Background: an optimization exercise with open tools, aiming at a short achievable clock period and few clock cycles. Do not read the settings as production practice. Where RTL was checked, it was by simulation tests only, not by an equivalence proof against the original. The series may have gaps, and a smaller design here may also do less where the tests do not look. No functional check of the RTL was part of runs 4 to 9.

==> flow/design.v <==
module TinyMIPS(
    input wire clk,
    input wire rst,
    input wire [15:0] data_fromRAM,
    output reg wrEn,
    output reg [7:0] addr_toRAM,
    output reg [15:0] data_toRAM
);
    reg [2:0] st, stN;
    reg [7:0] PC, PCN;
    reg [15:0] IW, IWN;
    reg [15:0] T1, T1N, T2, T2N;
    reg [15:0] RF [7:0];
    reg rfWe;
    reg [2:0] rfWa;
    reg [15:0] rfWd;
    always @(posedge clk or posedge rst) begin
        if (rst) begin
            st <= 3'd0;
            PC <= 8'd0;
            IW <= 16'd0;
            T1 <= 16'd0;
            T2 <= 16'd0;
        end else begin
            st <= stN;
            PC <= PCN;
            IW <= IWN;
            T1 <= T1N;
            T2 <= T2N;
        end
    end
    always @(posedge clk) begin
        if (rfWe)
            RF[rfWa] <= rfWd;
    end
    always @* begin
        wrEn = 1'b0;
        PCN = PC;
        IWN = IW;
        stN = st;
        addr_toRAM = 8'd0;
        data_toRAM = 16'd0;
        T1N = T1;
        T2N = T2;
        rfWe = 1'b0;
        rfWa = 3'd0;
        rfWd = 16'd0;
        case (st)
            3'd0: begin  
                addr_toRAM = PC;
                stN = 3'd1;
            end
            3'd1: begin  
                IWN = data_fromRAM;
                case (data_fromRAM[15:12])
                    4'b0000: begin  
                        T1N = RF[data_fromRAM[8:6]];
                        stN = 3'd2;
                    end
                    4'b0001: begin  
                        T1N = RF[data_fromRAM[8:6]];
                        stN = 3'd2;
                    end
                    4'b0010: begin  
                        T1N = RF[data_fromRAM[8:6]];
                        stN = 3'd2;
                    end
                    4'b0011: begin  
                        T1N = RF[data_fromRAM[8:6]];
                        stN = 3'd2;
                    end
                    4'b0100: begin  
                        T1N = RF[data_fromRAM[8:6]];
                        stN = 3'd2;
                    end
                    4'b0101: begin  
                        T1N = RF[data_fromRAM[8:6]];
                        stN = 3'd2;
                    end
                    4'b0110: begin  
                        rfWe = 1'b1; rfWa = data_fromRAM[11:9]; rfWd = RF[data_fromRAM[8:6]];
                        PCN = PC + 8'd1;
                        stN = 3'd0;
                    end
                    4'b0111: begin  
                        rfWe = 1'b1; rfWa = data_fromRAM[11:9]; rfWd = {7'd0, data_fromRAM[8:0]};
                        PCN = PC + 8'd1;
                        stN = 3'd0;
                    end
                    4'b1000: begin  
                        T1N = RF[data_fromRAM[11:9]];
                        stN = 3'd2;
                    end
                    4'b1001: begin  
                        T1N = RF[data_fromRAM[11:9]];
                        stN = 3'd2;
                    end
                    4'b1010: begin  
                        T1N = RF[data_fromRAM[11:9]];
                        stN = 3'd2;
                    end
                    default: stN = 3'd0;
                endcase
            end
            3'd2: begin  
                case (IW[15:12])
                    4'b0000: begin  
                        T1N = T1;
                        T2N = RF[IW[5:3]];
                        stN = 3'd3;
                    end
                    4'b0001: begin  
                        rfWe = 1'b1; rfWa = IW[11:9]; rfWd = T1 + {{10{IW[5]}}, IW[5:0]};
                        PCN = PC + 8'd1;
                        stN = 3'd0;
                    end
                    4'b0010: begin  
                        T1N = T1;
                        T2N = RF[IW[5:3]];
                        stN = 3'd3;
                    end
                    4'b0011: begin  
                        T1N = T1;
                        T2N = RF[IW[5:3]];
                        stN = 3'd3;
                    end
                    4'b0100: begin  
                        addr_toRAM = T1 + IW[5:0];
                        stN = 3'd3;
                    end
                    4'b0101: begin  
                        addr_toRAM = T1 + IW[5:0];
                        data_toRAM = RF[IW[11:9]];
                        wrEn = 1'b1;
                        PCN = PC + 8'd1;
                        stN = 3'd0;
                    end
                    4'b1000: begin  
                        T2N = RF[IW[8:6]];
                        stN = 3'd3;
                    end
                    4'b1001: begin  
                        T2N = RF[IW[8:6]];
                        stN = 3'd3;
                    end
                    4'b1010: begin  
                        T2N = RF[IW[8:6]];
                        stN = 3'd3;
                    end
                    default: stN = 3'd0;
                endcase
            end
            3'd3: begin  
                case (IW[15:12])
                    4'b0000: begin  
                        rfWe = 1'b1; rfWa = IW[11:9]; rfWd = T1 + T2;
                        PCN = PC + 8'd1;
                        stN = 3'd0;
                    end
                    4'b0010: begin  
                        rfWe = 1'b1; rfWa = IW[11:9]; rfWd = T1 * T2;
                        PCN = PC + 8'd1;
                        stN = 3'd0;
                    end
                    4'b0011: begin  
                        rfWe = 1'b1; rfWa = IW[11:9]; rfWd = (T2 < 32) ? (T1 >> T2) : (T1 << (T2 - 32));
                        PCN = PC + 8'd1;
                        stN = 3'd0;
                    end
                    4'b0100: begin  
                        rfWe = 1'b1; rfWa = IW[11:9]; rfWd = data_fromRAM;
                        PCN = PC + 8'd1;
                        stN = 3'd0;
                    end
                    4'b1000: begin  
                        PCN = (T1 == T2) ? (PC + {{2{IW[5]}}, IW[5:0]}) : (PC + 8'd1);
                        stN = 3'd0;
                    end
                    4'b1001: begin  
                        PCN = (T1 < T2) ? (PC + {{2{IW[5]}}, IW[5:0]}) : (PC + 8'd1);
                        stN = 3'd0;
                    end
                    4'b1010: begin  
                        PCN = (T1 > T2) ? (PC + {{2{IW[5]}}, IW[5:0]}) : (PC + 8'd1);
                        stN = 3'd0;
                    end
                    default: stN = 3'd0;
                endcase
            end
            default: stN = 3'd0;
        endcase
    end
endmodule
==> flow/run.sh <==
#!/bin/bash
# synth_recipe.tcl (not shown) runs the flow's synth.tcl, then flattens the netlist and writes it again
# the make line also repeats each setting of config.mk as NAME=value (left out here)
make -C /OpenROAD-flow-scripts/flow DESIGN_CONFIG=/design/flow/config.mk WORK_HOME=/design/flow/orfs CLKGATE_MAP_FILE= SYNTH_SCRIPT=/design/flow/synth_recipe.tcl finish
==> flow/config.mk <==
export PLATFORM = sky130hd
export DESIGN_NAME = TinyMIPS
export DESIGN_NICKNAME = TinyMIPS
export VERILOG_FILES = /design/flow/design.v
export SDC_FILE = /design/flow/constraint.sdc
export NUM_CORES = 8
export LEC_CHECK = 0
export CAP_MARGIN = 20
export CORE_MARGIN = 2
export CORE_UTILIZATION = 40
export SLEW_MARGIN = 20
==> flow/constraint.sdc <==
create_clock -name core_clock -period 8.0 [get_ports {clk}]
set_input_delay 1.6000 -clock core_clock [delete_from_list [all_inputs] [get_ports {clk}]]
set_output_delay 1.6000 -clock core_clock [all_outputs]
set_load 0.01 [all_outputs]
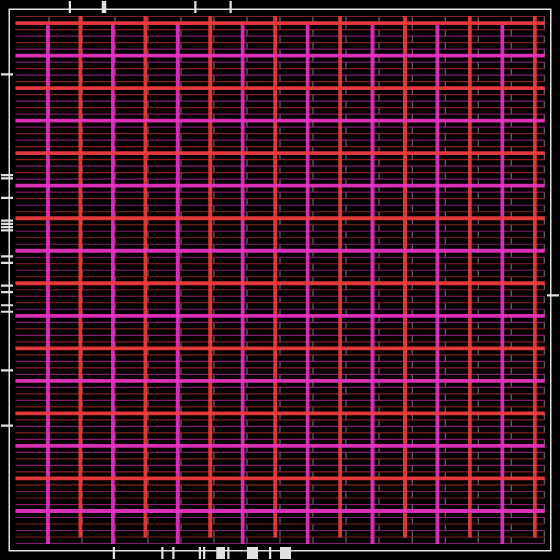
Fig. 1. Power grid (run 1).
Pins as bars on the die edge. Tap cells in grey.
[VSS] magenta
[VDD] red
tap cells: 664
met1 rails: 82
rows: 81
die height: 226 µm
core footprint: 48700 µm²
Die X: 226 µm

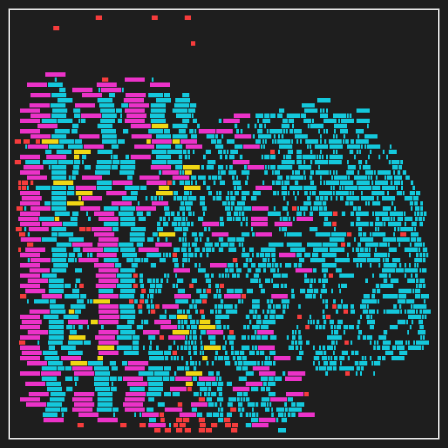
Fig. 2. Cell classes on the final placement (run 1).
[clock drivers and dummy loads] yellow | cells: 32 | share of their area: 3.0%
[registers] magenta | cells: 186 | share of their area: 26%
[remaining logic cells] cyan | cells: 1475 | share of their area: 68%
[remaining buffers and delay cells] red | cells: 87 | share of their area: 3.6%
Site Rows: 81
Seq area share: 24.9%
cell area after layout: 21300 µm²
final core occ: 43.7%

==> impl_metrics.env, run 1 <==
export IMPL_grt_pass1_wl_um=94400
export IMPL_cap_violations=0
export IMPL_path_depth=19
export IMPL_period_minus_slack_ns=6.99
export IMPL_grt_pass1_vias=15100
export IMPL_muxShareOfSynthArea_pct=26.9
export IMPL_overflow=0
export IMPL_synth_edf_count=128
export IMPL_synth_seq_area_share_pct=26.9
export IMPL_slowest_delay_ns=0.80
export IMPL_finClkSkew_ns=0.0182
export IMPL_synth_compound_area_share_pct=11.7
export IMPL_status="complete, no violations"
export IMPL_yosys_warnings=1
export IMPL_viasPerCell=6.21
export IMPL_seq_cells=186
export IMPL_syn_to_final_growth_pct=8.32
export IMPL_synth_xor_area_share_pct=3.50
export IMPL_synth_area_leaders="mux4_2 21%, edfxtp_1 20%, fa_1 8.3%"
export IMPL_dieArea_um2=51000
export IMPL_drc_errors=0
export IMPL_cts_root_buf="clkbuf_16"
export IMPL_place_gp_congestion=0.919
export IMPL_grtUsageTotal_pct=25.1
export IMPL_clockBufferDepth=2
export IMPL_dp_cells=2412
export IMPL_path_clk_slew_ns=0.07
export IMPL_ctsResizeCount=0
export IMPL_wirelength_um=62700
export IMPL_worst_pin_slew_ns=1.15
export IMPL_worstPathArrival_ns=7.14
export IMPL_slew_headroom_pct=23.1
export IMPL_finalSetupTns_ns=0
export IMPL_worstHoldPathType="reg2reg"
export IMPL_worstPathCellList="nand2_1 -> fa_1 -> fa_1 -> fa_1 -> fa_1 -> inv_1 -> fa_1 -> inv_1 -> fa_1 -> inv_1 -> ha_1 -> nand2_1 -> a211oi_1 -> a2111oi_0 -> nand2_1 -> o311a_1 -> xor2_1 -> a221oi_1 -> o221ai_1"
export IMPL_grtUsageMet2_pct=40.2
export IMPL_final_nets=1972
export IMPL_postCtsSetupBuffers=0
export IMPL_clk_share_pct=2.84
export IMPL_r2r_end="RF[4][14]$_DFFE_PP_"
export IMPL_n_all_inverters=149
export IMPL_place_ws_ns=1.09
export IMPL_yosys_area_top_type_share_pct=20.7
export IMPL_required_ns=8.15
Testbench counts for the RTL of run 1, summed over its fixed seeds: cycles 295,731.
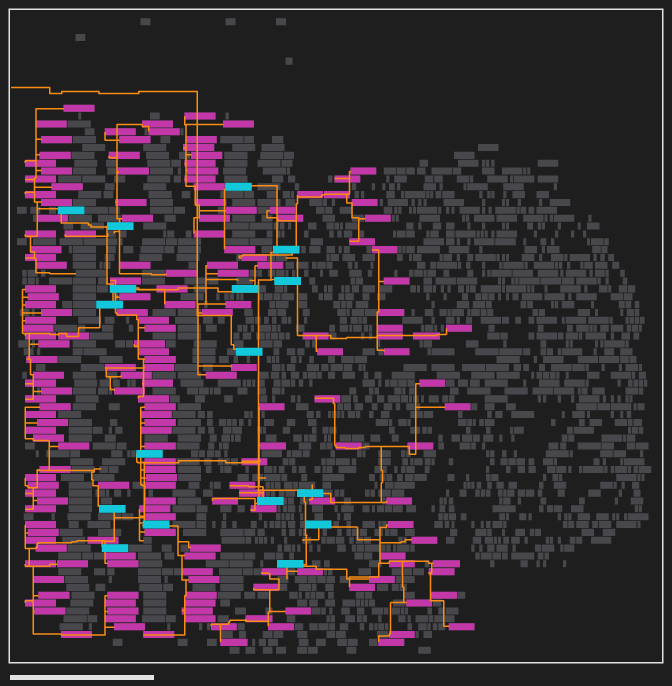
Fig. 3. Clock wires, drivers and flops (run 1).
The bar under the picture is 50 µm long.
[flip-flops] magenta | count: 186
[clock wires] orange | length: 2410 µm
[clock-net drivers] cyan | count: 17
routed clock nets: 18

==> run 2: a larger rewrite; changed files in full <==
==> flow/design.v <==
module TinyMIPS(
    input  wire        clk,
    input  wire        rst,
    input  wire [15:0] data_fromRAM,
    output wire        wrEn,
    output wire [7:0]  addr_toRAM,
    output wire [15:0] data_toRAM
);
    function [15:0] add16;               
        input [15:0] a, b;
        reg   [15:0] g, p;
        integer i, k;
        begin
            g = a & b;
            p = a ^ b;
            for (k = 1; k < 16; k = k * 2)
                for (i = 15; i >= k; i = i - 1) begin
                    g[i] = g[i] | (p[i] & g[i-k]);
                    p[i] = p[i] & p[i-k];
                end
            add16 = (a ^ b) ^ {g[14:0], 1'b0};
        end
    endfunction
    function lt16;                       
        input [15:0] a, b;
        reg   [15:0] g, p;
        integer i, k;
        begin
            g = ~a & b;
            p = ~(a ^ b);
            for (k = 1; k < 16; k = k * 2)
                for (i = 15; i >= k; i = i - 1) begin
                    g[i] = g[i] | (p[i] & g[i-k]);
                    p[i] = p[i] & p[i-k];
                end
            lt16 = g[15];
        end
    endfunction
    reg  [7:0]  pA;         
    reg         pWE;
    reg  [15:0] pDO;
    reg         pF;         
    reg  [7:0]  pNX;        
    reg         pBP;        
    assign addr_toRAM = pA;
    assign wrEn       = pWE;
    assign data_toRAM = pDO;
    reg         rV, rBP;
    reg  [7:0]  rPC, rNX;
    reg         LAbb;
    reg  [7:0]  LAtgt;
    reg  [7:0]  fpc;        
    reg         halted;
    reg         bv;         
    reg  [7:0]  bpc, btg;
    reg  [3:0]  qv;
    reg  [15:0] qI  [0:3];
    reg  [7:0]  qP  [0:3];
    reg  [7:0]  qN  [0:3];
    reg  [2:0]  qXS [0:3];
    reg  [2:0]  qYS [0:3];
    reg  [3:0]  qNX, qNY;   
    reg  [3:0]  qRB;        
    reg  [15:0] RF [0:7];
    reg         ev;
    reg         e_wr;       
    reg         e_long;     
    reg  [2:0]  e_rd;
    reg         e_srl, e_ld, e_st, e_br, e_beq, e_halt;
    reg  [15:0] eX, eY;
    reg         fxr, fyr;   
    reg  [5:0]  e_imm;
    reg  [7:0]  e_pc, e_tgt, e_pc1, e_tgt1, e_pc2;
    reg         e_pnt, e_pnp;    
    reg         e_bk;            
    reg         bV, b_tk, b_pnt, b_pnp, b_bk;
    reg  [7:0]  b_pc, b_tgt, b_pc1, b_tgt1, b_pc2;
    reg  [15:0] Rres;       
    reg  [15:0] LR;         
    reg         s1v, s1_long, s1_ld, s1_wr, s1_srl;
    reg  [2:0]  s1_rd;
    reg         s2v, s2_long, s2_ld, s2_kill;
    reg  [2:0]  s2_rd;
    reg         s3v, s3_kill;
    reg  [2:0]  s3_rd;
    reg  [15:0] MA;
    reg  [7:0]  Bone, Btwo, Bneg;    
    reg  [5:0]  SA;                  
    reg         SZ;                  
    reg  [15:0] M0, M1, M2;          
    wire [15:0] X = fxr ? Rres : eX;
    wire [15:0] Y = fyr ? Rres : eY;
    wire [15:0] sum = add16(X, Y);
    wire        c_eq  = (X == Y);
    wire        c_lt  = lt16(X, Y);
    wire        taken = e_beq ? c_eq : c_lt;
    wire        misB  = bV & (b_tk ? ~b_pnt : ~b_pnp);
    wire [7:0]  redir  = b_tk ? b_tgt  : b_pc1;
    wire [7:0]  redir1 = b_tk ? b_tgt1 : b_pc2;
    wire        e_ok     = ev & ~misB;
    wire        e_halt_v = e_ok & e_halt;
    wire        e_mem    = e_ok & (e_ld | e_st);
    wire        sq       = misB | e_halt_v;
    wire [7:0]  maddr    = X[7:0] + {2'b00, e_imm};
    wire [15:0] m_s = M0 ^ M1 ^ M2;
    wire [15:0] m_c = (M0 & M1) | (M0 & M2) | (M1 & M2);
    wire [15:0] mres = add16(m_s, {m_c[14:0], 1'b0});
    wire [15:0] lres = s2_ld ? data_fromRAM : mres;
    wire [16:0] yb = {Y, 1'b0};
    wire [7:0]  b_one, b_two, b_neg;
    wire [15:0] pp [0:7];
    wire [15:0] pk;
    genvar g;
    generate
        for (g = 0; g < 8; g = g + 1) begin : booth
            assign b_one[g] = yb[2*g+1] ^ yb[2*g];
            assign b_two[g] = (yb[2*g+2] & ~yb[2*g+1] & ~yb[2*g]) | (~yb[2*g+2] & yb[2*g+1] & yb[2*g]);
            assign b_neg[g] = yb[2*g+2];
            wire [15:0] m  = Btwo[g] ? {MA[14:0], 1'b0} : Bone[g] ? MA : 16'd0;
            wire [15:0] mm = Bneg[g] ? ~m : m;
            assign pp[g] = mm << (2*g);
            assign pk[2*g]   = Bneg[g];
            assign pk[2*g+1] = 1'b0;
        end
    endgenerate
    wire [15:0] t1s0 = pp[0] ^ pp[1] ^ pp[2];
    wire [15:0] t1c0 = ((pp[0] & pp[1]) | (pp[0] & pp[2]) | (pp[1] & pp[2])) << 1;
    wire [15:0] t1s1 = pp[3] ^ pp[4] ^ pp[5];
    wire [15:0] t1c1 = ((pp[3] & pp[4]) | (pp[3] & pp[5]) | (pp[4] & pp[5])) << 1;
    wire [15:0] t1s2 = pp[6] ^ pp[7] ^ pk;
    wire [15:0] t1c2 = ((pp[6] & pp[7]) | (pp[6] & pk) | (pp[7] & pk)) << 1;
    wire [15:0] t2s0 = t1s0 ^ t1c0 ^ t1s1;
    wire [15:0] t2c0 = ((t1s0 & t1c0) | (t1s0 & t1s1) | (t1c0 & t1s1)) << 1;
    wire [15:0] t2s1 = t1c1 ^ t1s2 ^ t1c2;
    wire [15:0] t2c1 = ((t1c1 & t1s2) | (t1c1 & t1c2) | (t1s2 & t1c2)) << 1;
    wire [15:0] t3s  = t2s0 ^ t2c0 ^ t2s1;
    wire [15:0] t3c  = ((t2s0 & t2c0) | (t2s0 & t2s1) | (t2c0 & t2s1)) << 1;
    wire [15:0] shr = MA >> SA[3:0];
    wire [15:0] shl = MA << SA[3:0];
    wire [15:0] shres = (s1_srl & ~SZ) ? (SA[5] ? shl : shr) : 16'd0;
    wire [15:0] ri = data_fromRAM;
    wire [3:0]  rop = ri[15:12];
    wire        r_br  = (rop == 4'd8) | (rop == 4'd9) | (rop == 4'd10);
    wire        r_ok  = rV & ~LAbb;                      
    wire        r_bb  = r_ok & r_br & ri[5] & ~rBP;      
    wire [7:0]  r_tgt = rPC + {{2{ri[5]}}, ri[5:0]};
    wire        r_ab  = (rop == 4'd8) | (rop == 4'd9);   
    wire [2:0]  r_xs  = r_ab ? ri[11:9] : ri[8:6];
    wire [2:0]  r_ys  = (rop == 4'd5) ? ri[11:9] : r_ab ? ri[8:6] :
                        (rop == 4'd10) ? ri[11:9] : ri[5:3];
    wire        r_nx  = (rop != 4'd7) & (rop <= 4'd10);
    wire        r_ny  = (rop == 4'd0) | (rop == 4'd2) | (rop == 4'd3) | (rop == 4'd5) | r_br;
    wire [15:0] di = qI[0];
    wire [3:0]  dop = di[15:12];
    wire [2:0]  da = di[11:9];
    wire        d_add  = (dop == 4'd0);
    wire        d_addi = (dop == 4'd1);
    wire        d_mul  = (dop == 4'd2);
    wire        d_srl  = (dop == 4'd3);
    wire        d_ld   = (dop == 4'd4);
    wire        d_st   = (dop == 4'd5);
    wire        d_cp   = (dop == 4'd6);
    wire        d_cpi  = (dop == 4'd7);
    wire        d_br   = (dop == 4'd8) | (dop == 4'd9) | (dop == 4'd10);
    wire        d_halt = (dop >= 4'd11);
    wire [2:0]  xs = qXS[0];
    wire [2:0]  ys = qYS[0];
    wire        needx = qNX[0];
    wire        needy = qNY[0];
    wire        d_wr  = d_add | d_addi | d_cp | d_cpi;
    wire        d_long = d_ld | d_mul | d_srl;
    wire        e_any  = ev  & (e_wr | e_long);
    wire        s1_any = s1v & (s1_wr | s1_long);
    wire        x0 = e_any  & (e_rd == xs);
    wire        x1 = s1_any & (s1_rd == xs);
    wire        x2 = s2v & s2_long & (s2_rd == xs);
    wire        x3 = s3v & ~s3_kill & (s3_rd == xs);
    wire        y0 = e_any  & (e_rd == ys);
    wire        y1 = s1_any & (s1_rd == ys);
    wire        y2 = s2v & s2_long & (s2_rd == ys);
    wire        y3 = s3v & ~s3_kill & (s3_rd == ys);
    wire        xstall = needx & ((x0 & e_long) | (~x0 & x1 & s1_long));
    wire        ystall = needy & ((y0 & e_long) | (~y0 & y1 & s1_long));
    wire        issue = qv[0] & ~xstall & ~ystall & ~halted;
    wire [15:0] rx0 = (~x1 & x3) ? LR : RF[xs];
    wire [15:0] ry0 = (~y1 & y3) ? LR : RF[ys];
    wire [15:0] rx1 = x1 ? Rres : rx0;
    wire [15:0] ry1 = y1 ? Rres : ry0;
    wire [15:0] rx = (~x1 & x2) ? lres : rx1;
    wire [15:0] ry = (~y1 & y2) ? lres : ry1;
    wire [7:0]  d_pc = qP[0];
    wire [7:0]  d_pn = qN[0];
    wire [7:0]  d_tgt = d_pc + {{2{di[5]}}, di[5:0]};
    wire [7:0]  d_pc1 = d_pc + 8'd1;
    wire        bhit  = bv & (bpc == fpc);
    wire [7:0]  fpred = bhit ? btg : fpc + 8'd1;
    wire        room  = ~(qv[3] | (qv[2] & (rV | pF)) | (qv[1] & rV & pF));
    wire [7:0]  la_tgt1 = LAtgt + 8'd1;
    reg  [7:0]  nA, nNX, nfpc;
    reg         nF, nBP;
    reg  [3:0]  nqv;
    always @* begin
        nA = pA; nNX = pNX; nfpc = fpc; nF = 1'b0; nBP = 1'b0;
        if (misB) begin
            nA = redir; nF = 1'b1; nNX = redir1; nfpc = redir1;
        end else if (e_mem) begin
            nA = maddr;
            if (LAbb) nfpc = LAtgt;
        end else if (e_halt_v | halted) begin
            nF = 1'b0;
        end else if (LAbb) begin
            if (room) begin
                nA = LAtgt; nF = 1'b1; nNX = la_tgt1; nfpc = la_tgt1;
            end else
                nfpc = LAtgt;
        end else if (room) begin
            nA = fpc; nF = 1'b1; nNX = fpred; nfpc = fpred; nBP = bhit;
        end
        if (sq) nqv = 4'd0;
        else case ({issue, r_ok})
            2'b01:   nqv = {qv[2:0], 1'b1};
            2'b10:   nqv = {1'b0, qv[3:1]};
            default: nqv = qv;
        endcase
    end
    always @(posedge clk) begin
        if (rst) begin
            pA  <= 8'd0;
            pWE <= 1'b0;
        end else begin
            pA  <= nA;
            pWE <= e_mem & e_st;
        end
        pDO <= Y;
    end
    integer i;
    always @(posedge clk or posedge rst) begin
        if (rst) begin
            pF <= 1'b1; pNX <= 8'd1; pBP <= 1'b0;
            rV <= 1'b0; LAbb <= 1'b0;
            fpc <= 8'd1; halted <= 1'b0; bv <= 1'b0;
            qv <= 4'd0;
            ev <= 1'b0; bV <= 1'b0; s1v <= 1'b0; s2v <= 1'b0; s3v <= 1'b0;
        end else begin
            pNX <= nNX; fpc <= nfpc; pF <= nF; pBP <= nBP;
            qv <= nqv;
            rV <= pF & ~sq & ~LAbb;
            LAbb <= r_bb & ~sq;
            ev <= issue & ~sq;
            bV <= e_ok & ~e_halt;
            if (e_halt_v) halted <= 1'b1;
            if (bV & b_tk & b_bk) bv <= 1'b1;
            s1v <= e_ok;
            s2v <= s1v;
            s3v <= s2v & s2_long;
        end
    end
    always @(posedge clk) begin
        rPC <= pA;
        LAtgt <= r_tgt;
        rNX <= pNX;
        rBP <= pBP;
        if (bV & b_tk & b_bk) begin
            bpc <= b_pc; btg <= b_tgt;
        end
        for (i = 0; i < 4; i = i + 1) begin
            if ((issue && i < 3 && qv[(i < 3) ? i + 1 : i])) begin
                qI[i]  <= qI[(i < 3) ? i + 1 : i];
                qP[i]  <= qP[(i < 3) ? i + 1 : i];
                qN[i]  <= qN[(i < 3) ? i + 1 : i];
                qXS[i] <= qXS[(i < 3) ? i + 1 : i];
                qYS[i] <= qYS[(i < 3) ? i + 1 : i];
                qNX[i] <= qNX[(i < 3) ? i + 1 : i];
                qNY[i] <= qNY[(i < 3) ? i + 1 : i];
                qRB[i] <= qRB[(i < 3) ? i + 1 : i];
            end else if (issue ? 1'b1 : !qv[i]) begin
                qI[i] <= ri; qP[i] <= rPC; qN[i] <= rNX; qRB[i] <= r_bb;
                qXS[i] <= r_xs; qYS[i] <= r_ys; qNX[i] <= r_nx; qNY[i] <= r_ny;
            end
        end
        e_wr   <= d_wr;
        e_long <= d_long;
        e_rd   <= da;
        e_srl  <= d_srl;
        e_ld   <= d_ld;
        e_st   <= d_st;
        e_br   <= d_br;
        e_beq  <= (dop == 4'd8);
        e_halt <= d_halt;
        eX     <= d_cpi ? {7'd0, di[8:0]} : rx;
        eY     <= d_addi ? {{10{di[5]}}, di[5:0]} : (d_cp | d_cpi) ? 16'd0 : ry;
        fxr    <= needx & x0;
        fyr    <= needy & y0;
        e_imm  <= di[5:0];
        e_bk   <= di[5];
        e_pc   <= d_pc;
        e_tgt  <= d_tgt;
        e_pc1  <= d_pc1;
        e_tgt1 <= d_tgt + 8'd1;
        e_pc2  <= d_pc + 8'd2;
        e_pnt  <= qRB[0] | (d_pn == d_tgt);
        e_pnp  <= ~qRB[0] & (d_pn == d_pc1);
        b_tk   <= e_br & taken;
        b_pnt  <= e_br & e_pnt;
        b_pnp  <= e_pnp;
        b_bk   <= e_br & e_bk;
        b_pc   <= e_pc;
        b_tgt  <= e_tgt;
        b_pc1  <= e_pc1;
        b_tgt1 <= e_tgt1;
        b_pc2  <= e_pc2;
        Rres <= sum;
        s1_long <= e_long; s1_ld <= e_ld; s1_wr <= e_wr; s1_rd <= e_rd;
        s1_srl <= e_srl;
        s2_long <= s1_long; s2_ld <= s1_ld; s2_rd <= s1_rd;
        s2_kill <= e_ok & e_wr & (e_rd == s1_rd);
        s3_kill <= s2_kill; s3_rd <= s2_rd;
        MA   <= X;
        Bone <= e_srl ? 8'd0 : b_one;
        Btwo <= e_srl ? 8'd0 : b_two;
        Bneg <= e_srl ? 8'd0 : b_neg;
        SA   <= Y[5:0];
        SZ   <= (|Y[15:6]) | Y[4];
        M0 <= t3s | shres; M1 <= t3c; M2 <= t2c1;
        LR <= lres;
        if (s3v & ~s3_kill) RF[s3_rd] <= LR;
        if (s1v & s1_wr) RF[s1_rd] <= Rres;
    end
endmodule
==> flow/config.mk <==
export PLATFORM = sky130hd
export DESIGN_NAME = TinyMIPS
export DESIGN_NICKNAME = TinyMIPS
export VERILOG_FILES = /design/flow/design.v
export SDC_FILE = /design/flow/constraint.sdc
export NUM_CORES = 8
export LEC_CHECK = 0
export CAP_MARGIN = 20
export CORE_MARGIN = 2
export CORE_UTILIZATION = 60
export PLACE_DENSITY = 0.7
export SETUP_SLACK_MARGIN = 5
export SLEW_MARGIN = 20
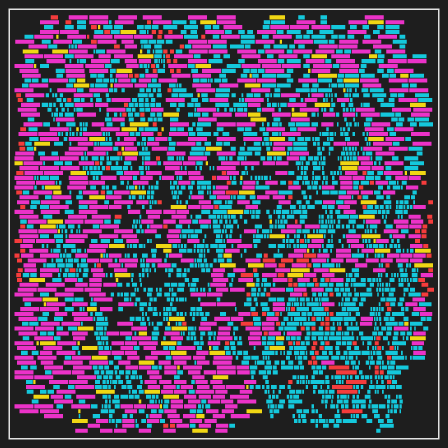
Fig. 4. Cell classes on the final placement (run 2).
[remaining buffers and delay cells] red | cells: 159 | share of their area: 4.2%
[remaining logic cells] cyan | cells: 1976 | share of their area: 45%
[clock drivers and dummy loads] yellow | cells: 128 | share of their area: 6.3%
[registers] magenta | cells: 653 | share of their area: 45%

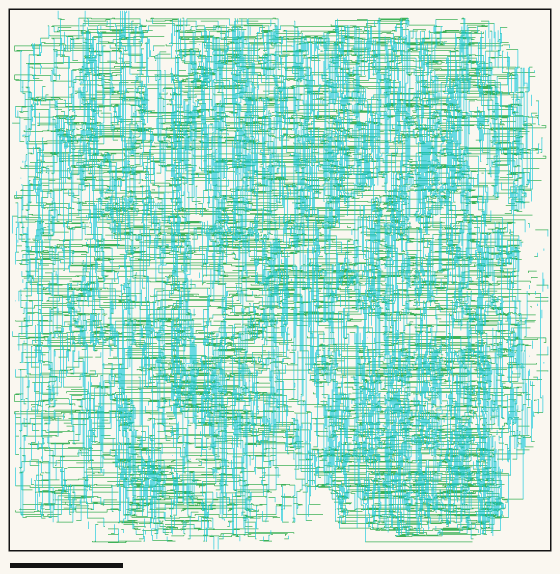
Fig. 5. Signal wires by layer (run 2).
The bar under the picture is 50 µm long. Two of the layers only.
[M2] cyan | wire length: 42.7 mm
[M1] green | wire length: 38.0 mm
Vias: 23000
gr usage total: 31.8%
drt wl/cell: 25.0 µm

==> impl_metrics.env, run 2 <==
export IMPL_seq_cells=653
export IMPL_nClkBuffers=102
export IMPL_num_rows=86
export IMPL_die_width_um=239
export IMPL_slew_headroom_pct=30.5
export IMPL_grtUsageMet2_pct=50.3
export IMPL_synth_edf_count=308
export IMPL_overflow=0
export IMPL_worst_pin_slew_ns=1.04
export IMPL_grt_pass1_wl_um=138000
export IMPL_cap_violations=0
export IMPL_grt_pass1_vias=22700
export IMPL_multi_input_area_share_pct=42.2
export IMPL_n_all_inverters=144
export IMPL_worstHoldPathType="reg2reg"
export IMPL_seq_area_share_pct=43.6
export IMPL_yosys_warnings=6
export IMPL_clk_share_pct=6.19
export IMPL_die_y_um=239
export IMPL_post_route_util_pct=68.6
export IMPL_required_ns=8.51
export IMPL_worst_slack_ns=5.01
export IMPL_period_minus_slack_ns=2.99
export IMPL_multiInputGateArea_um2=15900
export IMPL_synth_area_leaders="edfxtp_1 28%, dfxtp_1 19%, mux2_2 7.5%"
export IMPL_min_to="b_tgt[2]$_DFF_P_"
export IMPL_diodes=0
export IMPL_finalSetupTns_ns=0
export IMPL_htreeDepth=3
export IMPL_worstPathArrival_ns=3.50
export IMPL_drt_met1_wl_um=38000
export IMPL_wirelength_um=91500
export IMPL_status="complete, no violations"
export IMPL_path_depth=10
export IMPL_final_nets=3011
export IMPL_postCtsSetupBuffers=17
export IMPL_cts_root_buf="clkbuf_16"
export IMPL_finClkSkew_ns=0.0236
export IMPL_muxShareOfSynthArea_pct=17.8
export IMPL_synthSimpleGateAreaFrac_pct=7.35
export IMPL_synth_seq_area_share_pct=49.1
export IMPL_finalInstanceArea_um2=37700
export IMPL_worstPathCellList="buf_12 -> buf_4 -> mux2i_2 -> inv_1 -> ha_1 -> nand4_1 -> nor2_1 -> a2111oi_0 -> o221ai_1 -> and3_1"
export IMPL_ctsResizeCount=145
export IMPL_yosys_area_top_type_share_pct=27.8
export IMPL_dieArea_um2=57300
export IMPL_met2WireLength_um=42700
export IMPL_drc_errors=0
export IMPL_clockBufferDepth=3
export IMPL_fp_coreArea_um2=55000
export IMPL_path_clk_slew_ns=0.06
export IMPL_place_ws_ns=4.11
export IMPL_fillerInstances=3897
export IMPL_r2r_end="b_tk$_DFF_P_"
export IMPL_viasPerCell=6.27
export IMPL_synth_compound_area_share_pct=10.1
export IMPL_syn_inst=2833
export IMPL_syn_area_um2=33200
export IMPL_path_class="reg2reg"
export IMPL_place_gp_congestion=0.960
export IMPL_hold_ws_ns=0.315
export IMPL_synth_xor_area_share_pct=5.48
export IMPL_dp_cells=3462
export IMPL_syn_to_final_growth_pct=13.4
Testbench counts for the RTL of run 2, summed over its fixed seeds: cycles 122,544.
==> inputs of run 3 (changes only) <==
--- a/flow/config.mk
+++ b/flow/config.mk
@@ -7,7 +7,6 @@
 export LEC_CHECK = 0
 export CAP_MARGIN = 20
 export CORE_MARGIN = 2
-export CORE_UTILIZATION = 60
-export PLACE_DENSITY = 0.7
+export CORE_UTILIZATION = 40
 export SETUP_SLACK_MARGIN = 5
 export SLEW_MARGIN = 20
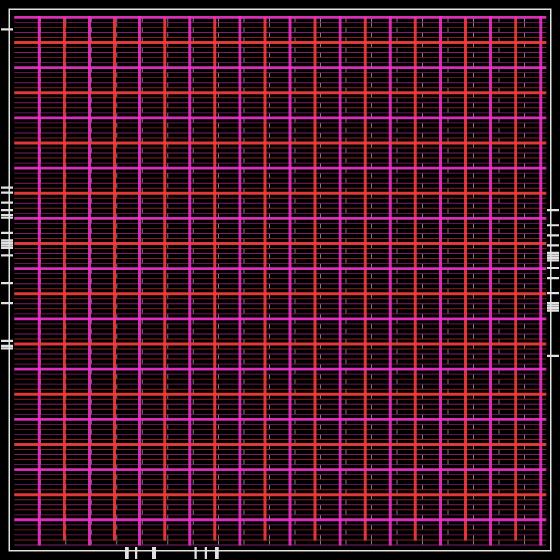
Fig. 6. Power grid (run 3).
Pins as bars on the die edge. Tap cells in grey.
[VSS] magenta
[VDD] red
tap cells: 1070
met4 straps: 21
met5 straps: 21

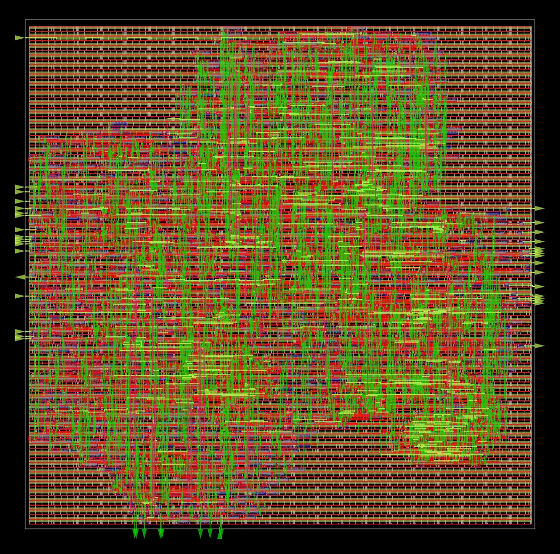
Fig. 7. Wires after detailed routing (run 3).
met3 wire length: 6050 µm
Vias: 22700
gr usage total: 21.7%
drt wl/cell: 23.6 µm

==> impl_metrics.env, run 3 <==
export IMPL_status="complete, no violations"
export IMPL_muxShareOfSynthArea_pct=17.8
export IMPL_required_ns=8.53
export IMPL_multiInputGateArea_um2=15900
export IMPL_finalSetupViolCount=0
export IMPL_met2WireLength_um=43100
export IMPL_n_all_inverters=144
export IMPL_finClkSkew_ns=0.0549
export IMPL_grt_max_degree=49
export IMPL_placed_area_um2=34500
export IMPL_min_to="b_pc1[0]$_DFF_P_"
export IMPL_hold_ws_ns=0.309
export IMPL_num_rows=105
export IMPL_synth_seq_area_share_pct=49.1
export IMPL_finalInstanceArea_um2=38200
export IMPL_dieArea_um2=85400
export IMPL_synthSimpleGateAreaFrac_pct=7.35
export IMPL_seq_cells=653
export IMPL_largest_register="RF"
export IMPL_fillerInstances=7433
export IMPL_ctsResizeCount=146
export IMPL_finalSetupTns_ns=0
export IMPL_viasPerCell=5.71
export IMPL_worstHoldPathType="reg2reg"
export IMPL_period_minus_slack_ns=2.96
export IMPL_postCtsSetupBuffers=17
export IMPL_path_clk_slew_ns=0.07
export IMPL_synth_top_family_by_area="multiplexers"
export IMPL_grt_pass1_wl_um=141000
export IMPL_cap_violations=0
export IMPL_crit_family="buffers and inverters"
export IMPL_yosys_warnings=6
export IMPL_min_path_cells=0
export IMPL_path_class="in2reg"
export IMPL_syn_inst=2833
export IMPL_post_route_util_pct=46.4
export IMPL_drc_errors=0
export IMPL_hp_start="e_pc1[0]$_DFF_P_"
export IMPL_syn_to_final_growth_pct=14.9
export IMPL_cts_root_buf="clkbuf_16"
export IMPL_clock_sinks=653
export IMPL_dominant_cells="registers"
export IMPL_clockBufferDepth=3
export IMPL_synth_xor_area_share_pct=5.48
export IMPL_grtUsageMet2_pct=34.5
export IMPL_layoutNonFillerInstCount=3977
export IMPL_nClkBuffers=106
export IMPL_place_gp_congestion=0.907
export IMPL_synth_compound_area_share_pct=10.1
export IMPL_worst_slack_ns=5.04
export IMPL_met3_usage_pct=2.87
export IMPL_wirelength_um=93900
export IMPL_dp_cells=3785
export IMPL_diodes=1
export IMPL_synth_edf_count=308
export IMPL_hold_viol=0
export IMPL_maxUsedRoutingLayer="met4"
export IMPL_endpoint_kind="flip-flop"
export IMPL_drt_met1_wl_um=42000
export IMPL_critPathMaxFanout=7
export IMPL_tritoncts="built"
export IMPL_start_util_pct=40.4
export IMPL_worstPathCellList="clkdlybuf4s50_1 -> ha_1 -> inv_1 -> o21bai_1 -> a21oi_1 -> o21ai_0 -> xnor2_1"
export IMPL_busiest_layer="met2"
export IMPL_slew_headroom_pct=33.2
export IMPL_yosys_area_top_type_share_pct=27.8
export IMPL_worst_pin_slew_ns=1.00
export IMPL_r2r_end="b_tk$_DFF_P_"
export IMPL_overflow=0
export IMPL_final_nets=3000
export IMPL_die_y_um=292
export IMPL_path_depth=7
export IMPL_grt_pass1_vias=22600
export IMPL_worstPathArrival_ns=3.49
export IMPL_cts_buffers=73
export IMPL_seq_area_share_pct=43.1
export IMPL_syn_area_um2=33200
export IMPL_synth_cell_type_count=84
export IMPL_multi_input_area_share_pct=41.7
export IMPL_area_sequential_um2=16400
export IMPL_fin_crit_sh_pct=37.0
export IMPL_crit_path_start="data_fromRAM[3]"
export IMPL_die_width_um=292
export IMPL_clk_share_pct=6.52
export IMPL_fp_coreArea_um2=82200
export IMPL_r2r_start="fyr$_DFF_P_"
export IMPL_synth_area_leaders="edfxtp_1 28%, dfxtp_1 19%, mux2_2 7.5%"
export IMPL_place_ws_ns=4.07
export IMPL_htreeDepth=3
export IMPL_first_pass_iters=9
export IMPL_largest_register_ff_count=128
export IMPL_dp_hpwl_um=63800
export IMPL_r2r_worst_path_cells=9
export IMPL_crit_buf_inv=2
export IMPL_layout_common_cells="308 x edfxtp_1, 265 x dfxtp_1, 219 x mux2_2"
export IMPL_ys_flop_type="dfxtp_1"
==> inputs of run 4 (changes only) <==
--- a/flow/design.v
+++ b/flow/design.v
@@ -90,9 +90,10 @@
     reg  [15:0] M0, M1, M2;          
     wire [15:0] X = fxr ? Rres : eX;
     wire [15:0] Y = fyr ? Rres : eY;
-    wire [15:0] sum = add16(X, Y);
-    wire        c_eq  = (X == Y);
-    wire        c_lt  = lt16(X, Y);
+    wire [15:0] sum;
+    add16m u_sum (.a(X), .b(Y), .s(sum));
+    wire        c_eq, c_lt;
+    cmp16m u_cmp (.a(X), .b(Y), .eq(c_eq), .lt(c_lt));
     wire        taken = e_beq ? c_eq : c_lt;
     wire        misB  = bV & (b_tk ? ~b_pnt : ~b_pnp);
     wire [7:0]  redir  = b_tk ? b_tgt  : b_pc1;
@@ -104,7 +105,8 @@
     wire [7:0]  maddr    = X[7:0] + {2'b00, e_imm};
     wire [15:0] m_s = M0 ^ M1 ^ M2;
     wire [15:0] m_c = (M0 & M1) | (M0 & M2) | (M1 & M2);
-    wire [15:0] mres = add16(m_s, {m_c[14:0], 1'b0});
+    wire [15:0] mres;
+    add16m u_mres (.a(m_s), .b({m_c[14:0], 1'b0}), .s(mres));
     wire [15:0] lres = s2_ld ? data_fromRAM : mres;
     wire [16:0] yb = {Y, 1'b0};
     wire [7:0]  b_one, b_two, b_neg;
@@ -327,3 +329,32 @@
         if (s1v & s1_wr) RF[s1_rd] <= Rres;
     end
 endmodule
+module add16m(input wire [15:0] a, input wire [15:0] b, output wire [15:0] s);
+    reg [15:0] g, p;
+    integer i, k;
+    always @* begin
+        g = a & b;
+        p = a ^ b;
+        for (k = 1; k < 16; k = k * 2)
+            for (i = 15; i >= k; i = i - 1) begin
+                g[i] = g[i] | (p[i] & g[i-k]);
+                p[i] = p[i] & p[i-k];
+            end
+    end
+    assign s = (a ^ b) ^ {g[14:0], 1'b0};
+endmodule
+module cmp16m(input wire [15:0] a, input wire [15:0] b, output wire eq, output wire lt);
+    reg [15:0] g, p;
+    integer i, k;
+    always @* begin
+        g = ~a & b;
+        p = ~(a ^ b);
+        for (k = 1; k < 16; k = k * 2)
+            for (i = 15; i >= k; i = i - 1) begin
+                g[i] = g[i] | (p[i] & g[i-k]);
+                p[i] = p[i] & p[i-k];
+            end
+    end
+    assign lt = g[15];
+    assign eq = (a == b);
+endmodule
==> flow/flow/run.sh (new file) <==
#!/bin/bash
# Standard layout, with the timing repair aiming at a larger setup margin.
bash standard.sh SETUP_SLACK_MARGIN=5.3 > standard_flow.log 2>&1
==> flow/standard.sh (new file) <==
#!/bin/bash
# synth_recipe.tcl (not shown) runs the flow's synth.tcl, then flattens the netlist and writes it again
# the make line also repeats each setting of config.mk as NAME=value (left out here)
make -C /OpenROAD-flow-scripts/flow DESIGN_CONFIG=/design/flow/config.mk WORK_HOME=/design/flow/orfs CLKGATE_MAP_FILE= SYNTH_SCRIPT=/design/flow/synth_recipe.tcl "${@:-finish}"
--- a/flow/config.mk
+++ b/flow/config.mk
@@ -10,3 +10,4 @@
 export CORE_UTILIZATION = 40
 export SETUP_SLACK_MARGIN = 5
 export SLEW_MARGIN = 20
+export SYNTH_HIERARCHICAL = 1
removed: flow/run.sh
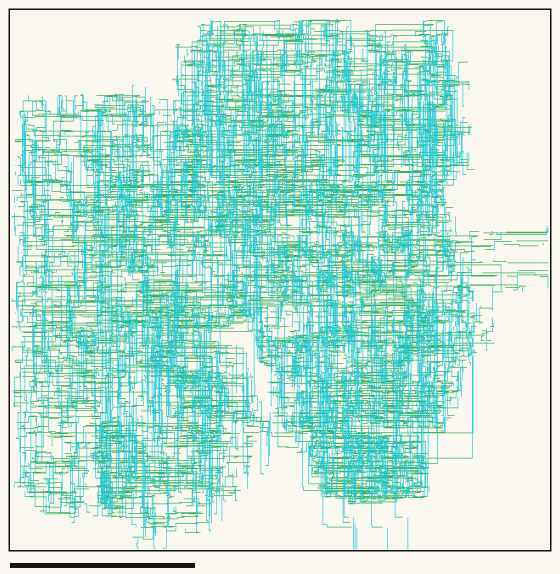
Fig. 8. Signal wires by layer (run 4).
The bar under the picture is 100 µm long. Two of the layers only.
[M1] green | wire length: 40.6 mm
[M2] cyan | wire length: 45.1 mm
gr usage total: 21.8%
drt wl/cell: 23.4 µm
Vias: 23100
Detailed Route WL: 95000 µm

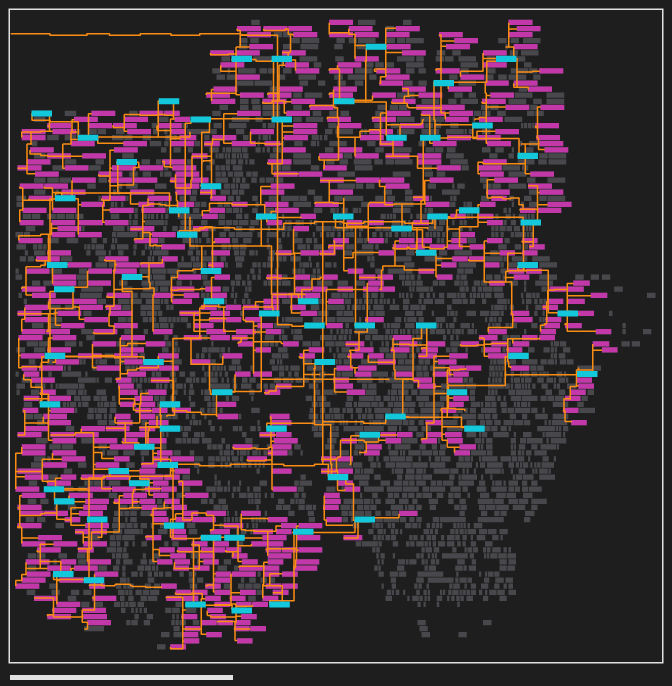
Fig. 9. Clock wires, drivers and flops (run 4).
The bar under the picture is 100 µm long.
[clock wires] orange | length: 8090 µm
[clock-net drivers] cyan | count: 71
[flip-flops] magenta | count: 653
flops lie: widely spread
routed clock nets: 72
Layout Skew: 0.0370 ns

==> impl_metrics.env, run 4 <==
export IMPL_status="complete, no violations"
export IMPL_dp_hpwl_um=62600
export IMPL_post_route_util_pct=48.2
export IMPL_required_ns=8.52
export IMPL_die_y_um=293
export IMPL_worst_pin_slew_ns=1.13
export IMPL_seq_cells=653
export IMPL_path_class="reg2reg"
export IMPL_cap_violations=0
export IMPL_num_rows=105
export IMPL_finalSetupViolCount=0
export IMPL_dieArea_um2=85600
export IMPL_start_util_pct=40.5
export IMPL_multiInputGateArea_um2=16800
export IMPL_ys_flop_type="dfxtp_1"
export IMPL_layoutNonFillerInstCount=4063
export IMPL_grt_max_degree=47
export IMPL_r2r_start="Btwo[0]$_SDFF_PP0_"
export IMPL_crit_buf_inv=4
export IMPL_path_depth=11
export IMPL_dominant_cells="multi-input gates"
export IMPL_met3_usage_pct=3.57
export IMPL_clock_sinks=653
export IMPL_nClkBuffers=96
export IMPL_syn_area_um2=33300
export IMPL_r2r_worst_path_cells=11
export IMPL_fp_coreArea_um2=82200
export IMPL_synthSimpleGateAreaFrac_pct=7.34
export IMPL_diodes=1
export IMPL_hold_ws_ns=0.324
export IMPL_path_clk_slew_ns=0.06
export IMPL_drt_met1_wl_um=40600
export IMPL_final_nets=3091
export IMPL_muxShareOfSynthArea_pct=17.6
export IMPL_clk_share_pct=6.20
export IMPL_place_gp_congestion=0.906
export IMPL_first_pass_iters=6
export IMPL_yosys_area_top_type_share_pct=27.8
export IMPL_htreeDepth=3
export IMPL_synth_edf_count=308
export IMPL_viasPerCell=5.68
export IMPL_worst_slack_ns=5.13
export IMPL_min_to="b_tgt[0]$_DFF_P_"
export IMPL_syn_to_final_growth_pct=19.0
export IMPL_seq_area_share_pct=41.6
export IMPL_worstPathCellList="buf_12 -> buf_4 -> nor2b_4 -> a22oi_2 -> xnor2_1 -> fa_1 -> inv_1 -> fa_1 -> inv_1 -> fa_1 -> o21bai_1"
export IMPL_fin_crit_sh_pct=35.8
export IMPL_fillerInstances=7243
export IMPL_synth_top_family_by_area="multiplexers"
export IMPL_drc_errors=0
export IMPL_hp_start="e_tgt[0]$_DFF_P_"
export IMPL_synth_cell_type_count=78
export IMPL_ctsResizeCount=351
export IMPL_dp_cells=3807
export IMPL_worstPathArrival_ns=3.39
export IMPL_finalSetupTns_ns=0
export IMPL_met3_length_um=6550
export IMPL_syn_inst=2844
export IMPL_largest_register="RF"
==> inputs of run 5 (changes only) <==
==> flow/flow/run.sh (replaced) <==
#!/bin/bash
# Standard layout, with the timing repair aiming at a larger setup margin.
bash standard.sh SETUP_SLACK_MARGIN=5.5 > standard_flow.log 2>&1
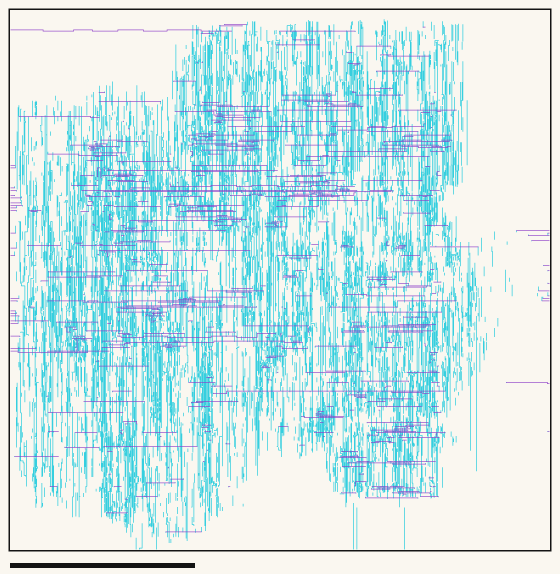
Fig. 10. Signal wires by layer (run 5).
The bar under the picture is 100 µm long. Two of the layers only.
[M2] cyan | wire length: 49.5 mm
[M3] purple | wire length: 6950 µm
drt wl/cell: 24.7 µm
Vias: 24100
Detailed Route WL: 103000 µm
gr usage total: 23.4%

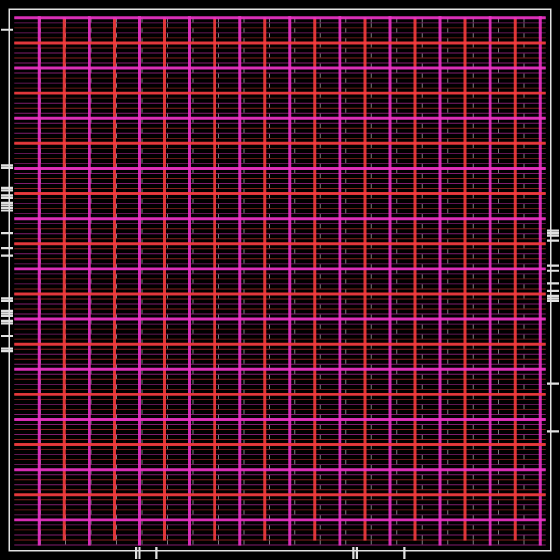
Fig. 11. Power grid (run 5).
Pins as bars on the die edge. Tap cells in grey.
[VDD] red
[VSS] magenta
tap cells: 1070
met1 rails: 106

==> impl_metrics.env, run 5 <==
export IMPL_fin_crit_sh_pct=36.3
export IMPL_start_util_pct=40.5
export IMPL_min_to="b_pc[1]$_DFF_P_"
export IMPL_syn_area_um2=33300
export IMPL_r2r_start="M2[11]$_DFF_P_"
export IMPL_worstPathCellList="fa_1 -> ha_4 -> a21o_1 -> a21o_1 -> a21oi_1 -> o21ai_1 -> xor2_2 -> mux2_4 -> nand3_2 -> nand2_2 -> o21ai_1 -> nand2_1"
export IMPL_syn_to_final_growth_pct=27.1
export IMPL_nClkBuffers=104
export IMPL_r2r_end="eY[14]$_DFF_P_"
export IMPL_fillerInstances=6889
export IMPL_final_common_cell="edfxtp_1"
export IMPL_muxShareOfSynthArea_pct=17.6
export IMPL_r2r_worst_path_cells=12
export IMPL_viasPerCell=5.76
export IMPL_place_gp_congestion=0.889
export IMPL_drt_met1_wl_um=42800
export IMPL_required_ns=8.55
export IMPL_drtIter0Drc=2120
export IMPL_final_nets=3210
export IMPL_status="complete, no violations"
export IMPL_dominant_cells="multi-input gates"
export IMPL_met3_usage_pct=4.17
export IMPL_seq_area_share_pct=39.0
export IMPL_largest_register="RF"
export IMPL_yosys_area_top_type_share_pct=27.8
export IMPL_seq_cells=653
export IMPL_yosys_register_bits=653
export IMPL_ctsResizeCount=524
export IMPL_synthSimpleGateAreaFrac_pct=7.34
export IMPL_finClkSkew_ns=0.0340
export IMPL_cap_violations=0
export IMPL_syn_inst=2844
export IMPL_clock_sinks=653
export IMPL_post_route_util_pct=51.5
export IMPL_finalSetupViolCount=0
export IMPL_first_pass_iters=6
export IMPL_insertion_delay_ns=0.64
export IMPL_synth_cell_type_count=78
export IMPL_fp_coreArea_um2=82200
export IMPL_dp_cells=3803
export IMPL_layoutNonFillerInstCount=4187
export IMPL_worstPathArrival_ns=3.46
export IMPL_met3_length_um=6950
export IMPL_num_rows=105
export IMPL_crit_buf_inv=0
export IMPL_tritoncts="built"
export IMPL_diodes=2
export IMPL_drc_errors=0
export IMPL_clk_share_pct=5.92
export IMPL_hp_start="e_pc[1]$_DFF_P_"
export IMPL_hold_ws_ns=0.309
export IMPL_ys_flop_type="dfxtp_1"
export IMPL_worst_pin_slew_ns=1.14
export IMPL_htreeDepth=3
export IMPL_path_clk_slew_ns=0.06
export IMPL_worst_slack_ns=5.10
export IMPL_synth_edf_count=308
export IMPL_synth_top_family_by_area="multiplexers"
export IMPL_multiInputGateArea_um2=17900
export IMPL_path_depth=12
export IMPL_dieArea_um2=85600
export IMPL_grt_max_degree=42
--- run 6 (changed files replaced; the others as in run 5) ---
==> flow/design.v <==
module TinyMIPS(
    input  wire        clk,
    input  wire        rst,
    input  wire [15:0] data_fromRAM,
    output wire        wrEn,
    output wire [7:0]  addr_toRAM,
    output wire [15:0] data_toRAM
);
    function [15:0] add16;               
        input [15:0] a, b;
        reg   [15:0] g, p;
        integer i, k;
        begin
            g = a & b;
            p = a ^ b;
            for (k = 1; k < 16; k = k * 2)
                for (i = 15; i >= k; i = i - 1) begin
                    g[i] = g[i] | (p[i] & g[i-k]);
                    p[i] = p[i] & p[i-k];
                end
            add16 = (a ^ b) ^ {g[14:0], 1'b0};
        end
    endfunction
    function lt16;                       
        input [15:0] a, b;
        reg   [15:0] g, p;
        integer i, k;
        begin
            g = ~a & b;
            p = ~(a ^ b);
            for (k = 1; k < 16; k = k * 2)
                for (i = 15; i >= k; i = i - 1) begin
                    g[i] = g[i] | (p[i] & g[i-k]);
                    p[i] = p[i] & p[i-k];
                end
            lt16 = g[15];
        end
    endfunction
    reg  [7:0]  pA;         
    reg         pWE;
    reg  [15:0] pDO;
    reg         pF;         
    reg  [7:0]  pNX;        
    reg         pBP;        
    assign addr_toRAM = pA;
    assign wrEn       = pWE;
    assign data_toRAM = pDO;
    reg         rV, rBP;
    reg  [7:0]  rPC, rNX;
    reg         LAbb;
    reg  [7:0]  LAtgt;
    reg  [7:0]  fpc;        
    reg         halted;
    reg         bv;         
    reg  [7:0]  bpc, btg;
    reg  [3:0]  qv;
    reg  [15:0] qI  [0:3];
    reg  [7:0]  qP  [0:3];
    reg  [7:0]  qN  [0:3];
    reg  [2:0]  qXS [0:3];
    reg  [2:0]  qYS [0:3];
    reg  [3:0]  qNX, qNY;   
    reg  [3:0]  qRB;        
    reg  [15:0] RF [0:7];
    reg         ev;
    reg         e_wr;       
    reg         e_long;     
    reg  [2:0]  e_rd;
    reg         e_srl, e_ld, e_st, e_br, e_beq, e_halt;
    reg  [15:0] eX, eY;
    reg         fxa, fya;   
    reg         fxc, fyc;   
    reg         fxm, fym;   
    reg         fxu, fyu;   
    reg  [5:0]  e_imm;
    reg  [7:0]  e_pc, e_tgt, e_pc1, e_tgt1, e_pc2;
    reg         e_pnt, e_pnp;    
    reg         e_bk;            
    reg         bV, b_tk, b_pnt, b_pnp, b_bk;
    reg  [7:0]  b_pc, b_tgt, b_pc1, b_tgt1, b_pc2;
    reg  [15:0] Rres;       
    reg  [15:0] LR;         
    reg         s1v, s1_long, s1_ld, s1_wr;
    reg  [2:0]  s1_rd;
    reg         s2v, s2_long, s2_ld, s2_kill;
    reg  [2:0]  s2_rd;
    reg         s3v, s3_kill;
    reg  [2:0]  s3_rd;
    reg  [15:0] MR0, MR1, MR2, MR3, MR4, MR5;    
    reg  [15:0] SR;                              
    reg  [15:0] M0, M1;                          
    wire [15:0] Xa = fxa ? Rres : eX;
    wire [15:0] Ya = fya ? Rres : eY;
    wire [15:0] Xc = fxc ? Rres : eX;
    wire [15:0] Yc = fyc ? Rres : eY;
    wire [15:0] Xm = fxm ? Rres : eX;
    wire [15:0] Ym = fym ? Rres : eY;
    wire [15:0] Xu = fxu ? Rres : eX;
    wire [15:0] Yu = fyu ? Rres : eY;
    wire [15:0] sum;
    add16m u_sum (.a(Xa), .b(Ya), .s(sum));
    wire        c_eq, c_lt;
    cmp16m u_cmp (.a(Xc), .b(Yc), .eq(c_eq), .lt(c_lt));
    wire        taken = e_beq ? c_eq : c_lt;
    wire        misB  = bV & (b_tk ? ~b_pnt : ~b_pnp);
    wire [7:0]  redir  = b_tk ? b_tgt  : b_pc1;
    wire [7:0]  redir1 = b_tk ? b_tgt1 : b_pc2;
    wire        e_ok     = ev & ~misB;
    wire        e_halt_v = e_ok & e_halt;
    wire        e_mem    = e_ok & (e_ld | e_st);
    wire        sq       = misB | e_halt_v;
    wire [7:0]  maddr    = Xm[7:0] + {2'b00, e_imm};
    wire [15:0] r0, r1, r2, r3, r4, r5, shres, m0n, m1n;
    mul_e  u_mul_e  (.x(Xu), .y(Yu), .srl(e_srl), .r0(r0), .r1(r1), .r2(r2), .r3(r3),
                     .r4(r4), .r5(r5), .sh(shres));
    mul_e2 u_mul_e2 (.r0(MR0), .r1(MR1), .r2(MR2), .r3(MR3), .r4(MR4), .r5(MR5), .sh(SR),
                     .s(m0n), .c(m1n));
    wire [15:0] mres;
    add16m u_mres (.a(M0), .b(M1), .s(mres));
    wire [15:0] lres = s2_ld ? data_fromRAM : mres;
    wire [15:0] ri = data_fromRAM;
    wire [3:0]  rop = ri[15:12];
    wire        r_br  = (rop == 4'd8) | (rop == 4'd9) | (rop == 4'd10);
    wire        r_ok  = rV & ~LAbb;                      
    wire        r_bb  = r_ok & r_br & ri[5] & ~rBP;      
    wire [7:0]  r_tgt = rPC + {{2{ri[5]}}, ri[5:0]};
    wire        r_ab  = (rop == 4'd8) | (rop == 4'd9);   
    wire [2:0]  r_xs  = r_ab ? ri[11:9] : ri[8:6];
    wire [2:0]  r_ys  = (rop == 4'd5) ? ri[11:9] : r_ab ? ri[8:6] :
                        (rop == 4'd10) ? ri[11:9] : ri[5:3];
    wire        r_nx  = (rop != 4'd7) & (rop <= 4'd10);
    wire        r_ny  = (rop == 4'd0) | (rop == 4'd2) | (rop == 4'd3) | (rop == 4'd5) | r_br;
    wire [15:0] di = qI[0];
    wire [3:0]  dop = di[15:12];
    wire [2:0]  da = di[11:9];
    wire        d_add  = (dop == 4'd0);
    wire        d_addi = (dop == 4'd1);
    wire        d_mul  = (dop == 4'd2);
    wire        d_srl  = (dop == 4'd3);
    wire        d_ld   = (dop == 4'd4);
    wire        d_st   = (dop == 4'd5);
    wire        d_cp   = (dop == 4'd6);
    wire        d_cpi  = (dop == 4'd7);
    wire        d_br   = (dop == 4'd8) | (dop == 4'd9) | (dop == 4'd10);
    wire        d_halt = (dop >= 4'd11);
    wire [2:0]  xs = qXS[0];
    wire [2:0]  ys = qYS[0];
    wire        needx = qNX[0];
    wire        needy = qNY[0];
    wire        d_wr  = d_add | d_addi | d_cp | d_cpi;
    wire        d_long = d_ld | d_mul | d_srl;
    wire        e_any  = ev  & (e_wr | e_long);
    wire        s1_any = s1v & (s1_wr | s1_long);
    wire        x0 = e_any  & (e_rd == xs);
    wire        x1 = s1_any & (s1_rd == xs);
    wire        x2 = s2v & s2_long & (s2_rd == xs);
    wire        x3 = s3v & ~s3_kill & (s3_rd == xs);
    wire        y0 = e_any  & (e_rd == ys);
    wire        y1 = s1_any & (s1_rd == ys);
    wire        y2 = s2v & s2_long & (s2_rd == ys);
    wire        y3 = s3v & ~s3_kill & (s3_rd == ys);
    wire        xstall = needx & ((x0 & e_long) | (~x0 & x1 & s1_long));
    wire        ystall = needy & ((y0 & e_long) | (~y0 & y1 & s1_long));
    wire        issue = qv[0] & ~xstall & ~ystall & ~halted;
    wire [15:0] rx0 = (~x1 & x3) ? LR : RF[xs];
    wire [15:0] ry0 = (~y1 & y3) ? LR : RF[ys];
    wire [15:0] rx1 = x1 ? Rres : rx0;
    wire [15:0] ry1 = y1 ? Rres : ry0;
    wire [15:0] rx = (~x1 & x2) ? lres : rx1;
    wire [15:0] ry = (~y1 & y2) ? lres : ry1;
    wire [7:0]  d_pc = qP[0];
    wire [7:0]  d_pn = qN[0];
    wire [7:0]  d_tgt = d_pc + {{2{di[5]}}, di[5:0]};
    wire [7:0]  d_pc1 = d_pc + 8'd1;
    wire        bhit  = bv & (bpc == fpc);
    wire [7:0]  fpred = bhit ? btg : fpc + 8'd1;
    wire        room  = ~(qv[3] | (qv[2] & (rV | pF)) | (qv[1] & rV & pF));
    wire [7:0]  la_tgt1 = LAtgt + 8'd1;
    reg  [7:0]  nA, nNX, nfpc;
    reg         nF, nBP;
    reg  [3:0]  nqv;
    always @* begin
        nA = pA; nNX = pNX; nfpc = fpc; nF = 1'b0; nBP = 1'b0;
        if (misB) begin
            nA = redir; nF = 1'b1; nNX = redir1; nfpc = redir1;
        end else if (e_mem) begin
            nA = maddr;
            if (LAbb) nfpc = LAtgt;
        end else if (e_halt_v | halted) begin
            nF = 1'b0;
        end else if (LAbb) begin
            if (room) begin
                nA = LAtgt; nF = 1'b1; nNX = la_tgt1; nfpc = la_tgt1;
            end else
                nfpc = LAtgt;
        end else if (room) begin
            nA = fpc; nF = 1'b1; nNX = fpred; nfpc = fpred; nBP = bhit;
        end
        if (sq) nqv = 4'd0;
        else case ({issue, r_ok})
            2'b01:   nqv = {qv[2:0], 1'b1};
            2'b10:   nqv = {1'b0, qv[3:1]};
            default: nqv = qv;
        endcase
    end
    always @(posedge clk) begin
        if (rst) begin
            pA  <= 8'd0;
            pWE <= 1'b0;
        end else begin
            pA  <= nA;
            pWE <= e_mem & e_st;
        end
        pDO <= Ym;
    end
    integer i;
    always @(posedge clk or posedge rst) begin
        if (rst) begin
            pF <= 1'b1; pNX <= 8'd1; pBP <= 1'b0;
            rV <= 1'b0; LAbb <= 1'b0;
            fpc <= 8'd1; halted <= 1'b0; bv <= 1'b0;
            qv <= 4'd0;
            ev <= 1'b0; bV <= 1'b0; s1v <= 1'b0; s2v <= 1'b0; s3v <= 1'b0;
        end else begin
            pNX <= nNX; fpc <= nfpc; pF <= nF; pBP <= nBP;
            qv <= nqv;
            rV <= pF & ~sq & ~LAbb;
            LAbb <= r_bb & ~sq;
            ev <= issue & ~sq;
            bV <= e_ok & ~e_halt;
            if (e_halt_v) halted <= 1'b1;
            if (bV & b_tk & b_bk) bv <= 1'b1;
            s1v <= e_ok;
            s2v <= s1v;
            s3v <= s2v & s2_long;
        end
    end
    always @(posedge clk) begin
        rPC <= pA;
        LAtgt <= r_tgt;
        rNX <= pNX;
        rBP <= pBP;
        if (bV & b_tk & b_bk) begin
            bpc <= b_pc; btg <= b_tgt;
        end
        for (i = 0; i < 4; i = i + 1) begin
            if ((issue && i < 3 && qv[(i < 3) ? i + 1 : i])) begin
                qI[i]  <= qI[(i < 3) ? i + 1 : i];
                qP[i]  <= qP[(i < 3) ? i + 1 : i];
                qN[i]  <= qN[(i < 3) ? i + 1 : i];
                qXS[i] <= qXS[(i < 3) ? i + 1 : i];
                qYS[i] <= qYS[(i < 3) ? i + 1 : i];
                qNX[i] <= qNX[(i < 3) ? i + 1 : i];
                qNY[i] <= qNY[(i < 3) ? i + 1 : i];
                qRB[i] <= qRB[(i < 3) ? i + 1 : i];
            end else if (issue ? 1'b1 : !qv[i]) begin
                qI[i] <= ri; qP[i] <= rPC; qN[i] <= rNX; qRB[i] <= r_bb;
                qXS[i] <= r_xs; qYS[i] <= r_ys; qNX[i] <= r_nx; qNY[i] <= r_ny;
            end
        end
        e_wr   <= d_wr;
        e_long <= d_long;
        e_rd   <= da;
        e_srl  <= d_srl;
        e_ld   <= d_ld;
        e_st   <= d_st;
        e_br   <= d_br;
        e_beq  <= (dop == 4'd8);
        e_halt <= d_halt;
        eX     <= d_cpi ? {7'd0, di[8:0]} : rx;
        eY     <= d_addi ? {{10{di[5]}}, di[5:0]} : (d_cp | d_cpi) ? 16'd0 : ry;
        fxa    <= needx & x0 & d_wr;
        fya    <= needy & y0 & d_wr;
        fxc    <= needx & x0 & d_br;
        fyc    <= needy & y0 & d_br;
        fxm    <= needx & x0 & (d_ld | d_st);
        fym    <= needy & y0 & d_st;
        fxu    <= needx & x0 & (d_mul | d_srl);
        fyu    <= needy & y0 & (d_mul | d_srl);
        e_imm  <= di[5:0];
        e_bk   <= di[5];
        e_pc   <= d_pc;
        e_tgt  <= d_tgt;
        e_pc1  <= d_pc1;
        e_tgt1 <= d_tgt + 8'd1;
        e_pc2  <= d_pc + 8'd2;
        e_pnt  <= qRB[0] | (d_pn == d_tgt);
        e_pnp  <= ~qRB[0] & (d_pn == d_pc1);
        b_tk   <= e_br & taken;
        b_pnt  <= e_br & e_pnt;
        b_pnp  <= e_pnp;
        b_bk   <= e_br & e_bk;
        b_pc   <= e_pc;
        b_tgt  <= e_tgt;
        b_pc1  <= e_pc1;
        b_tgt1 <= e_tgt1;
        b_pc2  <= e_pc2;
        Rres <= sum;
        s1_long <= e_long; s1_ld <= e_ld; s1_wr <= e_wr; s1_rd <= e_rd;
        s2_long <= s1_long; s2_ld <= s1_ld; s2_rd <= s1_rd;
        s2_kill <= e_ok & e_wr & (e_rd == s1_rd);
        s3_kill <= s2_kill; s3_rd <= s2_rd;
        MR0 <= r0; MR1 <= r1; MR2 <= r2; MR3 <= r3; MR4 <= r4; MR5 <= r5;
        SR  <= shres;
        M0  <= m0n; M1 <= m1n;
        LR <= lres;
        if (s3v & ~s3_kill) RF[s3_rd] <= LR;
        if (s1v & s1_wr) RF[s1_rd] <= Rres;
    end
endmodule
module add16m(input wire [15:0] a, input wire [15:0] b, output wire [15:0] s);
    reg [15:0] g, p;
    integer i, k;
    always @* begin
        g = a & b;
        p = a ^ b;
        for (k = 1; k < 16; k = k * 2)
            for (i = 15; i >= k; i = i - 1) begin
                g[i] = g[i] | (p[i] & g[i-k]);
                p[i] = p[i] & p[i-k];
            end
    end
    assign s = (a ^ b) ^ {g[14:0], 1'b0};
endmodule
module cmp16m(input wire [15:0] a, input wire [15:0] b, output wire eq, output wire lt);
    reg [15:0] g, p;
    integer i, k;
    always @* begin
        g = ~a & b;
        p = ~(a ^ b);
        for (k = 1; k < 16; k = k * 2)
            for (i = 15; i >= k; i = i - 1) begin
                g[i] = g[i] | (p[i] & g[i-k]);
                p[i] = p[i] & p[i-k];
            end
    end
    assign lt = g[15];
    assign eq = (a == b);
endmodule
module mul_e(input wire [15:0] x, input wire [15:0] y, input wire srl,
             output wire [15:0] r0, output wire [15:0] r1, output wire [15:0] r2,
             output wire [15:0] r3, output wire [15:0] r4, output wire [15:0] r5,
             output wire [15:0] sh);
    wire [16:0] yb = {y, 1'b0};
    wire [15:0] pp [0:7];
    wire [15:0] pk;
    genvar g;
    generate
        for (g = 0; g < 8; g = g + 1) begin : booth
            wire one = ~srl & (yb[2*g+1] ^ yb[2*g]);
            wire two = ~srl & ((yb[2*g+2] & ~yb[2*g+1] & ~yb[2*g]) | (~yb[2*g+2] & yb[2*g+1] & yb[2*g]));
            wire neg = ~srl & yb[2*g+2];
            wire [15:0] m  = two ? {x[14:0], 1'b0} : one ? x : 16'd0;
            wire [15:0] mm = neg ? ~m : m;
            assign pp[g] = mm << (2*g);
            assign pk[2*g]   = neg;
            assign pk[2*g+1] = 1'b0;
        end
    endgenerate
    assign r0 = pp[0] ^ pp[1] ^ pp[2];
    assign r1 = ((pp[0] & pp[1]) | (pp[0] & pp[2]) | (pp[1] & pp[2])) << 1;
    assign r2 = pp[3] ^ pp[4] ^ pp[5];
    assign r3 = ((pp[3] & pp[4]) | (pp[3] & pp[5]) | (pp[4] & pp[5])) << 1;
    assign r4 = pp[6] ^ pp[7] ^ pk;
    assign r5 = ((pp[6] & pp[7]) | (pp[6] & pk) | (pp[7] & pk)) << 1;
    wire        zero = (|y[15:6]) | y[4];
    wire [15:0] shr = x >> y[3:0];
    wire [15:0] shl = x << y[3:0];
    assign sh = (srl & ~zero) ? (y[5] ? shl : shr) : 16'd0;
endmodule
module mul_e2(input wire [15:0] r0, input wire [15:0] r1, input wire [15:0] r2,
              input wire [15:0] r3, input wire [15:0] r4, input wire [15:0] r5,
              input wire [15:0] sh, output wire [15:0] s, output wire [15:0] c);
    wire [15:0] a0 = r0 ^ r1 ^ r2;
    wire [15:0] b0 = ((r0 & r1) | (r0 & r2) | (r1 & r2)) << 1;
    wire [15:0] a1 = r3 ^ r4 ^ r5;
    wire [15:0] b1 = ((r3 & r4) | (r3 & r5) | (r4 & r5)) << 1;
    wire [15:0] a2 = a0 ^ b0 ^ a1;
    wire [15:0] b2 = ((a0 & b0) | (a0 & a1) | (b0 & a1)) << 1;
    assign s = (a2 ^ b2 ^ b1) | sh;
    assign c = ((a2 & b2) | (a2 & b1) | (b2 & b1)) << 1;
endmodule
==> flow/flow/run.sh <==
#!/bin/bash
# Standard layout, with the timing repair aiming at a larger setup margin.
bash standard.sh SETUP_SLACK_MARGIN=5.3 > standard_flow.log 2>&1
==> flow/config.mk <==
export PLATFORM = sky130hd
export DESIGN_NAME = TinyMIPS
export DESIGN_NICKNAME = TinyMIPS
export VERILOG_FILES = /design/flow/design.v
export SDC_FILE = /design/flow/constraint.sdc
export NUM_CORES = 8
export LEC_CHECK = 0
export CAP_MARGIN = 20
export CORE_MARGIN = 2
export CORE_UTILIZATION = 65
export PLACE_DENSITY = 0.8
export SETUP_SLACK_MARGIN = 5
export SLEW_MARGIN = 20
export SYNTH_HIERARCHICAL = 1
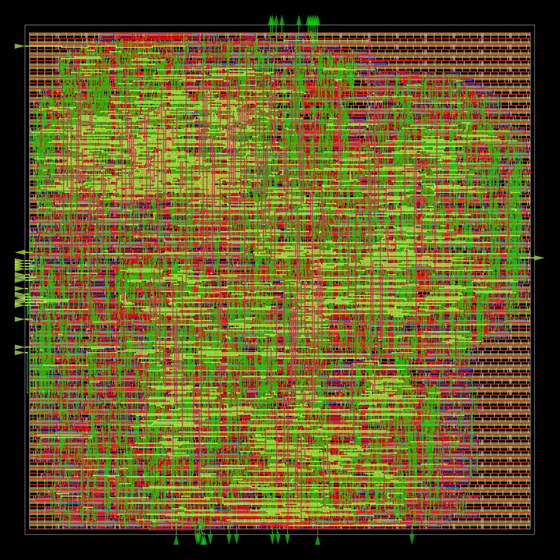
Fig. 12. Wires after detailed routing (run 6).
Detailed Route WL: 114000 µm
drt wl/cell: 27.6 µm

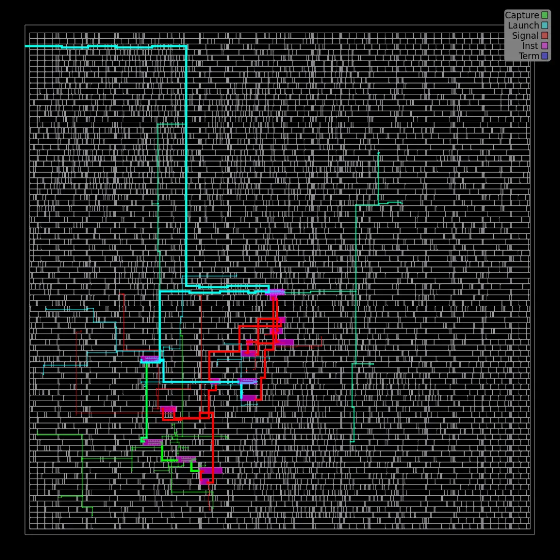
Fig. 13. Worst path highlighted (run 6).
post-route insts no fill: 4138
min cycle time layout: 2.80 ns
TNS Setup: 0 ns
final core occ: 73.2%

==> impl_metrics.env, run 6 <==
export IMPL_muxShareOfSynthArea_pct=19.7
export IMPL_fillerInstances=3758
export IMPL_synth_cell_type_count=95
export IMPL_viasPerCell=6.88
export IMPL_grtUsageTotal_pct=34.8
export IMPL_finClkSkew_ns=0.0340
export IMPL_drc_errors=0
export IMPL_met3_usage_pct=8.25
export IMPL_tritoncts="built"
export IMPL_vias=28500
export IMPL_n_all_inverters=73
export IMPL_dieArea_um2=61800
export IMPL_dp_cells=3909
export IMPL_yosys_area_top_type_share_pct=23.8
export IMPL_synthSimpleGateAreaFrac_pct=7.89
export IMPL_worst_pin_slew_ns=1.20
export IMPL_met2WireLength_um=50200
export IMPL_seq_cells=728
export IMPL_syn_to_final_growth_pct=11.2
export IMPL_worst_slack_ns=5.20
export IMPL_insertion_delay_ns=0.65
export IMPL_drtIter0Drc=4320
export IMPL_slew_headroom_pct=20.0
export IMPL_dp_hpwl_um=69200
export IMPL_final_common_cell="dfxtp_1"
export IMPL_met3_length_um=14900
export IMPL_hold_ws_ns=0.297
export IMPL_fin_crit_sh_pct=35.0
export IMPL_r2r_end="qN[1][3]$_DFFE_PP_"
export IMPL_clk_share_pct=5.94
export IMPL_first_pass_iters=10
export IMPL_syn_inst=3338
export IMPL_final_nets=3479
export IMPL_dominant_cells="multi-input gates"
export IMPL_htreeDepth=3
export IMPL_yosys_register_bits=728
export IMPL_worstHoldPathType="reg2reg"
export IMPL_place_gp_congestion=0.973
export IMPL_path_depth=9
export IMPL_required_ns=8.39
export IMPL_multiInputGateArea_um2=20000
export IMPL_status="complete, no violations"
export IMPL_start_util_pct=65.8
export IMPL_min_to="b_tgt1[5]$_DFF_P_"
export IMPL_worstPathCellList="xor2_1 -> o41ai_2 -> o32ai_4 -> buf_4 -> a211oi_4 -> buf_6 -> buf_6 -> buf_12 -> mux2_2"
export IMPL_worstPathArrival_ns=3.19
export IMPL_drt_met1_wl_um=43300
export IMPL_crit_buf_inv=4
export IMPL_antenna_found_initial=3
export IMPL_yosys_area_share_adder_pct=6.93
export IMPL_r2r_start="e_rd[1]$_DFF_P_"
export IMPL_async_flop_share_pct=4.26
export IMPL_grt_max_degree=76
export IMPL_nClkBuffers=97
export IMPL_r2r_worst_path_cells=9
export IMPL_clock_sinks=728
export IMPL_synth_top_family_by_area="multiplexers"
export IMPL_num_rows=89
export IMPL_cap_violations=0
export IMPL_diodes=2
export IMPL_comb_multi_input_count=2270
export IMPL_clockBufferDepth=3
export IMPL_largest_register="RF"
export IMPL_ys_flop_type="dfxtp_1"
## Run 7: files that changed since run 6, shown whole
==> flow/design.v <==
module TinyMIPS(
    input  wire        clk,
    input  wire        rst,
    input  wire [15:0] data_fromRAM,
    output wire        wrEn,
    output wire [7:0]  addr_toRAM,
    output wire [15:0] data_toRAM
);
    function [15:0] add16;               
        input [15:0] a, b;
        reg   [15:0] g, p;
        integer i, k;
        begin
            g = a & b;
            p = a ^ b;
            for (k = 1; k < 16; k = k * 2)
                for (i = 15; i >= k; i = i - 1) begin
                    g[i] = g[i] | (p[i] & g[i-k]);
                    p[i] = p[i] & p[i-k];
                end
            add16 = (a ^ b) ^ {g[14:0], 1'b0};
        end
    endfunction
    function lt16;                       
        input [15:0] a, b;
        reg   [15:0] g, p;
        integer i, k;
        begin
            g = ~a & b;
            p = ~(a ^ b);
            for (k = 1; k < 16; k = k * 2)
                for (i = 15; i >= k; i = i - 1) begin
                    g[i] = g[i] | (p[i] & g[i-k]);
                    p[i] = p[i] & p[i-k];
                end
            lt16 = g[15];
        end
    endfunction
    function [17:0] pdoh;
        input [15:0] w;
        reg   [3:0]  op;
        reg          ab, br;
        reg   [2:0]  xs, ys;
        begin
            op = w[15:12];
            ab = (op == 4'd8) | (op == 4'd9);
            br = ab | (op == 4'd10);
            xs = ab ? w[11:9] : w[8:6];
            ys = (op == 4'd5) ? w[11:9] : ab ? w[8:6] : (op == 4'd10) ? w[11:9] : w[5:3];
            pdoh = {8'd1 << xs, 8'd1 << ys, (op != 4'd7) & (op <= 4'd10),
                    (op == 4'd0) | (op == 4'd2) | (op == 4'd3) | (op == 4'd5) | br};
        end
    endfunction
    reg  [7:0]  pA;         
    reg  [7:0]  pAi;        
    reg         pWEi;
    reg         pWE;
    reg  [15:0] pDO;
    reg         pF;         
    reg  [7:0]  pNX;        
    reg         pBP;        
    assign addr_toRAM = pA;
    assign wrEn       = pWE;
    assign data_toRAM = pDO;
    reg         rV, rBP;
    reg  [7:0]  rPC, rNX;
    reg         LAbb;
    reg         rF;         
    reg         cap2;       
    reg         EB0v, EB1v;
    reg  [7:0]  EBA;
    reg  [15:0] EBw0, EBw1;
    reg  [7:0]  LAtgt;
    reg  [7:0]  LAtgtB1;    
    reg  [7:0]  fpc;        
    reg         halted;
    reg         bv;         
    reg  [7:0]  bpc, btg;
    localparam QW = 52;
    reg  [QW-1:0] Q [0:3];
    reg  [3:0]  qh, qt, qn;
    wire        q_ne  = qn[0];
    wire        q_ge2 = qn[1];
    wire        q_ge3 = qn[2];
    wire        q_full = qn[3];
    reg  [15:0] RF [0:7];
    reg         ev;
    reg         e_wr;       
    reg         e_long;     
    reg  [7:0]  e_av, e_lv;          
    reg         e_srl, e_ld, e_st, e_br, e_beq, e_halt;
    reg  [15:0] eX, eY;
    reg         fxa, fya;   
    reg         fxc, fyc;   
    reg         fxm, fym;   
    reg         fxu, fyu;   
    reg  [5:0]  e_imm;
    reg  [7:0]  e_pc, e_tgt, e_pc1, e_tgt1, e_pc2;
    reg         e_ptk, e_rb;     
    reg  [7:0]  e_pn;            
    reg         e_bk;            
    reg         bV, b_tk, b_ptk, b_sane, b_bk;
    reg  [7:0]  b_alt;           
    reg  [7:0]  b_pc, b_tgt, b_pc1, b_tgt1, b_pc2;
    reg  [15:0] Rres;       
    reg  [15:0] LR;         
    reg  [7:0]  s1_av, s1_lv;        
    reg         s1_ld;
    reg  [7:0]  s2_lv;               
    reg         s2_ld;
    reg  [7:0]  s3_lv;               
    reg  [15:0] MR0, MR1, MR2, MR3, MR4, MR5;    
    reg  [15:0] SR;                              
    reg  [15:0] M0, M1;                          
    wire [15:0] Xa = fxa ? Rres : eX;
    wire [15:0] Ya = fya ? Rres : eY;
    wire [15:0] Xc = fxc ? Rres : eX;
    wire [15:0] Yc = fyc ? Rres : eY;
    wire [15:0] Xm = fxm ? Rres : eX;
    wire [15:0] Ym = fym ? Rres : eY;
    wire [15:0] Xu = fxu ? Rres : eX;
    wire [15:0] Yu = fyu ? Rres : eY;
    wire [15:0] sum;
    add16m u_sum (.a(Xa), .b(Ya), .s(sum));
    wire        c_eq, c_lt;
    cmp16m u_cmp (.a(Xc), .b(Yc), .eq(c_eq), .lt(c_lt));
    wire        taken = e_beq ? c_eq : c_lt;
    wire        misB  = bV & (~b_sane | (b_tk != b_ptk));
    wire [7:0]  redir  = b_tk ? b_tgt  : b_pc1;
    wire [7:0]  redir1 = b_tk ? b_tgt1 : b_pc2;
    wire        e_ok     = ev & ~misB;
    wire        e_halt_v = e_ok & e_halt;
    wire        e_mem    = e_ok & (e_ld | e_st);
    wire        sq       = misB | e_halt_v;
    wire [7:0]  maddr    = Xm[7:0] + {2'b00, e_imm};
    wire [15:0] r0, r1, r2, r3, r4, r5, shres, m0n, m1n;
    mul_e  u_mul_e  (.x(Xu), .y(Yu), .srl(e_srl), .r0(r0), .r1(r1), .r2(r2), .r3(r3),
                     .r4(r4), .r5(r5), .sh(shres));
    mul_e2 u_mul_e2 (.r0(MR0), .r1(MR1), .r2(MR2), .r3(MR3), .r4(MR4), .r5(MR5), .sh(SR),
                     .s(m0n), .c(m1n));
    wire [15:0] mres;
    add16m u_mres (.a(M0), .b(M1), .s(mres));
    wire [15:0] lres = s2_ld ? data_fromRAM : mres;
    wire [15:0] ri = data_fromRAM;
    wire [3:0]  rop = ri[15:12];
    wire        r_br  = (rop == 4'd8) | (rop == 4'd9) | (rop == 4'd10);
    wire        r_ok  = rV & ~LAbb;                      
    wire        r_bb  = r_ok & r_br & ri[5] & ~rBP;      
    wire [7:0]  r_tgt = rPC + {{2{ri[5]}}, ri[5:0]};
    wire        r_ab  = (rop == 4'd8) | (rop == 4'd9);   
    wire [2:0]  r_xs  = r_ab ? ri[11:9] : ri[8:6];
    wire [2:0]  r_ys  = (rop == 4'd5) ? ri[11:9] : r_ab ? ri[8:6] :
                        (rop == 4'd10) ? ri[11:9] : ri[5:3];
    wire        r_nx  = (rop != 4'd7) & (rop <= 4'd10);
    wire        r_ny  = (rop == 4'd0) | (rop == 4'd2) | (rop == 4'd3) | (rop == 4'd5) | r_br;
    wire [QW-1:0] q0 = ({QW{qh[0]}} & Q[0]) | ({QW{qh[1]}} & Q[1]) |
                       ({QW{qh[2]}} & Q[2]) | ({QW{qh[3]}} & Q[3]);
    wire [15:0] di   = q0[51:36];
    wire [7:0]  d_pc = q0[35:28];
    wire [7:0]  d_pn = q0[27:20];
    wire        d_rb = q0[1];
    wire        d_bp = q0[0];
    wire [3:0]  dop = di[15:12];
    wire [2:0]  da = di[11:9];
    wire        d_add  = (dop == 4'd0);
    wire        d_addi = (dop == 4'd1);
    wire        d_mul  = (dop == 4'd2);
    wire        d_srl  = (dop == 4'd3);
    wire        d_ld   = (dop == 4'd4);
    wire        d_st   = (dop == 4'd5);
    wire        d_cp   = (dop == 4'd6);
    wire        d_cpi  = (dop == 4'd7);
    wire        d_br   = (dop == 4'd8) | (dop == 4'd9) | (dop == 4'd10);
    wire        d_halt = (dop >= 4'd11);
    wire [7:0]  xs = q0[19:12];      
    wire [7:0]  ys = q0[11:4];
    wire        needx = q0[3];
    wire        needy = q0[2];
    wire        d_wr  = d_add | d_addi | d_cp | d_cpi;
    wire        d_long = d_ld | d_mul | d_srl;
    wire [7:0]  W0 = ev ? (e_av | e_lv) : 8'd0;
    wire [7:0]  L0 = ev ? e_lv : 8'd0;
    wire [7:0]  W1 = s1_av | s1_lv;
    wire [7:0]  L2ld = s2_ld ? s2_lv : 8'd0;
    wire [7:0]  L2n  = s2_ld ? 8'd0 : s2_lv;
    wire [7:0]  busy = L0 | (~W0 & s1_lv) | (~W0 & ~W1 & L2n);
    wire        xstall = needx & |(busy & xs);
    wire        ystall = needy & |(busy & ys);
    wire        issue = q_ne & ~xstall & ~ystall & ~halted;
    wire        x0 = |(xs & W0);
    wire        y0 = |(ys & W0);
    reg  [15:0] rfx, rfy;
    integer r;
    always @* begin
        rfx = 16'd0; rfy = 16'd0;
        for (r = 0; r < 8; r = r + 1) begin
            rfx = rfx | (RF[r] & {16{xs[r]}});
            rfy = rfy | (RF[r] & {16{ys[r]}});
        end
    end
    wire        xr = |(xs & W1);
    wire        yr = |(ys & W1);
    wire        xd = |(xs & ~W1 & L2ld);
    wire        yd = |(ys & ~W1 & L2ld);
    wire        xl = |(xs & ~W1 & ~s2_lv & s3_lv);
    wire        yl = |(ys & ~W1 & ~s2_lv & s3_lv);
    wire [15:0] rx1 = xr ? Rres : xl ? LR : rfx;
    wire [15:0] ry1 = yr ? Rres : yl ? LR : rfy;
    wire [15:0] rx = xd ? data_fromRAM : rx1;
    wire [15:0] ry = yd ? data_fromRAM : ry1;
    wire [7:0]  d_tgt = d_pc + {{2{di[5]}}, di[5:0]};
    wire [7:0]  d_pc1 = d_pc + 8'd1;
    wire        bhit  = bv & (bpc == fpc);
    wire [7:0]  fpred = bhit ? btg : fpc + 8'd1;
    wire        room  = ~(q_full | (q_ge3 & (rV | pF)) | (q_ge2 & rV & pF));
    wire [7:0]  la_tgt1 = LAtgt + 8'd1;
    wire [7:0]  EBA1 = EBA + 8'd1;
    wire [7:0]  EBA2 = EBA + 8'd2;
    wire [7:0]  EBA3 = EBA + 8'd3;
    wire        ebhit = b_sane & EB0v & (b_alt == EBA);
    wire        ebf2 = ebhit & EB1v;
    wire        ebf1 = ebhit & ~EB1v;
    wire [7:0]  eb_s  = ebf2 ? EBA2 : ebf1 ? EBA1 : redir;
    wire [7:0]  eb_s1 = ebf2 ? EBA3 : ebf1 ? EBA2 : redir1;
    reg  [7:0]  nA, nNX, nfpc;
    reg         nF, nBP;
    always @* begin
        nA = pAi; nNX = pNX; nfpc = fpc; nF = 1'b0; nBP = 1'b0;
        if (misB) begin
            nA = eb_s; nF = 1'b1; nNX = eb_s1; nfpc = eb_s1;
        end else if (e_mem) begin
            nA = maddr;
            if (LAbb) nfpc = LAtgt;
        end else if (e_halt_v | halted) begin
            nF = 1'b0;
        end else if (LAbb) begin
            if (room) begin
                nA = LAtgt; nF = 1'b1; nNX = la_tgt1; nfpc = la_tgt1;
            end else
                nfpc = LAtgt;
        end else if (room) begin
            nA = fpc; nF = 1'b1; nNX = fpred; nfpc = fpred; nBP = bhit;
        end
    end
    wire [1:0]  am  = misB ? {ebf2, ebf1} : e_halt_v ? 2'd0 : {1'b0, r_ok};
    wire [3:0]  nqh = sq ? qt : issue ? {qh[2:0], qh[3]} : qh;
    wire [3:0]  nqt = am[1] ? {qt[1:0], qt[3:2]} : am[0] ? {qt[2:0], qt[3]} : qt;
    wire [3:0]  qn1 = sq ? 4'd0 : issue ? {1'b0, qn[3:1]} : qn;
    wire [3:0]  nqn = am[1] ? {qn1[1:0], 2'b11} : am[0] ? {qn1[2:0], 1'b1} : qn1;
    wire [3:0]  qt1 = {qt[2:0], qt[3]};
    wire [QW-1:0] a_r  = {ri, rPC, rNX, 8'd1 << r_xs, 8'd1 << r_ys, r_nx, r_ny, r_bb, rBP};
    wire [QW-1:0] a_e0 = {EBw0, EBA, EBA1, pdoh(EBw0), 2'b00};
    wire [QW-1:0] a_e1 = {EBw1, EBA1, EBA2, pdoh(EBw1), 2'b00};
    wire [QW-1:0] A0 = misB ? a_e0 : a_r;
    always @(posedge clk) begin
        if (rst) begin
            pA  <= 8'd0;
            pWE <= 1'b0;
        end else begin
            pA  <= nA;
            pWE <= e_mem & e_st;
        end
        pDO <= Ym;
    end
    always @(posedge clk or posedge rst) begin
        if (rst) begin
            pAi  <= 8'd0;
            pWEi <= 1'b0;
        end else begin
            pAi  <= nA;
            pWEi <= e_mem & e_st;
        end
    end
    integer i;
    always @(posedge clk) begin
        if (rst) begin
            pF <= 1'b1; pNX <= 8'd1; pBP <= 1'b0;
            rV <= 1'b0; LAbb <= 1'b0; rF <= 1'b0; cap2 <= 1'b0;
            EB0v <= 1'b0; EB1v <= 1'b0;
            fpc <= 8'd1; halted <= 1'b0; bv <= 1'b0;
            qh <= 4'd1; qt <= 4'd1; qn <= 4'd0;
            ev <= 1'b0; bV <= 1'b0;
            s1_av <= 8'd0; s1_lv <= 8'd0; s2_lv <= 8'd0; s3_lv <= 8'd0;
        end else begin
            pNX <= nNX; fpc <= nfpc; pF <= nF; pBP <= nBP;
            qh <= nqh; qt <= nqt; qn <= nqn;
            rV <= pF & ~sq & ~LAbb;
            LAbb <= r_bb & ~sq;
            rF   <= pF;
            cap2 <= LAbb;
            if (LAbb) begin
                EB0v <= rF & (rPC == LAtgtB1);
                EB1v <= 1'b0;
            end else if (cap2)
                EB1v <= EB0v & rF & (rPC == EBA1);
            if (pWEi & ((pAi == EBA) | (pAi == EBA1))) begin
                EB0v <= 1'b0; EB1v <= 1'b0;
            end
            ev <= issue & ~sq;
            bV <= e_ok & ~e_halt;
            if (e_halt_v) halted <= 1'b1;
            if (bV & b_tk & b_bk) bv <= 1'b1;
            s1_av <= e_ok ? e_av : 8'd0;
            s1_lv <= e_ok ? e_lv : 8'd0;
            s2_lv <= s1_lv & ~(e_ok ? e_av : 8'd0);
            s3_lv <= s2_lv;
        end
    end
    always @(posedge clk) begin
        rPC <= pAi;
        if (LAbb) begin EBA <= rPC; EBw0 <= data_fromRAM; end
        if (cap2) EBw1 <= data_fromRAM;
        LAtgt <= r_tgt;
        LAtgtB1 <= rPC + 8'd1;
        rNX <= pNX;
        rBP <= pBP;
        if (bV & b_tk & b_bk) begin
            bpc <= b_pc; btg <= b_tgt;
        end
        for (i = 0; i < 4; i = i + 1) begin
            if ((misB | ~q_full) & qt[i])
                Q[i] <= A0;
            else if (misB & qt1[i])
                Q[i] <= a_e1;
        end
        e_wr   <= d_wr;
        e_long <= d_long;
        e_av   <= d_wr   ? (8'd1 << da) : 8'd0;
        e_lv   <= d_long ? (8'd1 << da) : 8'd0;
        e_srl  <= d_srl;
        e_ld   <= d_ld;
        e_st   <= d_st;
        e_br   <= d_br;
        e_beq  <= (dop == 4'd8);
        e_halt <= d_halt;
        eX     <= d_cpi ? {7'd0, di[8:0]} : rx;
        eY     <= d_addi ? {{10{di[5]}}, di[5:0]} : (d_cp | d_cpi) ? 16'd0 : ry;
        fxa    <= needx & x0 & d_wr;
        fya    <= needy & y0 & d_wr;
        fxc    <= needx & x0 & d_br;
        fyc    <= needy & y0 & d_br;
        fxm    <= needx & x0 & (d_ld | d_st);
        fym    <= needy & y0 & d_st;
        fxu    <= needx & x0 & (d_mul | d_srl);
        fyu    <= needy & y0 & (d_mul | d_srl);
        e_imm  <= di[5:0];
        e_bk   <= di[5];
        e_pc   <= d_pc;
        e_tgt  <= d_tgt;
        e_pc1  <= d_pc1;
        e_tgt1 <= d_pc1 + {{2{di[5]}}, di[5:0]};
        e_pc2  <= d_pc + 8'd2;
        e_ptk  <= d_br & (d_rb | d_bp);
        e_rb   <= d_rb;
        e_pn   <= d_pn;
        b_tk   <= e_br & taken;
        b_ptk  <= e_ptk;
        b_alt  <= e_ptk ? e_pc1 : e_tgt;
        b_sane <= e_rb | (e_ptk ? (e_pn == e_tgt) : (e_pn == e_pc1));
        b_bk   <= e_br & e_bk;
        b_pc   <= e_pc;
        b_tgt  <= e_tgt;
        b_pc1  <= e_pc1;
        b_tgt1 <= e_tgt1;
        b_pc2  <= e_pc2;
        Rres <= sum;
        s1_ld <= e_ld;
        s2_ld <= s1_ld;
        MR0 <= r0; MR1 <= r1; MR2 <= r2; MR3 <= r3; MR4 <= r4; MR5 <= r5;
        SR  <= shres;
        M0  <= m0n; M1 <= m1n;
        LR <= lres;
        for (r = 0; r < 8; r = r + 1) begin
            if (s3_lv[r]) RF[r] <= LR;
            if (s1_av[r]) RF[r] <= Rres;
        end
    end
endmodule
module add16m(input wire [15:0] a, input wire [15:0] b, output wire [15:0] s);
    reg [15:0] g, p;
    integer i, k;
    always @* begin
        g = a & b;
        p = a ^ b;
        for (k = 1; k < 16; k = k * 2)
            for (i = 15; i >= k; i = i - 1) begin
                g[i] = g[i] | (p[i] & g[i-k]);
                p[i] = p[i] & p[i-k];
            end
    end
    assign s = (a ^ b) ^ {g[14:0], 1'b0};
endmodule
module cmp16m(input wire [15:0] a, input wire [15:0] b, output wire eq, output wire lt);
    reg [15:0] g, p;
    integer i, k;
    always @* begin
        g = ~a & b;
        p = ~(a ^ b);
        for (k = 1; k < 16; k = k * 2)
            for (i = 15; i >= k; i = i - 1) begin
                g[i] = g[i] | (p[i] & g[i-k]);
                p[i] = p[i] & p[i-k];
            end
    end
    assign lt = g[15];
    assign eq = (a == b);
endmodule
module mul_e(input wire [15:0] x, input wire [15:0] y, input wire srl,
             output wire [15:0] r0, output wire [15:0] r1, output wire [15:0] r2,
             output wire [15:0] r3, output wire [15:0] r4, output wire [15:0] r5,
             output wire [15:0] sh);
    wire [16:0] yb = {y, 1'b0};
    wire [15:0] pp [0:7];
    wire [15:0] pk;
    genvar g;
    generate
        for (g = 0; g < 8; g = g + 1) begin : booth
            wire one = ~srl & (yb[2*g+1] ^ yb[2*g]);
            wire two = ~srl & ((yb[2*g+2] & ~yb[2*g+1] & ~yb[2*g]) | (~yb[2*g+2] & yb[2*g+1] & yb[2*g]));
            wire neg = ~srl & yb[2*g+2];
            wire [15:0] m  = two ? {x[14:0], 1'b0} : one ? x : 16'd0;
            wire [15:0] mm = neg ? ~m : m;
            assign pp[g] = mm << (2*g);
            assign pk[2*g]   = neg;
            assign pk[2*g+1] = 1'b0;
        end
    endgenerate
    assign r0 = pp[0] ^ pp[1] ^ pp[2];
    assign r1 = ((pp[0] & pp[1]) | (pp[0] & pp[2]) | (pp[1] & pp[2])) << 1;
    assign r2 = pp[3] ^ pp[4] ^ pp[5];
    assign r3 = ((pp[3] & pp[4]) | (pp[3] & pp[5]) | (pp[4] & pp[5])) << 1;
    assign r4 = pp[6] ^ pp[7] ^ pk;
    assign r5 = ((pp[6] & pp[7]) | (pp[6] & pk) | (pp[7] & pk)) << 1;
    wire        zero = (|y[15:6]) | y[4];
    wire [15:0] shr = x >> y[3:0];
    wire [15:0] shl = x << y[3:0];
    assign sh = (srl & ~zero) ? (y[5] ? shl : shr) : 16'd0;
endmodule
module mul_e2(input wire [15:0] r0, input wire [15:0] r1, input wire [15:0] r2,
              input wire [15:0] r3, input wire [15:0] r4, input wire [15:0] r5,
              input wire [15:0] sh, output wire [15:0] s, output wire [15:0] c);
    wire [15:0] a0 = r0 ^ r1 ^ r2;
    wire [15:0] b0 = ((r0 & r1) | (r0 & r2) | (r1 & r2)) << 1;
    wire [15:0] a1 = r3 ^ r4 ^ r5;
    wire [15:0] b1 = ((r3 & r4) | (r3 & r5) | (r4 & r5)) << 1;
    wire [15:0] a2 = a0 ^ b0 ^ a1;
    wire [15:0] b2 = ((a0 & b0) | (a0 & a1) | (b0 & a1)) << 1;
    assign s = (a2 ^ b2 ^ b1) | sh;
    assign c = ((a2 & b2) | (a2 & b1) | (b2 & b1)) << 1;
endmodule
==> flow/flow/run.sh <==
#!/bin/bash
# Standard layout, with the timing repair aiming at a larger setup margin.
bash standard.sh SETUP_SLACK_MARGIN=5.35 > standard_flow.log 2>&1
==> flow/config.mk <==
export PLATFORM = sky130hd
export DESIGN_NAME = TinyMIPS
export DESIGN_NICKNAME = TinyMIPS
export VERILOG_FILES = /design/flow/design.v
export SDC_FILE = /design/flow/constraint.sdc
export NUM_CORES = 8
export LEC_CHECK = 0
export CAP_MARGIN = 20
export CORE_MARGIN = 2
export CORE_UTILIZATION = 50
export PLACE_DENSITY = 0.65
export SETUP_SLACK_MARGIN = 5
export SLEW_MARGIN = 20
export SYNTH_HIERARCHICAL = 1
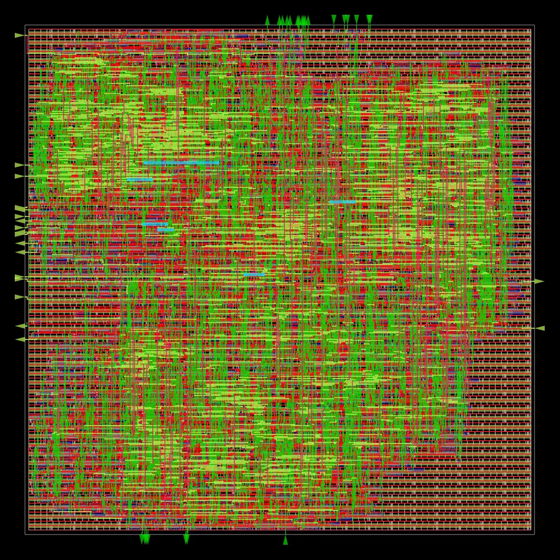
Fig. 14. Wires after detailed routing (run 7).
Vias: 37900
gr usage total: 31.1%
met2 routed WL: 69400 µm

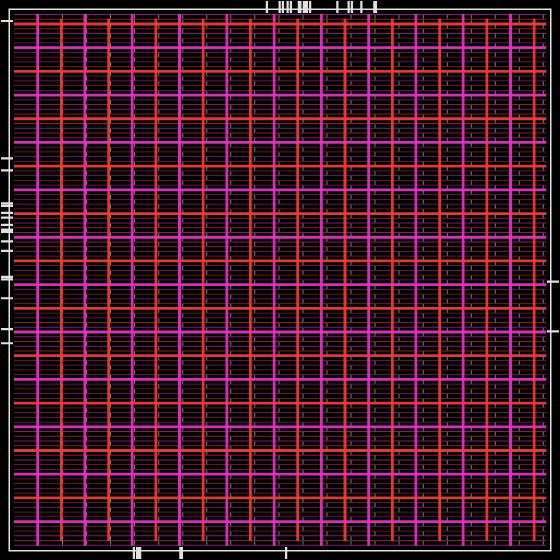
Fig. 15. Power grid (run 7).
Pins as bars on the die edge. Tap cells in grey.
[VDD] red
[VSS] magenta
met4 straps: 22
tap cells: 1254
met1 rails: 113
rows: 112
met5 straps: 22
Die X: 310 µm
core footprint: 93000 µm²

==> impl_metrics.env, run 7 <==
export IMPL_status="complete, no violations"
export IMPL_drt_met1_wl_um=63800
export IMPL_first_pass_iters=7
export IMPL_drtIter0Drc=5219
export IMPL_postCtsSetupBuffers=95
export IMPL_crit_buf_inv=2
export IMPL_yosys_area_share_adder_pct=6.12
export IMPL_insertion_delay_ns=0.69
export IMPL_overflow=0
export IMPL_synth_top_family_by_area="compound AO/OA/AOI/OAI gates"
export IMPL_worstPathArrival_ns=3.35
export IMPL_post_drt_wl_per_cell_um=26.7
export IMPL_r2r_worst_path_cells=10
export IMPL_post_route_util_pct=59.2
export IMPL_synth_cell_type_count=102
export IMPL_dominant_cells="multi-input gates"
export IMPL_drc_errors=0
export IMPL_finClkSkew_ns=0.0269
export IMPL_grt_max_degree=76
export IMPL_fin_crit_sh_pct=35.0
export IMPL_yosys_area_top_type_share_pct=25.2
export IMPL_seq_cells=877
export IMPL_cap_violations=0
export IMPL_layoutNonFillerInstCount=5936
export IMPL_ys_flop_type="dfxtp_1"
export IMPL_start_util_pct=50.3
export IMPL_worst_pin_slew_ns=0.960
export IMPL_worstHoldPathType="reg2reg"
export IMPL_grtUsageMet2_pct=47.3
export IMPL_dp_hpwl_um=94000
export IMPL_required_ns=8.55
export IMPL_nClkBuffers=127
export IMPL_async_flop_share_pct=1.03
export IMPL_syn_inst=4569
export IMPL_synthSimpleGateAreaFrac_pct=11.2
export IMPL_syn_to_final_growth_pct=17.6
export IMPL_slew_violations=0
export IMPL_htreeDepth=3
export IMPL_finalSetupTns_ns=0
export IMPL_muxShareOfSynthArea_pct=11.2
export IMPL_num_rows=112
export IMPL_diodes=1
export IMPL_met3_length_um=17900
export IMPL_path_class="reg2reg"
export IMPL_final_nets=4785
export IMPL_clockBufferDepth=3
export IMPL_r2r_start="s1_av[5]$_SDFF_PP0_"
export IMPL_largest_register="Q"
export IMPL_multiInputGateArea_um2=24800
export IMPL_final_common_cell="dfxtp_1"
export IMPL_place_gp_congestion=0.923
export IMPL_n_all_inverters=100
export IMPL_wirelength_um=158000
export IMPL_place_ws_ns=3.82
export IMPL_hold_ws_ns=0.321
export IMPL_slew_headroom_pct=36.0
export IMPL_min_to="b_tgt1[2]$_DFF_P_"
export IMPL_tritoncts="built"
export IMPL_clk_share_pct=5.73
export IMPL_yosys_register_bits=877
export IMPL_worst_slack_ns=5.20
export IMPL_clock_sinks=877
==> inputs of run 8 (changes only) <==
--- a/flow/design.v
+++ b/flow/design.v
@@ -63,15 +63,19 @@
     assign wrEn       = pWE;
     assign data_toRAM = pDO;
     reg         rV, rBP;
-    reg  [7:0]  rPC, rNX;
+    reg  [7:0]  rPC, rPC1, rPC2, rPC3, rNX;
     reg         LAbb;
     reg         rF;         
     reg         cap2;       
     reg         EB0v, EB1v;
     reg  [7:0]  EBA;
     reg  [15:0] EBw0, EBw1;
-    reg  [7:0]  LAtgt;
+    reg  [7:0]  LAtgt, LA1, LA2, LA3;
     reg  [7:0]  LAtgtB1;    
+    localparam RN = 12;
+    reg  [RN-1:0] rfv;
+    reg  [7:0]  rfa [0:RN-1];
+    reg  [15:0] rfw [0:RN-1];
     reg  [7:0]  fpc;        
     reg         halted;
     reg         bv;         
@@ -146,7 +150,10 @@
     wire        r_br  = (rop == 4'd8) | (rop == 4'd9) | (rop == 4'd10);
     wire        r_ok  = rV & ~LAbb;                      
     wire        r_bb  = r_ok & r_br & ri[5] & ~rBP;      
-    wire [7:0]  r_tgt = rPC + {{2{ri[5]}}, ri[5:0]};
+    wire [7:0]  r_tgt  = rPC + {{2{ri[5]}}, ri[5:0]};
+    wire [7:0]  r_tgt1 = rPC1 + {{2{ri[5]}}, ri[5:0]};
+    wire [7:0]  r_tgt2 = rPC2 + {{2{ri[5]}}, ri[5:0]};
+    wire [7:0]  r_tgt3 = rPC3 + {{2{ri[5]}}, ri[5:0]};
     wire        r_ab  = (rop == 4'd8) | (rop == 4'd9);   
     wire [2:0]  r_xs  = r_ab ? ri[11:9] : ri[8:6];
     wire [2:0]  r_ys  = (rop == 4'd5) ? ri[11:9] : r_ab ? ri[8:6] :
@@ -213,7 +220,20 @@
     wire        bhit  = bv & (bpc == fpc);
     wire [7:0]  fpred = bhit ? btg : fpc + 8'd1;
     wire        room  = ~(q_full | (q_ge3 & (rV | pF)) | (q_ge2 & rV & pF));
-    wire [7:0]  la_tgt1 = LAtgt + 8'd1;
+    wire [7:0]  la_tgt1 = LA1;
+    reg         hL0, hL1;
+    reg  [15:0] wl0, wl1;
+    integer k;
+    always @* begin
+        hL0 = 1'b0; hL1 = 1'b0; wl0 = 16'd0; wl1 = 16'd0;
+        for (k = 0; k < RN; k = k + 1) begin
+            if (rfv[k] & (rfa[k] == LAtgt)) begin hL0 = 1'b1; wl0 = wl0 | rfw[k]; end
+            if (rfv[k] & (rfa[k] == LA1))   begin hL1 = 1'b1; wl1 = wl1 | rfw[k]; end
+        end
+    end
+    wire        ltry  = ~q_ge3;                     
+    wire        lslot = ~q_ge2 & ~e_mem;            
+    wire        lf2   = ltry & hL0 & hL1;
     wire [7:0]  EBA1 = EBA + 8'd1;
     wire [7:0]  EBA2 = EBA + 8'd2;
     wire [7:0]  EBA3 = EBA + 8'd3;
@@ -230,19 +250,22 @@
             nA = eb_s; nF = 1'b1; nNX = eb_s1; nfpc = eb_s1;
         end else if (e_mem) begin
             nA = maddr;
-            if (LAbb) nfpc = LAtgt;
+            if (LAbb) nfpc = lf2 ? LA2 : LAtgt;
         end else if (e_halt_v | halted) begin
             nF = 1'b0;
         end else if (LAbb) begin
-            if (room) begin
+            if (ltry & lslot) begin
+                nA = LA2; nF = lf2; nNX = LA3; nfpc = lf2 ? LA3 : LAtgt;
+            end else if (room & ~ltry) begin
                 nA = LAtgt; nF = 1'b1; nNX = la_tgt1; nfpc = la_tgt1;
             end else
-                nfpc = LAtgt;
+                nfpc = lf2 ? LA2 : LAtgt;
         end else if (room) begin
             nA = fpc; nF = 1'b1; nNX = fpred; nfpc = fpred; nBP = bhit;
         end
     end
-    wire [1:0]  am  = misB ? {ebf2, ebf1} : e_halt_v ? 2'd0 : {1'b0, r_ok};
+    wire [1:0]  am  = misB ? {ebf2, ebf1} : e_halt_v ? 2'd0 :
+                      LAbb ? {lf2, 1'b0} : {1'b0, r_ok};
     wire [3:0]  nqh = sq ? qt : issue ? {qh[2:0], qh[3]} : qh;
     wire [3:0]  nqt = am[1] ? {qt[1:0], qt[3:2]} : am[0] ? {qt[2:0], qt[3]} : qt;
     wire [3:0]  qn1 = sq ? 4'd0 : issue ? {1'b0, qn[3:1]} : qn;
@@ -251,7 +274,10 @@
     wire [QW-1:0] a_r  = {ri, rPC, rNX, 8'd1 << r_xs, 8'd1 << r_ys, r_nx, r_ny, r_bb, rBP};
     wire [QW-1:0] a_e0 = {EBw0, EBA, EBA1, pdoh(EBw0), 2'b00};
     wire [QW-1:0] a_e1 = {EBw1, EBA1, EBA2, pdoh(EBw1), 2'b00};
-    wire [QW-1:0] A0 = misB ? a_e0 : a_r;
+    wire [QW-1:0] a_l0 = {wl0, LAtgt, LA1, pdoh(wl0), 2'b00};
+    wire [QW-1:0] a_l1 = {wl1, LA1, LA2, pdoh(wl1), 2'b00};
+    wire [QW-1:0] A0 = misB ? a_e0 : LAbb ? a_l0 : a_r;
+    wire [QW-1:0] A1 = misB ? a_e1 : a_l1;
     always @(posedge clk) begin
         if (rst) begin
             pA  <= 8'd0;
@@ -271,12 +297,12 @@
             pWEi <= e_mem & e_st;
         end
     end
-    integer i;
+    integer i, m;
     always @(posedge clk) begin
         if (rst) begin
             pF <= 1'b1; pNX <= 8'd1; pBP <= 1'b0;
             rV <= 1'b0; LAbb <= 1'b0; rF <= 1'b0; cap2 <= 1'b0;
-            EB0v <= 1'b0; EB1v <= 1'b0;
+            EB0v <= 1'b0; EB1v <= 1'b0; rfv <= {RN{1'b0}};
             fpc <= 8'd1; halted <= 1'b0; bv <= 1'b0;
             qh <= 4'd1; qt <= 4'd1; qn <= 4'd0;
             ev <= 1'b0; bV <= 1'b0;
@@ -296,6 +322,9 @@
             if (pWEi & ((pAi == EBA) | (pAi == EBA1))) begin
                 EB0v <= 1'b0; EB1v <= 1'b0;
             end
+            if (rF) rfv <= {rfv[RN-2:0], 1'b1};
+            for (m = 0; m < RN; m = m + 1)
+                if (pWEi & (pAi == rfa[m])) rfv[m] <= 1'b0;
             ev <= issue & ~sq;
             bV <= e_ok & ~e_halt;
             if (e_halt_v) halted <= 1'b1;
@@ -308,9 +337,21 @@
     end
     always @(posedge clk) begin
         rPC <= pAi;
+        rPC1 <= pAi + 8'd1;
+        rPC2 <= pAi + 8'd2;
+        rPC3 <= pAi + 8'd3;
         if (LAbb) begin EBA <= rPC; EBw0 <= data_fromRAM; end
         if (cap2) EBw1 <= data_fromRAM;
         LAtgt <= r_tgt;
+        LA1   <= r_tgt1;
+        LA2   <= r_tgt2;
+        LA3   <= r_tgt3;
+        if (rF) begin
+            rfa[0] <= rPC; rfw[0] <= data_fromRAM;
+            for (i = 1; i < RN; i = i + 1) begin
+                rfa[i] <= rfa[i-1]; rfw[i] <= rfw[i-1];
+            end
+        end
         LAtgtB1 <= rPC + 8'd1;
         rNX <= pNX;
         rBP <= pBP;
@@ -320,8 +361,8 @@
         for (i = 0; i < 4; i = i + 1) begin
             if ((misB | ~q_full) & qt[i])
                 Q[i] <= A0;
-            else if (misB & qt1[i])
-                Q[i] <= a_e1;
+            else if ((misB | ~q_ge3) & qt1[i])
+                Q[i] <= A1;
         end
         e_wr   <= d_wr;
         e_long <= d_long;
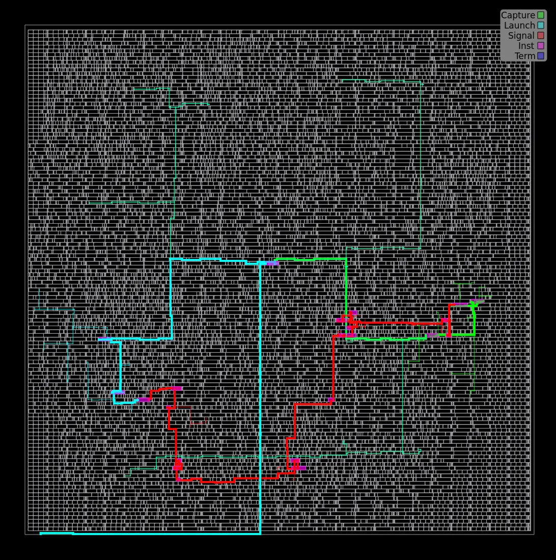
Fig. 16. Worst path highlighted (run 8).
final worst slack: 4.28 ns
min cycle time layout: 3.72 ns
post-route insts no fill: 8432

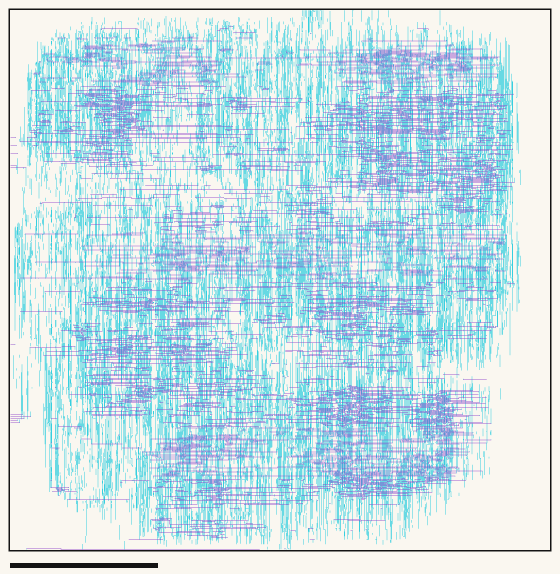
Fig. 17. Signal wires by layer (run 8).
The bar under the picture is 100 µm long. Two of the layers only.
[M3] purple | wire length: 33.1 mm
[M2] cyan | wire length: 105 mm

==> impl_metrics.env, run 8 <==
export IMPL_r2r_start="LAtgt[3]$_DFF_P_"
export IMPL_largest_register="Q"
export IMPL_clockBufferDepth=3
export IMPL_antenna_left=0
export IMPL_drive_above_1_share_pct=30.0
export IMPL_hold_ws_ns=0.325
export IMPL_yosys_area_top_type_share_pct=31.3
export IMPL_worst_pin_slew_ns=1.16
export IMPL_syn_inst=6214
export IMPL_die_width_um=365
export IMPL_finClkSkew_ns=0.0374
export IMPL_dominant_cells="multi-input gates"
export IMPL_status="complete, no violations"
export IMPL_grt_max_degree=186
export IMPL_final_common_cell="edfxtp_1"
export IMPL_htreeDepth=4
export IMPL_vias=56100
export IMPL_tritoncts="built"
export IMPL_finalSetupTns_ns=0
export IMPL_insertion_delay_ns=0.81
export IMPL_min_to="b_pc[2]$_DFF_P_"
export IMPL_path_class="reg2reg"
export IMPL_post_route_util_pct=63.5
export IMPL_ys_flop_type="edfxtp_1"
export IMPL_place_ws_ns=3.14
export IMPL_dieArea_um2=133000
export IMPL_seq_cells=1221
export IMPL_n_all_inverters=128
export IMPL_cap_violations=0
export IMPL_fin_crit_sh_pct=46.5
export IMPL_r2r_worst_path_cells=16
export IMPL_crit_buf_inv=5
export IMPL_buffers=692
export IMPL_syn_to_final_growth_pct=26.0
export IMPL_first_pass_iters=14
export IMPL_clk_share_pct=5.55
export IMPL_met3_length_um=33100
export IMPL_multiInputGateArea_um2=36000
export IMPL_synth_cell_type_count=105
export IMPL_worstHoldPathType="reg2reg"
export IMPL_nClkBuffers=195
export IMPL_path_clk_slew_ns=0.06
export IMPL_yosys_area_share_adder_pct=4.90
export IMPL_clock_sinks=1221
export IMPL_met2WireLength_um=105000
export IMPL_async_flop_share_pct=0.737
export IMPL_grt_use_met1_pct=50.0
export IMPL_seq_area_share_pct=38.2
export IMPL_synth_top_family_by_area="compound AO/OA/AOI/OAI gates"
export IMPL_drt_met1_wl_um=97000
export IMPL_overflow=0
export IMPL_num_rows=132
export IMPL_postCtsSetupBuffers=357
export IMPL_yosys_register_bits=1221
export IMPL_worstPathArrival_ns=4.35
export IMPL_grtUsageTotal_pct=36.0
export IMPL_slew_violations=0
export IMPL_dp_hpwl_um=148000
export IMPL_final_nets=6784
export IMPL_drc_errors=0
export IMPL_required_ns=8.62
export IMPL_start_util_pct=50.4
export IMPL_endpoint_kind="flip-flop"
export IMPL_wirelength_um=250000
export IMPL_cts_root_buf="clkbuf_16"
export IMPL_drtIter0Drc=9387
export IMPL_grtUsageMet2_pct=52.0
export IMPL_muxShareOfSynthArea_pct=8.22
export IMPL_post_drt_wl_per_cell_um=29.7
export IMPL_slew_headroom_pct=22.4
export IMPL_place_gp_congestion=0.992
export IMPL_fp_coreArea_um2=129000
==> run 9: too many edits to list; what changed since run 8 <==
flow/design.v: 491 -> 479 lines; modules unchanged: 4
  TinyMIPS: edited, 419 -> 393 lines
  add8m: new, 14 lines
==> module add8m as of run 9 <==
module add8m(input wire [7:0] a, input wire [7:0] b, output wire [7:0] s);
    reg [7:0] g, p;
    integer i, k;
    always @* begin
        g = a & b;
        p = a ^ b;
        for (k = 1; k < 8; k = k * 2)
            for (i = 7; i >= k; i = i - 1) begin
                g[i] = g[i] | (p[i] & g[i-k]);
                p[i] = p[i] & p[i-k];
            end
    end
    assign s = (a ^ b) ^ {g[6:0], 1'b0};
endmodule
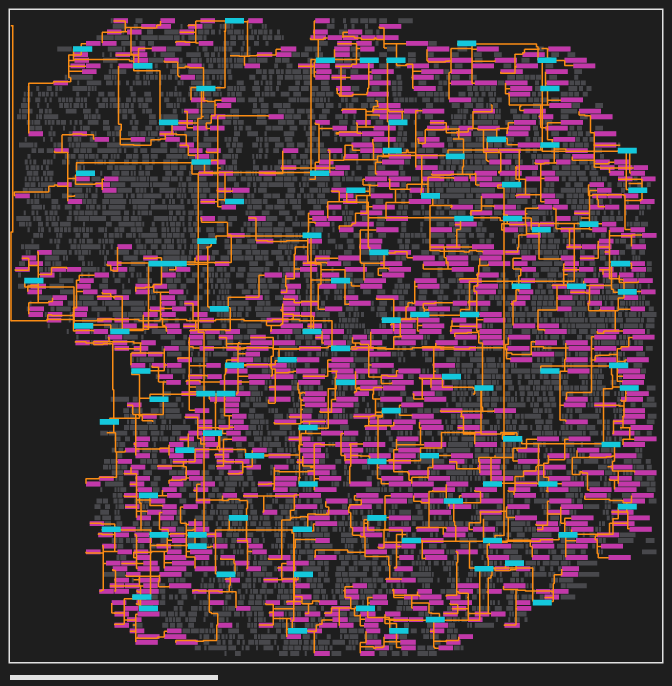
Fig. 18. Clock wires, drivers and flops (run 9).
The bar under the picture is 100 µm long.
[flip-flops] magenta | count: 915
[clock wires] orange | length: 11600 µm
[clock-net drivers] cyan | count: 97
routed clock nets: 98
insertion delay to the later sink of the worst-skew pair: 0.68 ns
Layout Skew: 0.0339 ns

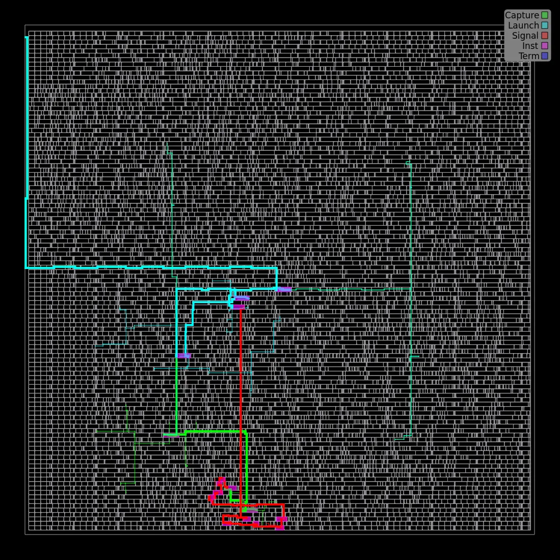
Fig. 19. Worst path highlighted (run 9).
post-route insts no fill: 6126
final worst slack: 5.18 ns
final core occ: 60.1%
min cycle time layout: 2.82 ns

==> impl_metrics.env, run 9 <==
export IMPL_status="complete, no violations"
export IMPL_worst_pin_slew_ns=1.11
export IMPL_muxShareOfSynthArea_pct=10.4
export IMPL_cts_root_buf="clkbuf_16"
export IMPL_met3_length_um=21800
export IMPL_endpoint_kind="flip-flop"
export IMPL_drc_errors=0
export IMPL_seq_area_share_pct=39.2
export IMPL_final_common_cell="dfxtp_1"
export IMPL_dieArea_um2=98500
export IMPL_slowest_delay_ns=0.54
export IMPL_hold_ws_ns=0.323
export IMPL_place_ws_ns=3.63
export IMPL_n_all_inverters=93
export IMPL_grtUsageMet2_pct=47.9
export IMPL_syn_inst=4713
export IMPL_dp_hpwl_um=96700
export IMPL_path_clk_slew_ns=0.06
export IMPL_synth_cell_type_count=98
export IMPL_fmax_mhz=355
export IMPL_yosys_area_share_adder_pct=5.98
export IMPL_diodes=1
export IMPL_first_pass_iters=8
export IMPL_postCtsSetupBuffers=107
export IMPL_grt_use_met1_pct=44.0
export IMPL_ys_flop_type="dfxtp_1"
export IMPL_min_to="b_pc2[6]$_DFF_P_"
export IMPL_synth_top_family_by_area="compound AO/OA/AOI/OAI gates"
export IMPL_r2r_start="LAimm[2]$_DFF_P_"
export IMPL_fp_coreArea_um2=95000
export IMPL_drt_met1_wl_um=65300
export IMPL_post_drt_wl_per_cell_um=27.3
export IMPL_grtUsageTotal_pct=31.9
export IMPL_cap_violations=0
export IMPL_clock_sinks=915
export IMPL_antenna_left=0
export IMPL_nClkBuffers=142
export IMPL_die_width_um=314
export IMPL_path_depth=10
export IMPL_async_flop_share_pct=0.984
export IMPL_multiInputGateArea_um2=25200
export IMPL_syn_to_final_growth_pct=18.9
export IMPL_crit_buf_inv=0
export IMPL_path_class="reg2reg"
export IMPL_place_gp_congestion=0.918
export IMPL_finalSetupTns_ns=0
export IMPL_vias=39500
export IMPL_drtIter0Drc=5365
export IMPL_r2r_end="fpc[7]$_SDFFE_PP0P_"
export IMPL_met2WireLength_um=71400
export IMPL_r2r_worst_path_cells=10
export IMPL_htreeDepth=3
export IMPL_buffers=352
export IMPL_num_rows=113
export IMPL_clockBufferDepth=3
export IMPL_yosys_register_bits=915
export IMPL_dominant_cells="multi-input gates"
export IMPL_layout_common_cells="464 x dfxtp_1, 392 x edfxtp_1, 383 x nor2_1"
export IMPL_slew_headroom_pct=25.8
export IMPL_required_ns=8.56
export IMPL_wirelength_um=167000
export IMPL_worstPathArrival_ns=3.38
export IMPL_worstHoldPathType="reg2reg"
export IMPL_busiest_layer="met2"
export IMPL_slew_violations=0
export IMPL_drive_above_1_share_pct=24.3
export IMPL_fin_crit_sh_pct=35.2
export IMPL_overflow=0
export IMPL_synth_common_cells="514 x dfxtp_1, 398 x nand2_1, 396 x nor2_1"
export IMPL_start_util_pct=50.5
export IMPL_grt_max_degree=76
export IMPL_final_nets=4963
export IMPL_clk_share_pct=5.88
export IMPL_yosys_area_top_type_share_pct=24.5
export IMPL_tritoncts="built"

## Gallery

Power grid.
Pins as bars on the die edge. Tap cells in grey.
picture 1
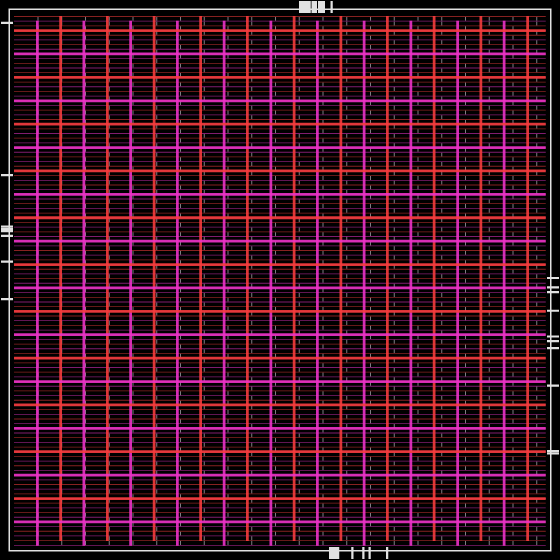
picture 2
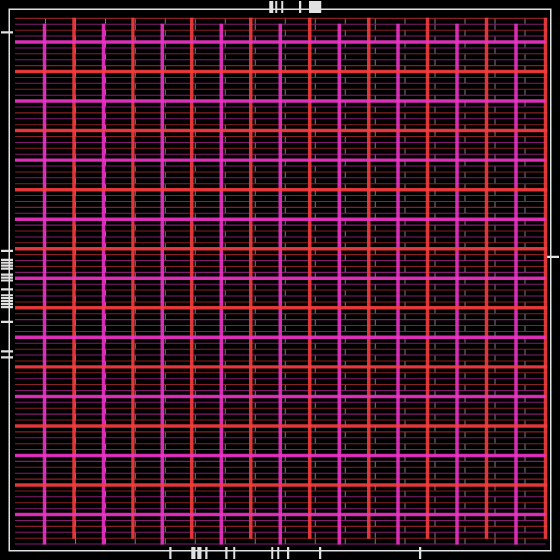
picture 3
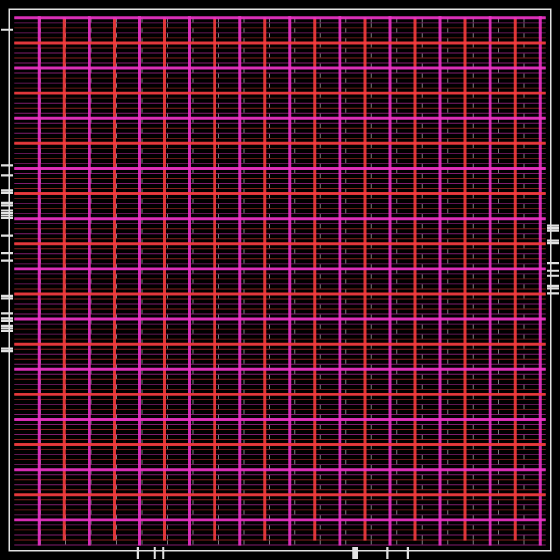
picture 4
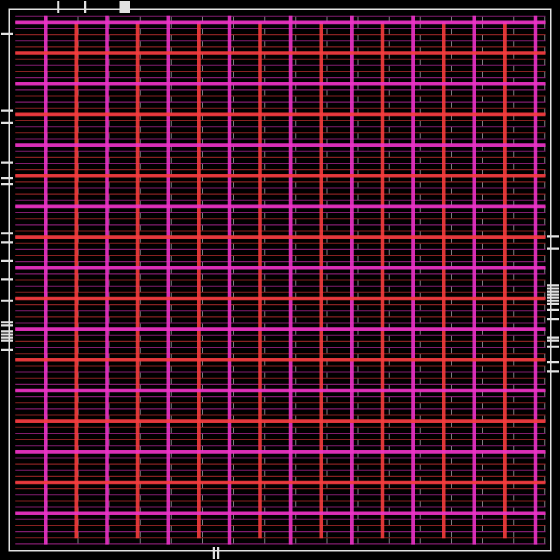
- picture 3 = run 4
- picture 2 = run 6
- picture 4 = run 2
- picture 1 = run 9
Of these, largest die: picture 1

Key to picture 3:
[VDD] red
[VSS] magenta
met1 rails: 106
signal pins: 43
met5 straps: 21
met4 straps: 21
tap cells: 1070


==> screenshots <==
Wires after detailed routing.
Plate I
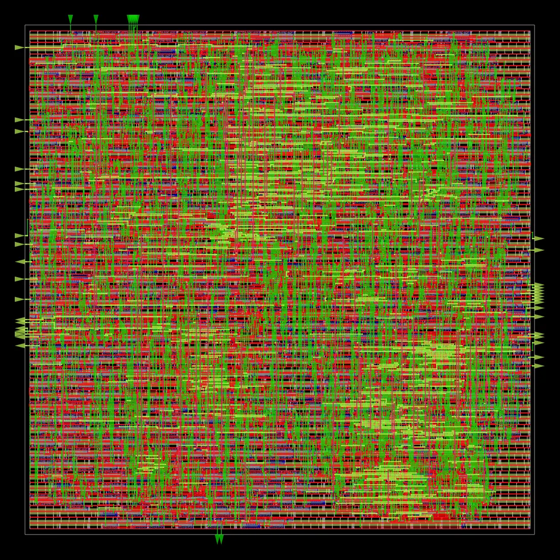
Plate II
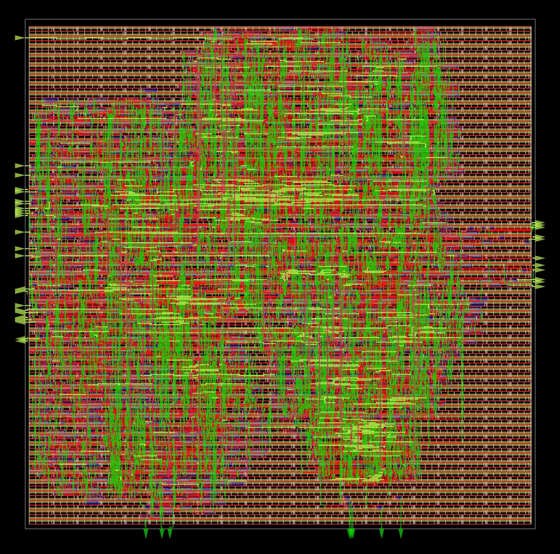
Plate III
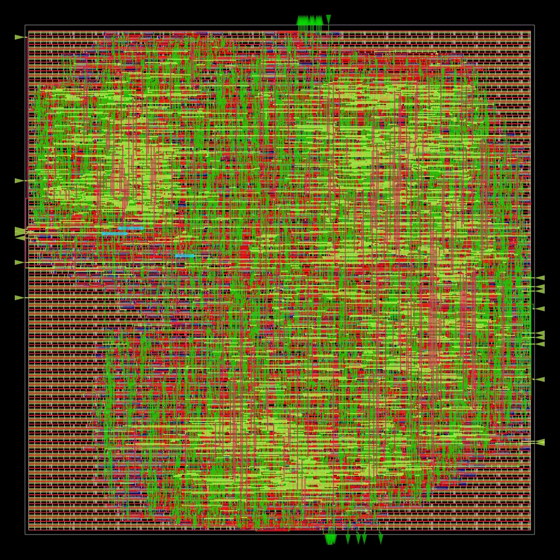
Plate IV
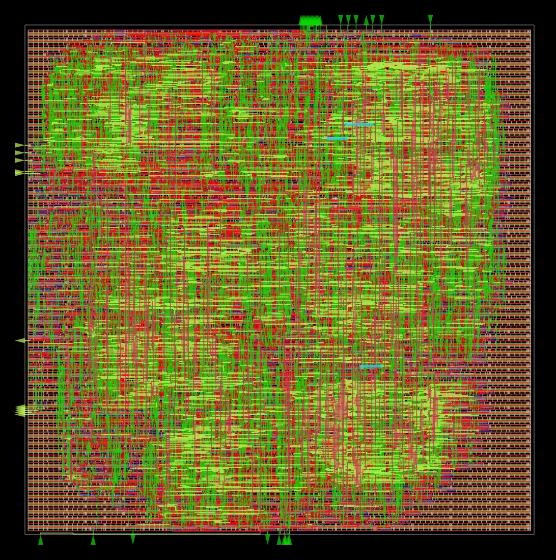
Plate V
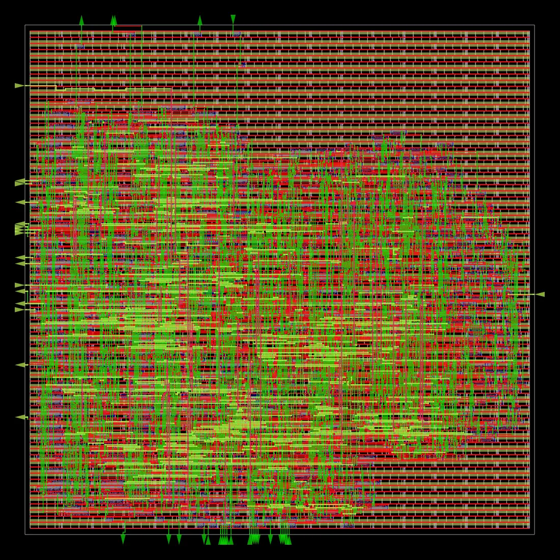
Plate II: run 4
Plate I: run 2
Plate IV: run 8
Plate V: run 1
Plate III: run 9
The one with the least wire is Plate V.
The one with the most wire is Plate IV.

[re-timing with driven ports]
The flow's constraints put no driver on any port. The routed layouts listed below were extracted and timed again, unchanged, in two steps. Step 1 sets driving cells, clkbuf_16 on the clock port and buf_2 on the other inputs (assumed; they add their load-dependent delay and slew). Step 2 adds t to the input delays and takes it off the output delays; t is the mean of the earliest and latest rising clock arrival at the registers after step 1. Input paths then give back, and output paths get back, about the clock's delay inside the block. Slacks: ideal ports / drivers / drivers and shift; pairs: ideal ports / drivers.
| run | t, ns | setup slack, ns | hold WS [ns] | slew at the worst register clock pin (ns) | worst slew at a driven data input, ns |
|---|---|---|---|---|---|
| run 1 | 0.499 | 1.012 / 1.012 / 1.012 | 0.567 / 0.567 / 0.567 | 0.09 / 0.09 | 0.05 |
| run 2 | 0.684 | 5.011 / 4.972 / 4.407 | 0.315 / 0.315 / 0.315 | 0.07 / 0.07 | 0.05 |
| run 3 | 0.691 | 5.042 / 4.977 / 4.399 | 0.309 / 0.309 / 0.309 | 0.07 / 0.07 | 0.03 |
| run 4 | 0.692 | 5.133 / 5.096 / 4.631 | 0.324 / 0.324 / 0.324 | 0.07 / 0.07 | 0.05 |
| run 5 | 0.689 | 5.095 / 5.095 / 4.822 | 0.309 / 0.309 / 0.309 | 0.07 / 0.07 | 0.06 |
| run 6 | 0.696 | 5.202 / 5.198 / 4.646 | 0.297 / 0.297 / 0.297 | 0.07 / 0.07 | 0.04 |
| run 7 | 0.752 | 5.197 / 5.160 / 4.407 | 0.321 / 0.321 / 0.321 | 0.07 / 0.07 | 0.17 |
| run 8 | 0.872 | 4.279 / 4.279 / 3.484 | 0.325 / 0.325 / 0.325 | 0.07 / 0.07 | 0.14 |
| run 9 | 0.730 | 5.184 / 5.184 / 4.663 | 0.323 / 0.323 / 0.323 | 0.07 / 0.07 | 0.14 |
After both steps setup and hold are still met in every run listed. For run 8, which loses most, drivers alone change the setup slack by 0.000 ns; drivers and shift together by -0.795 ns.
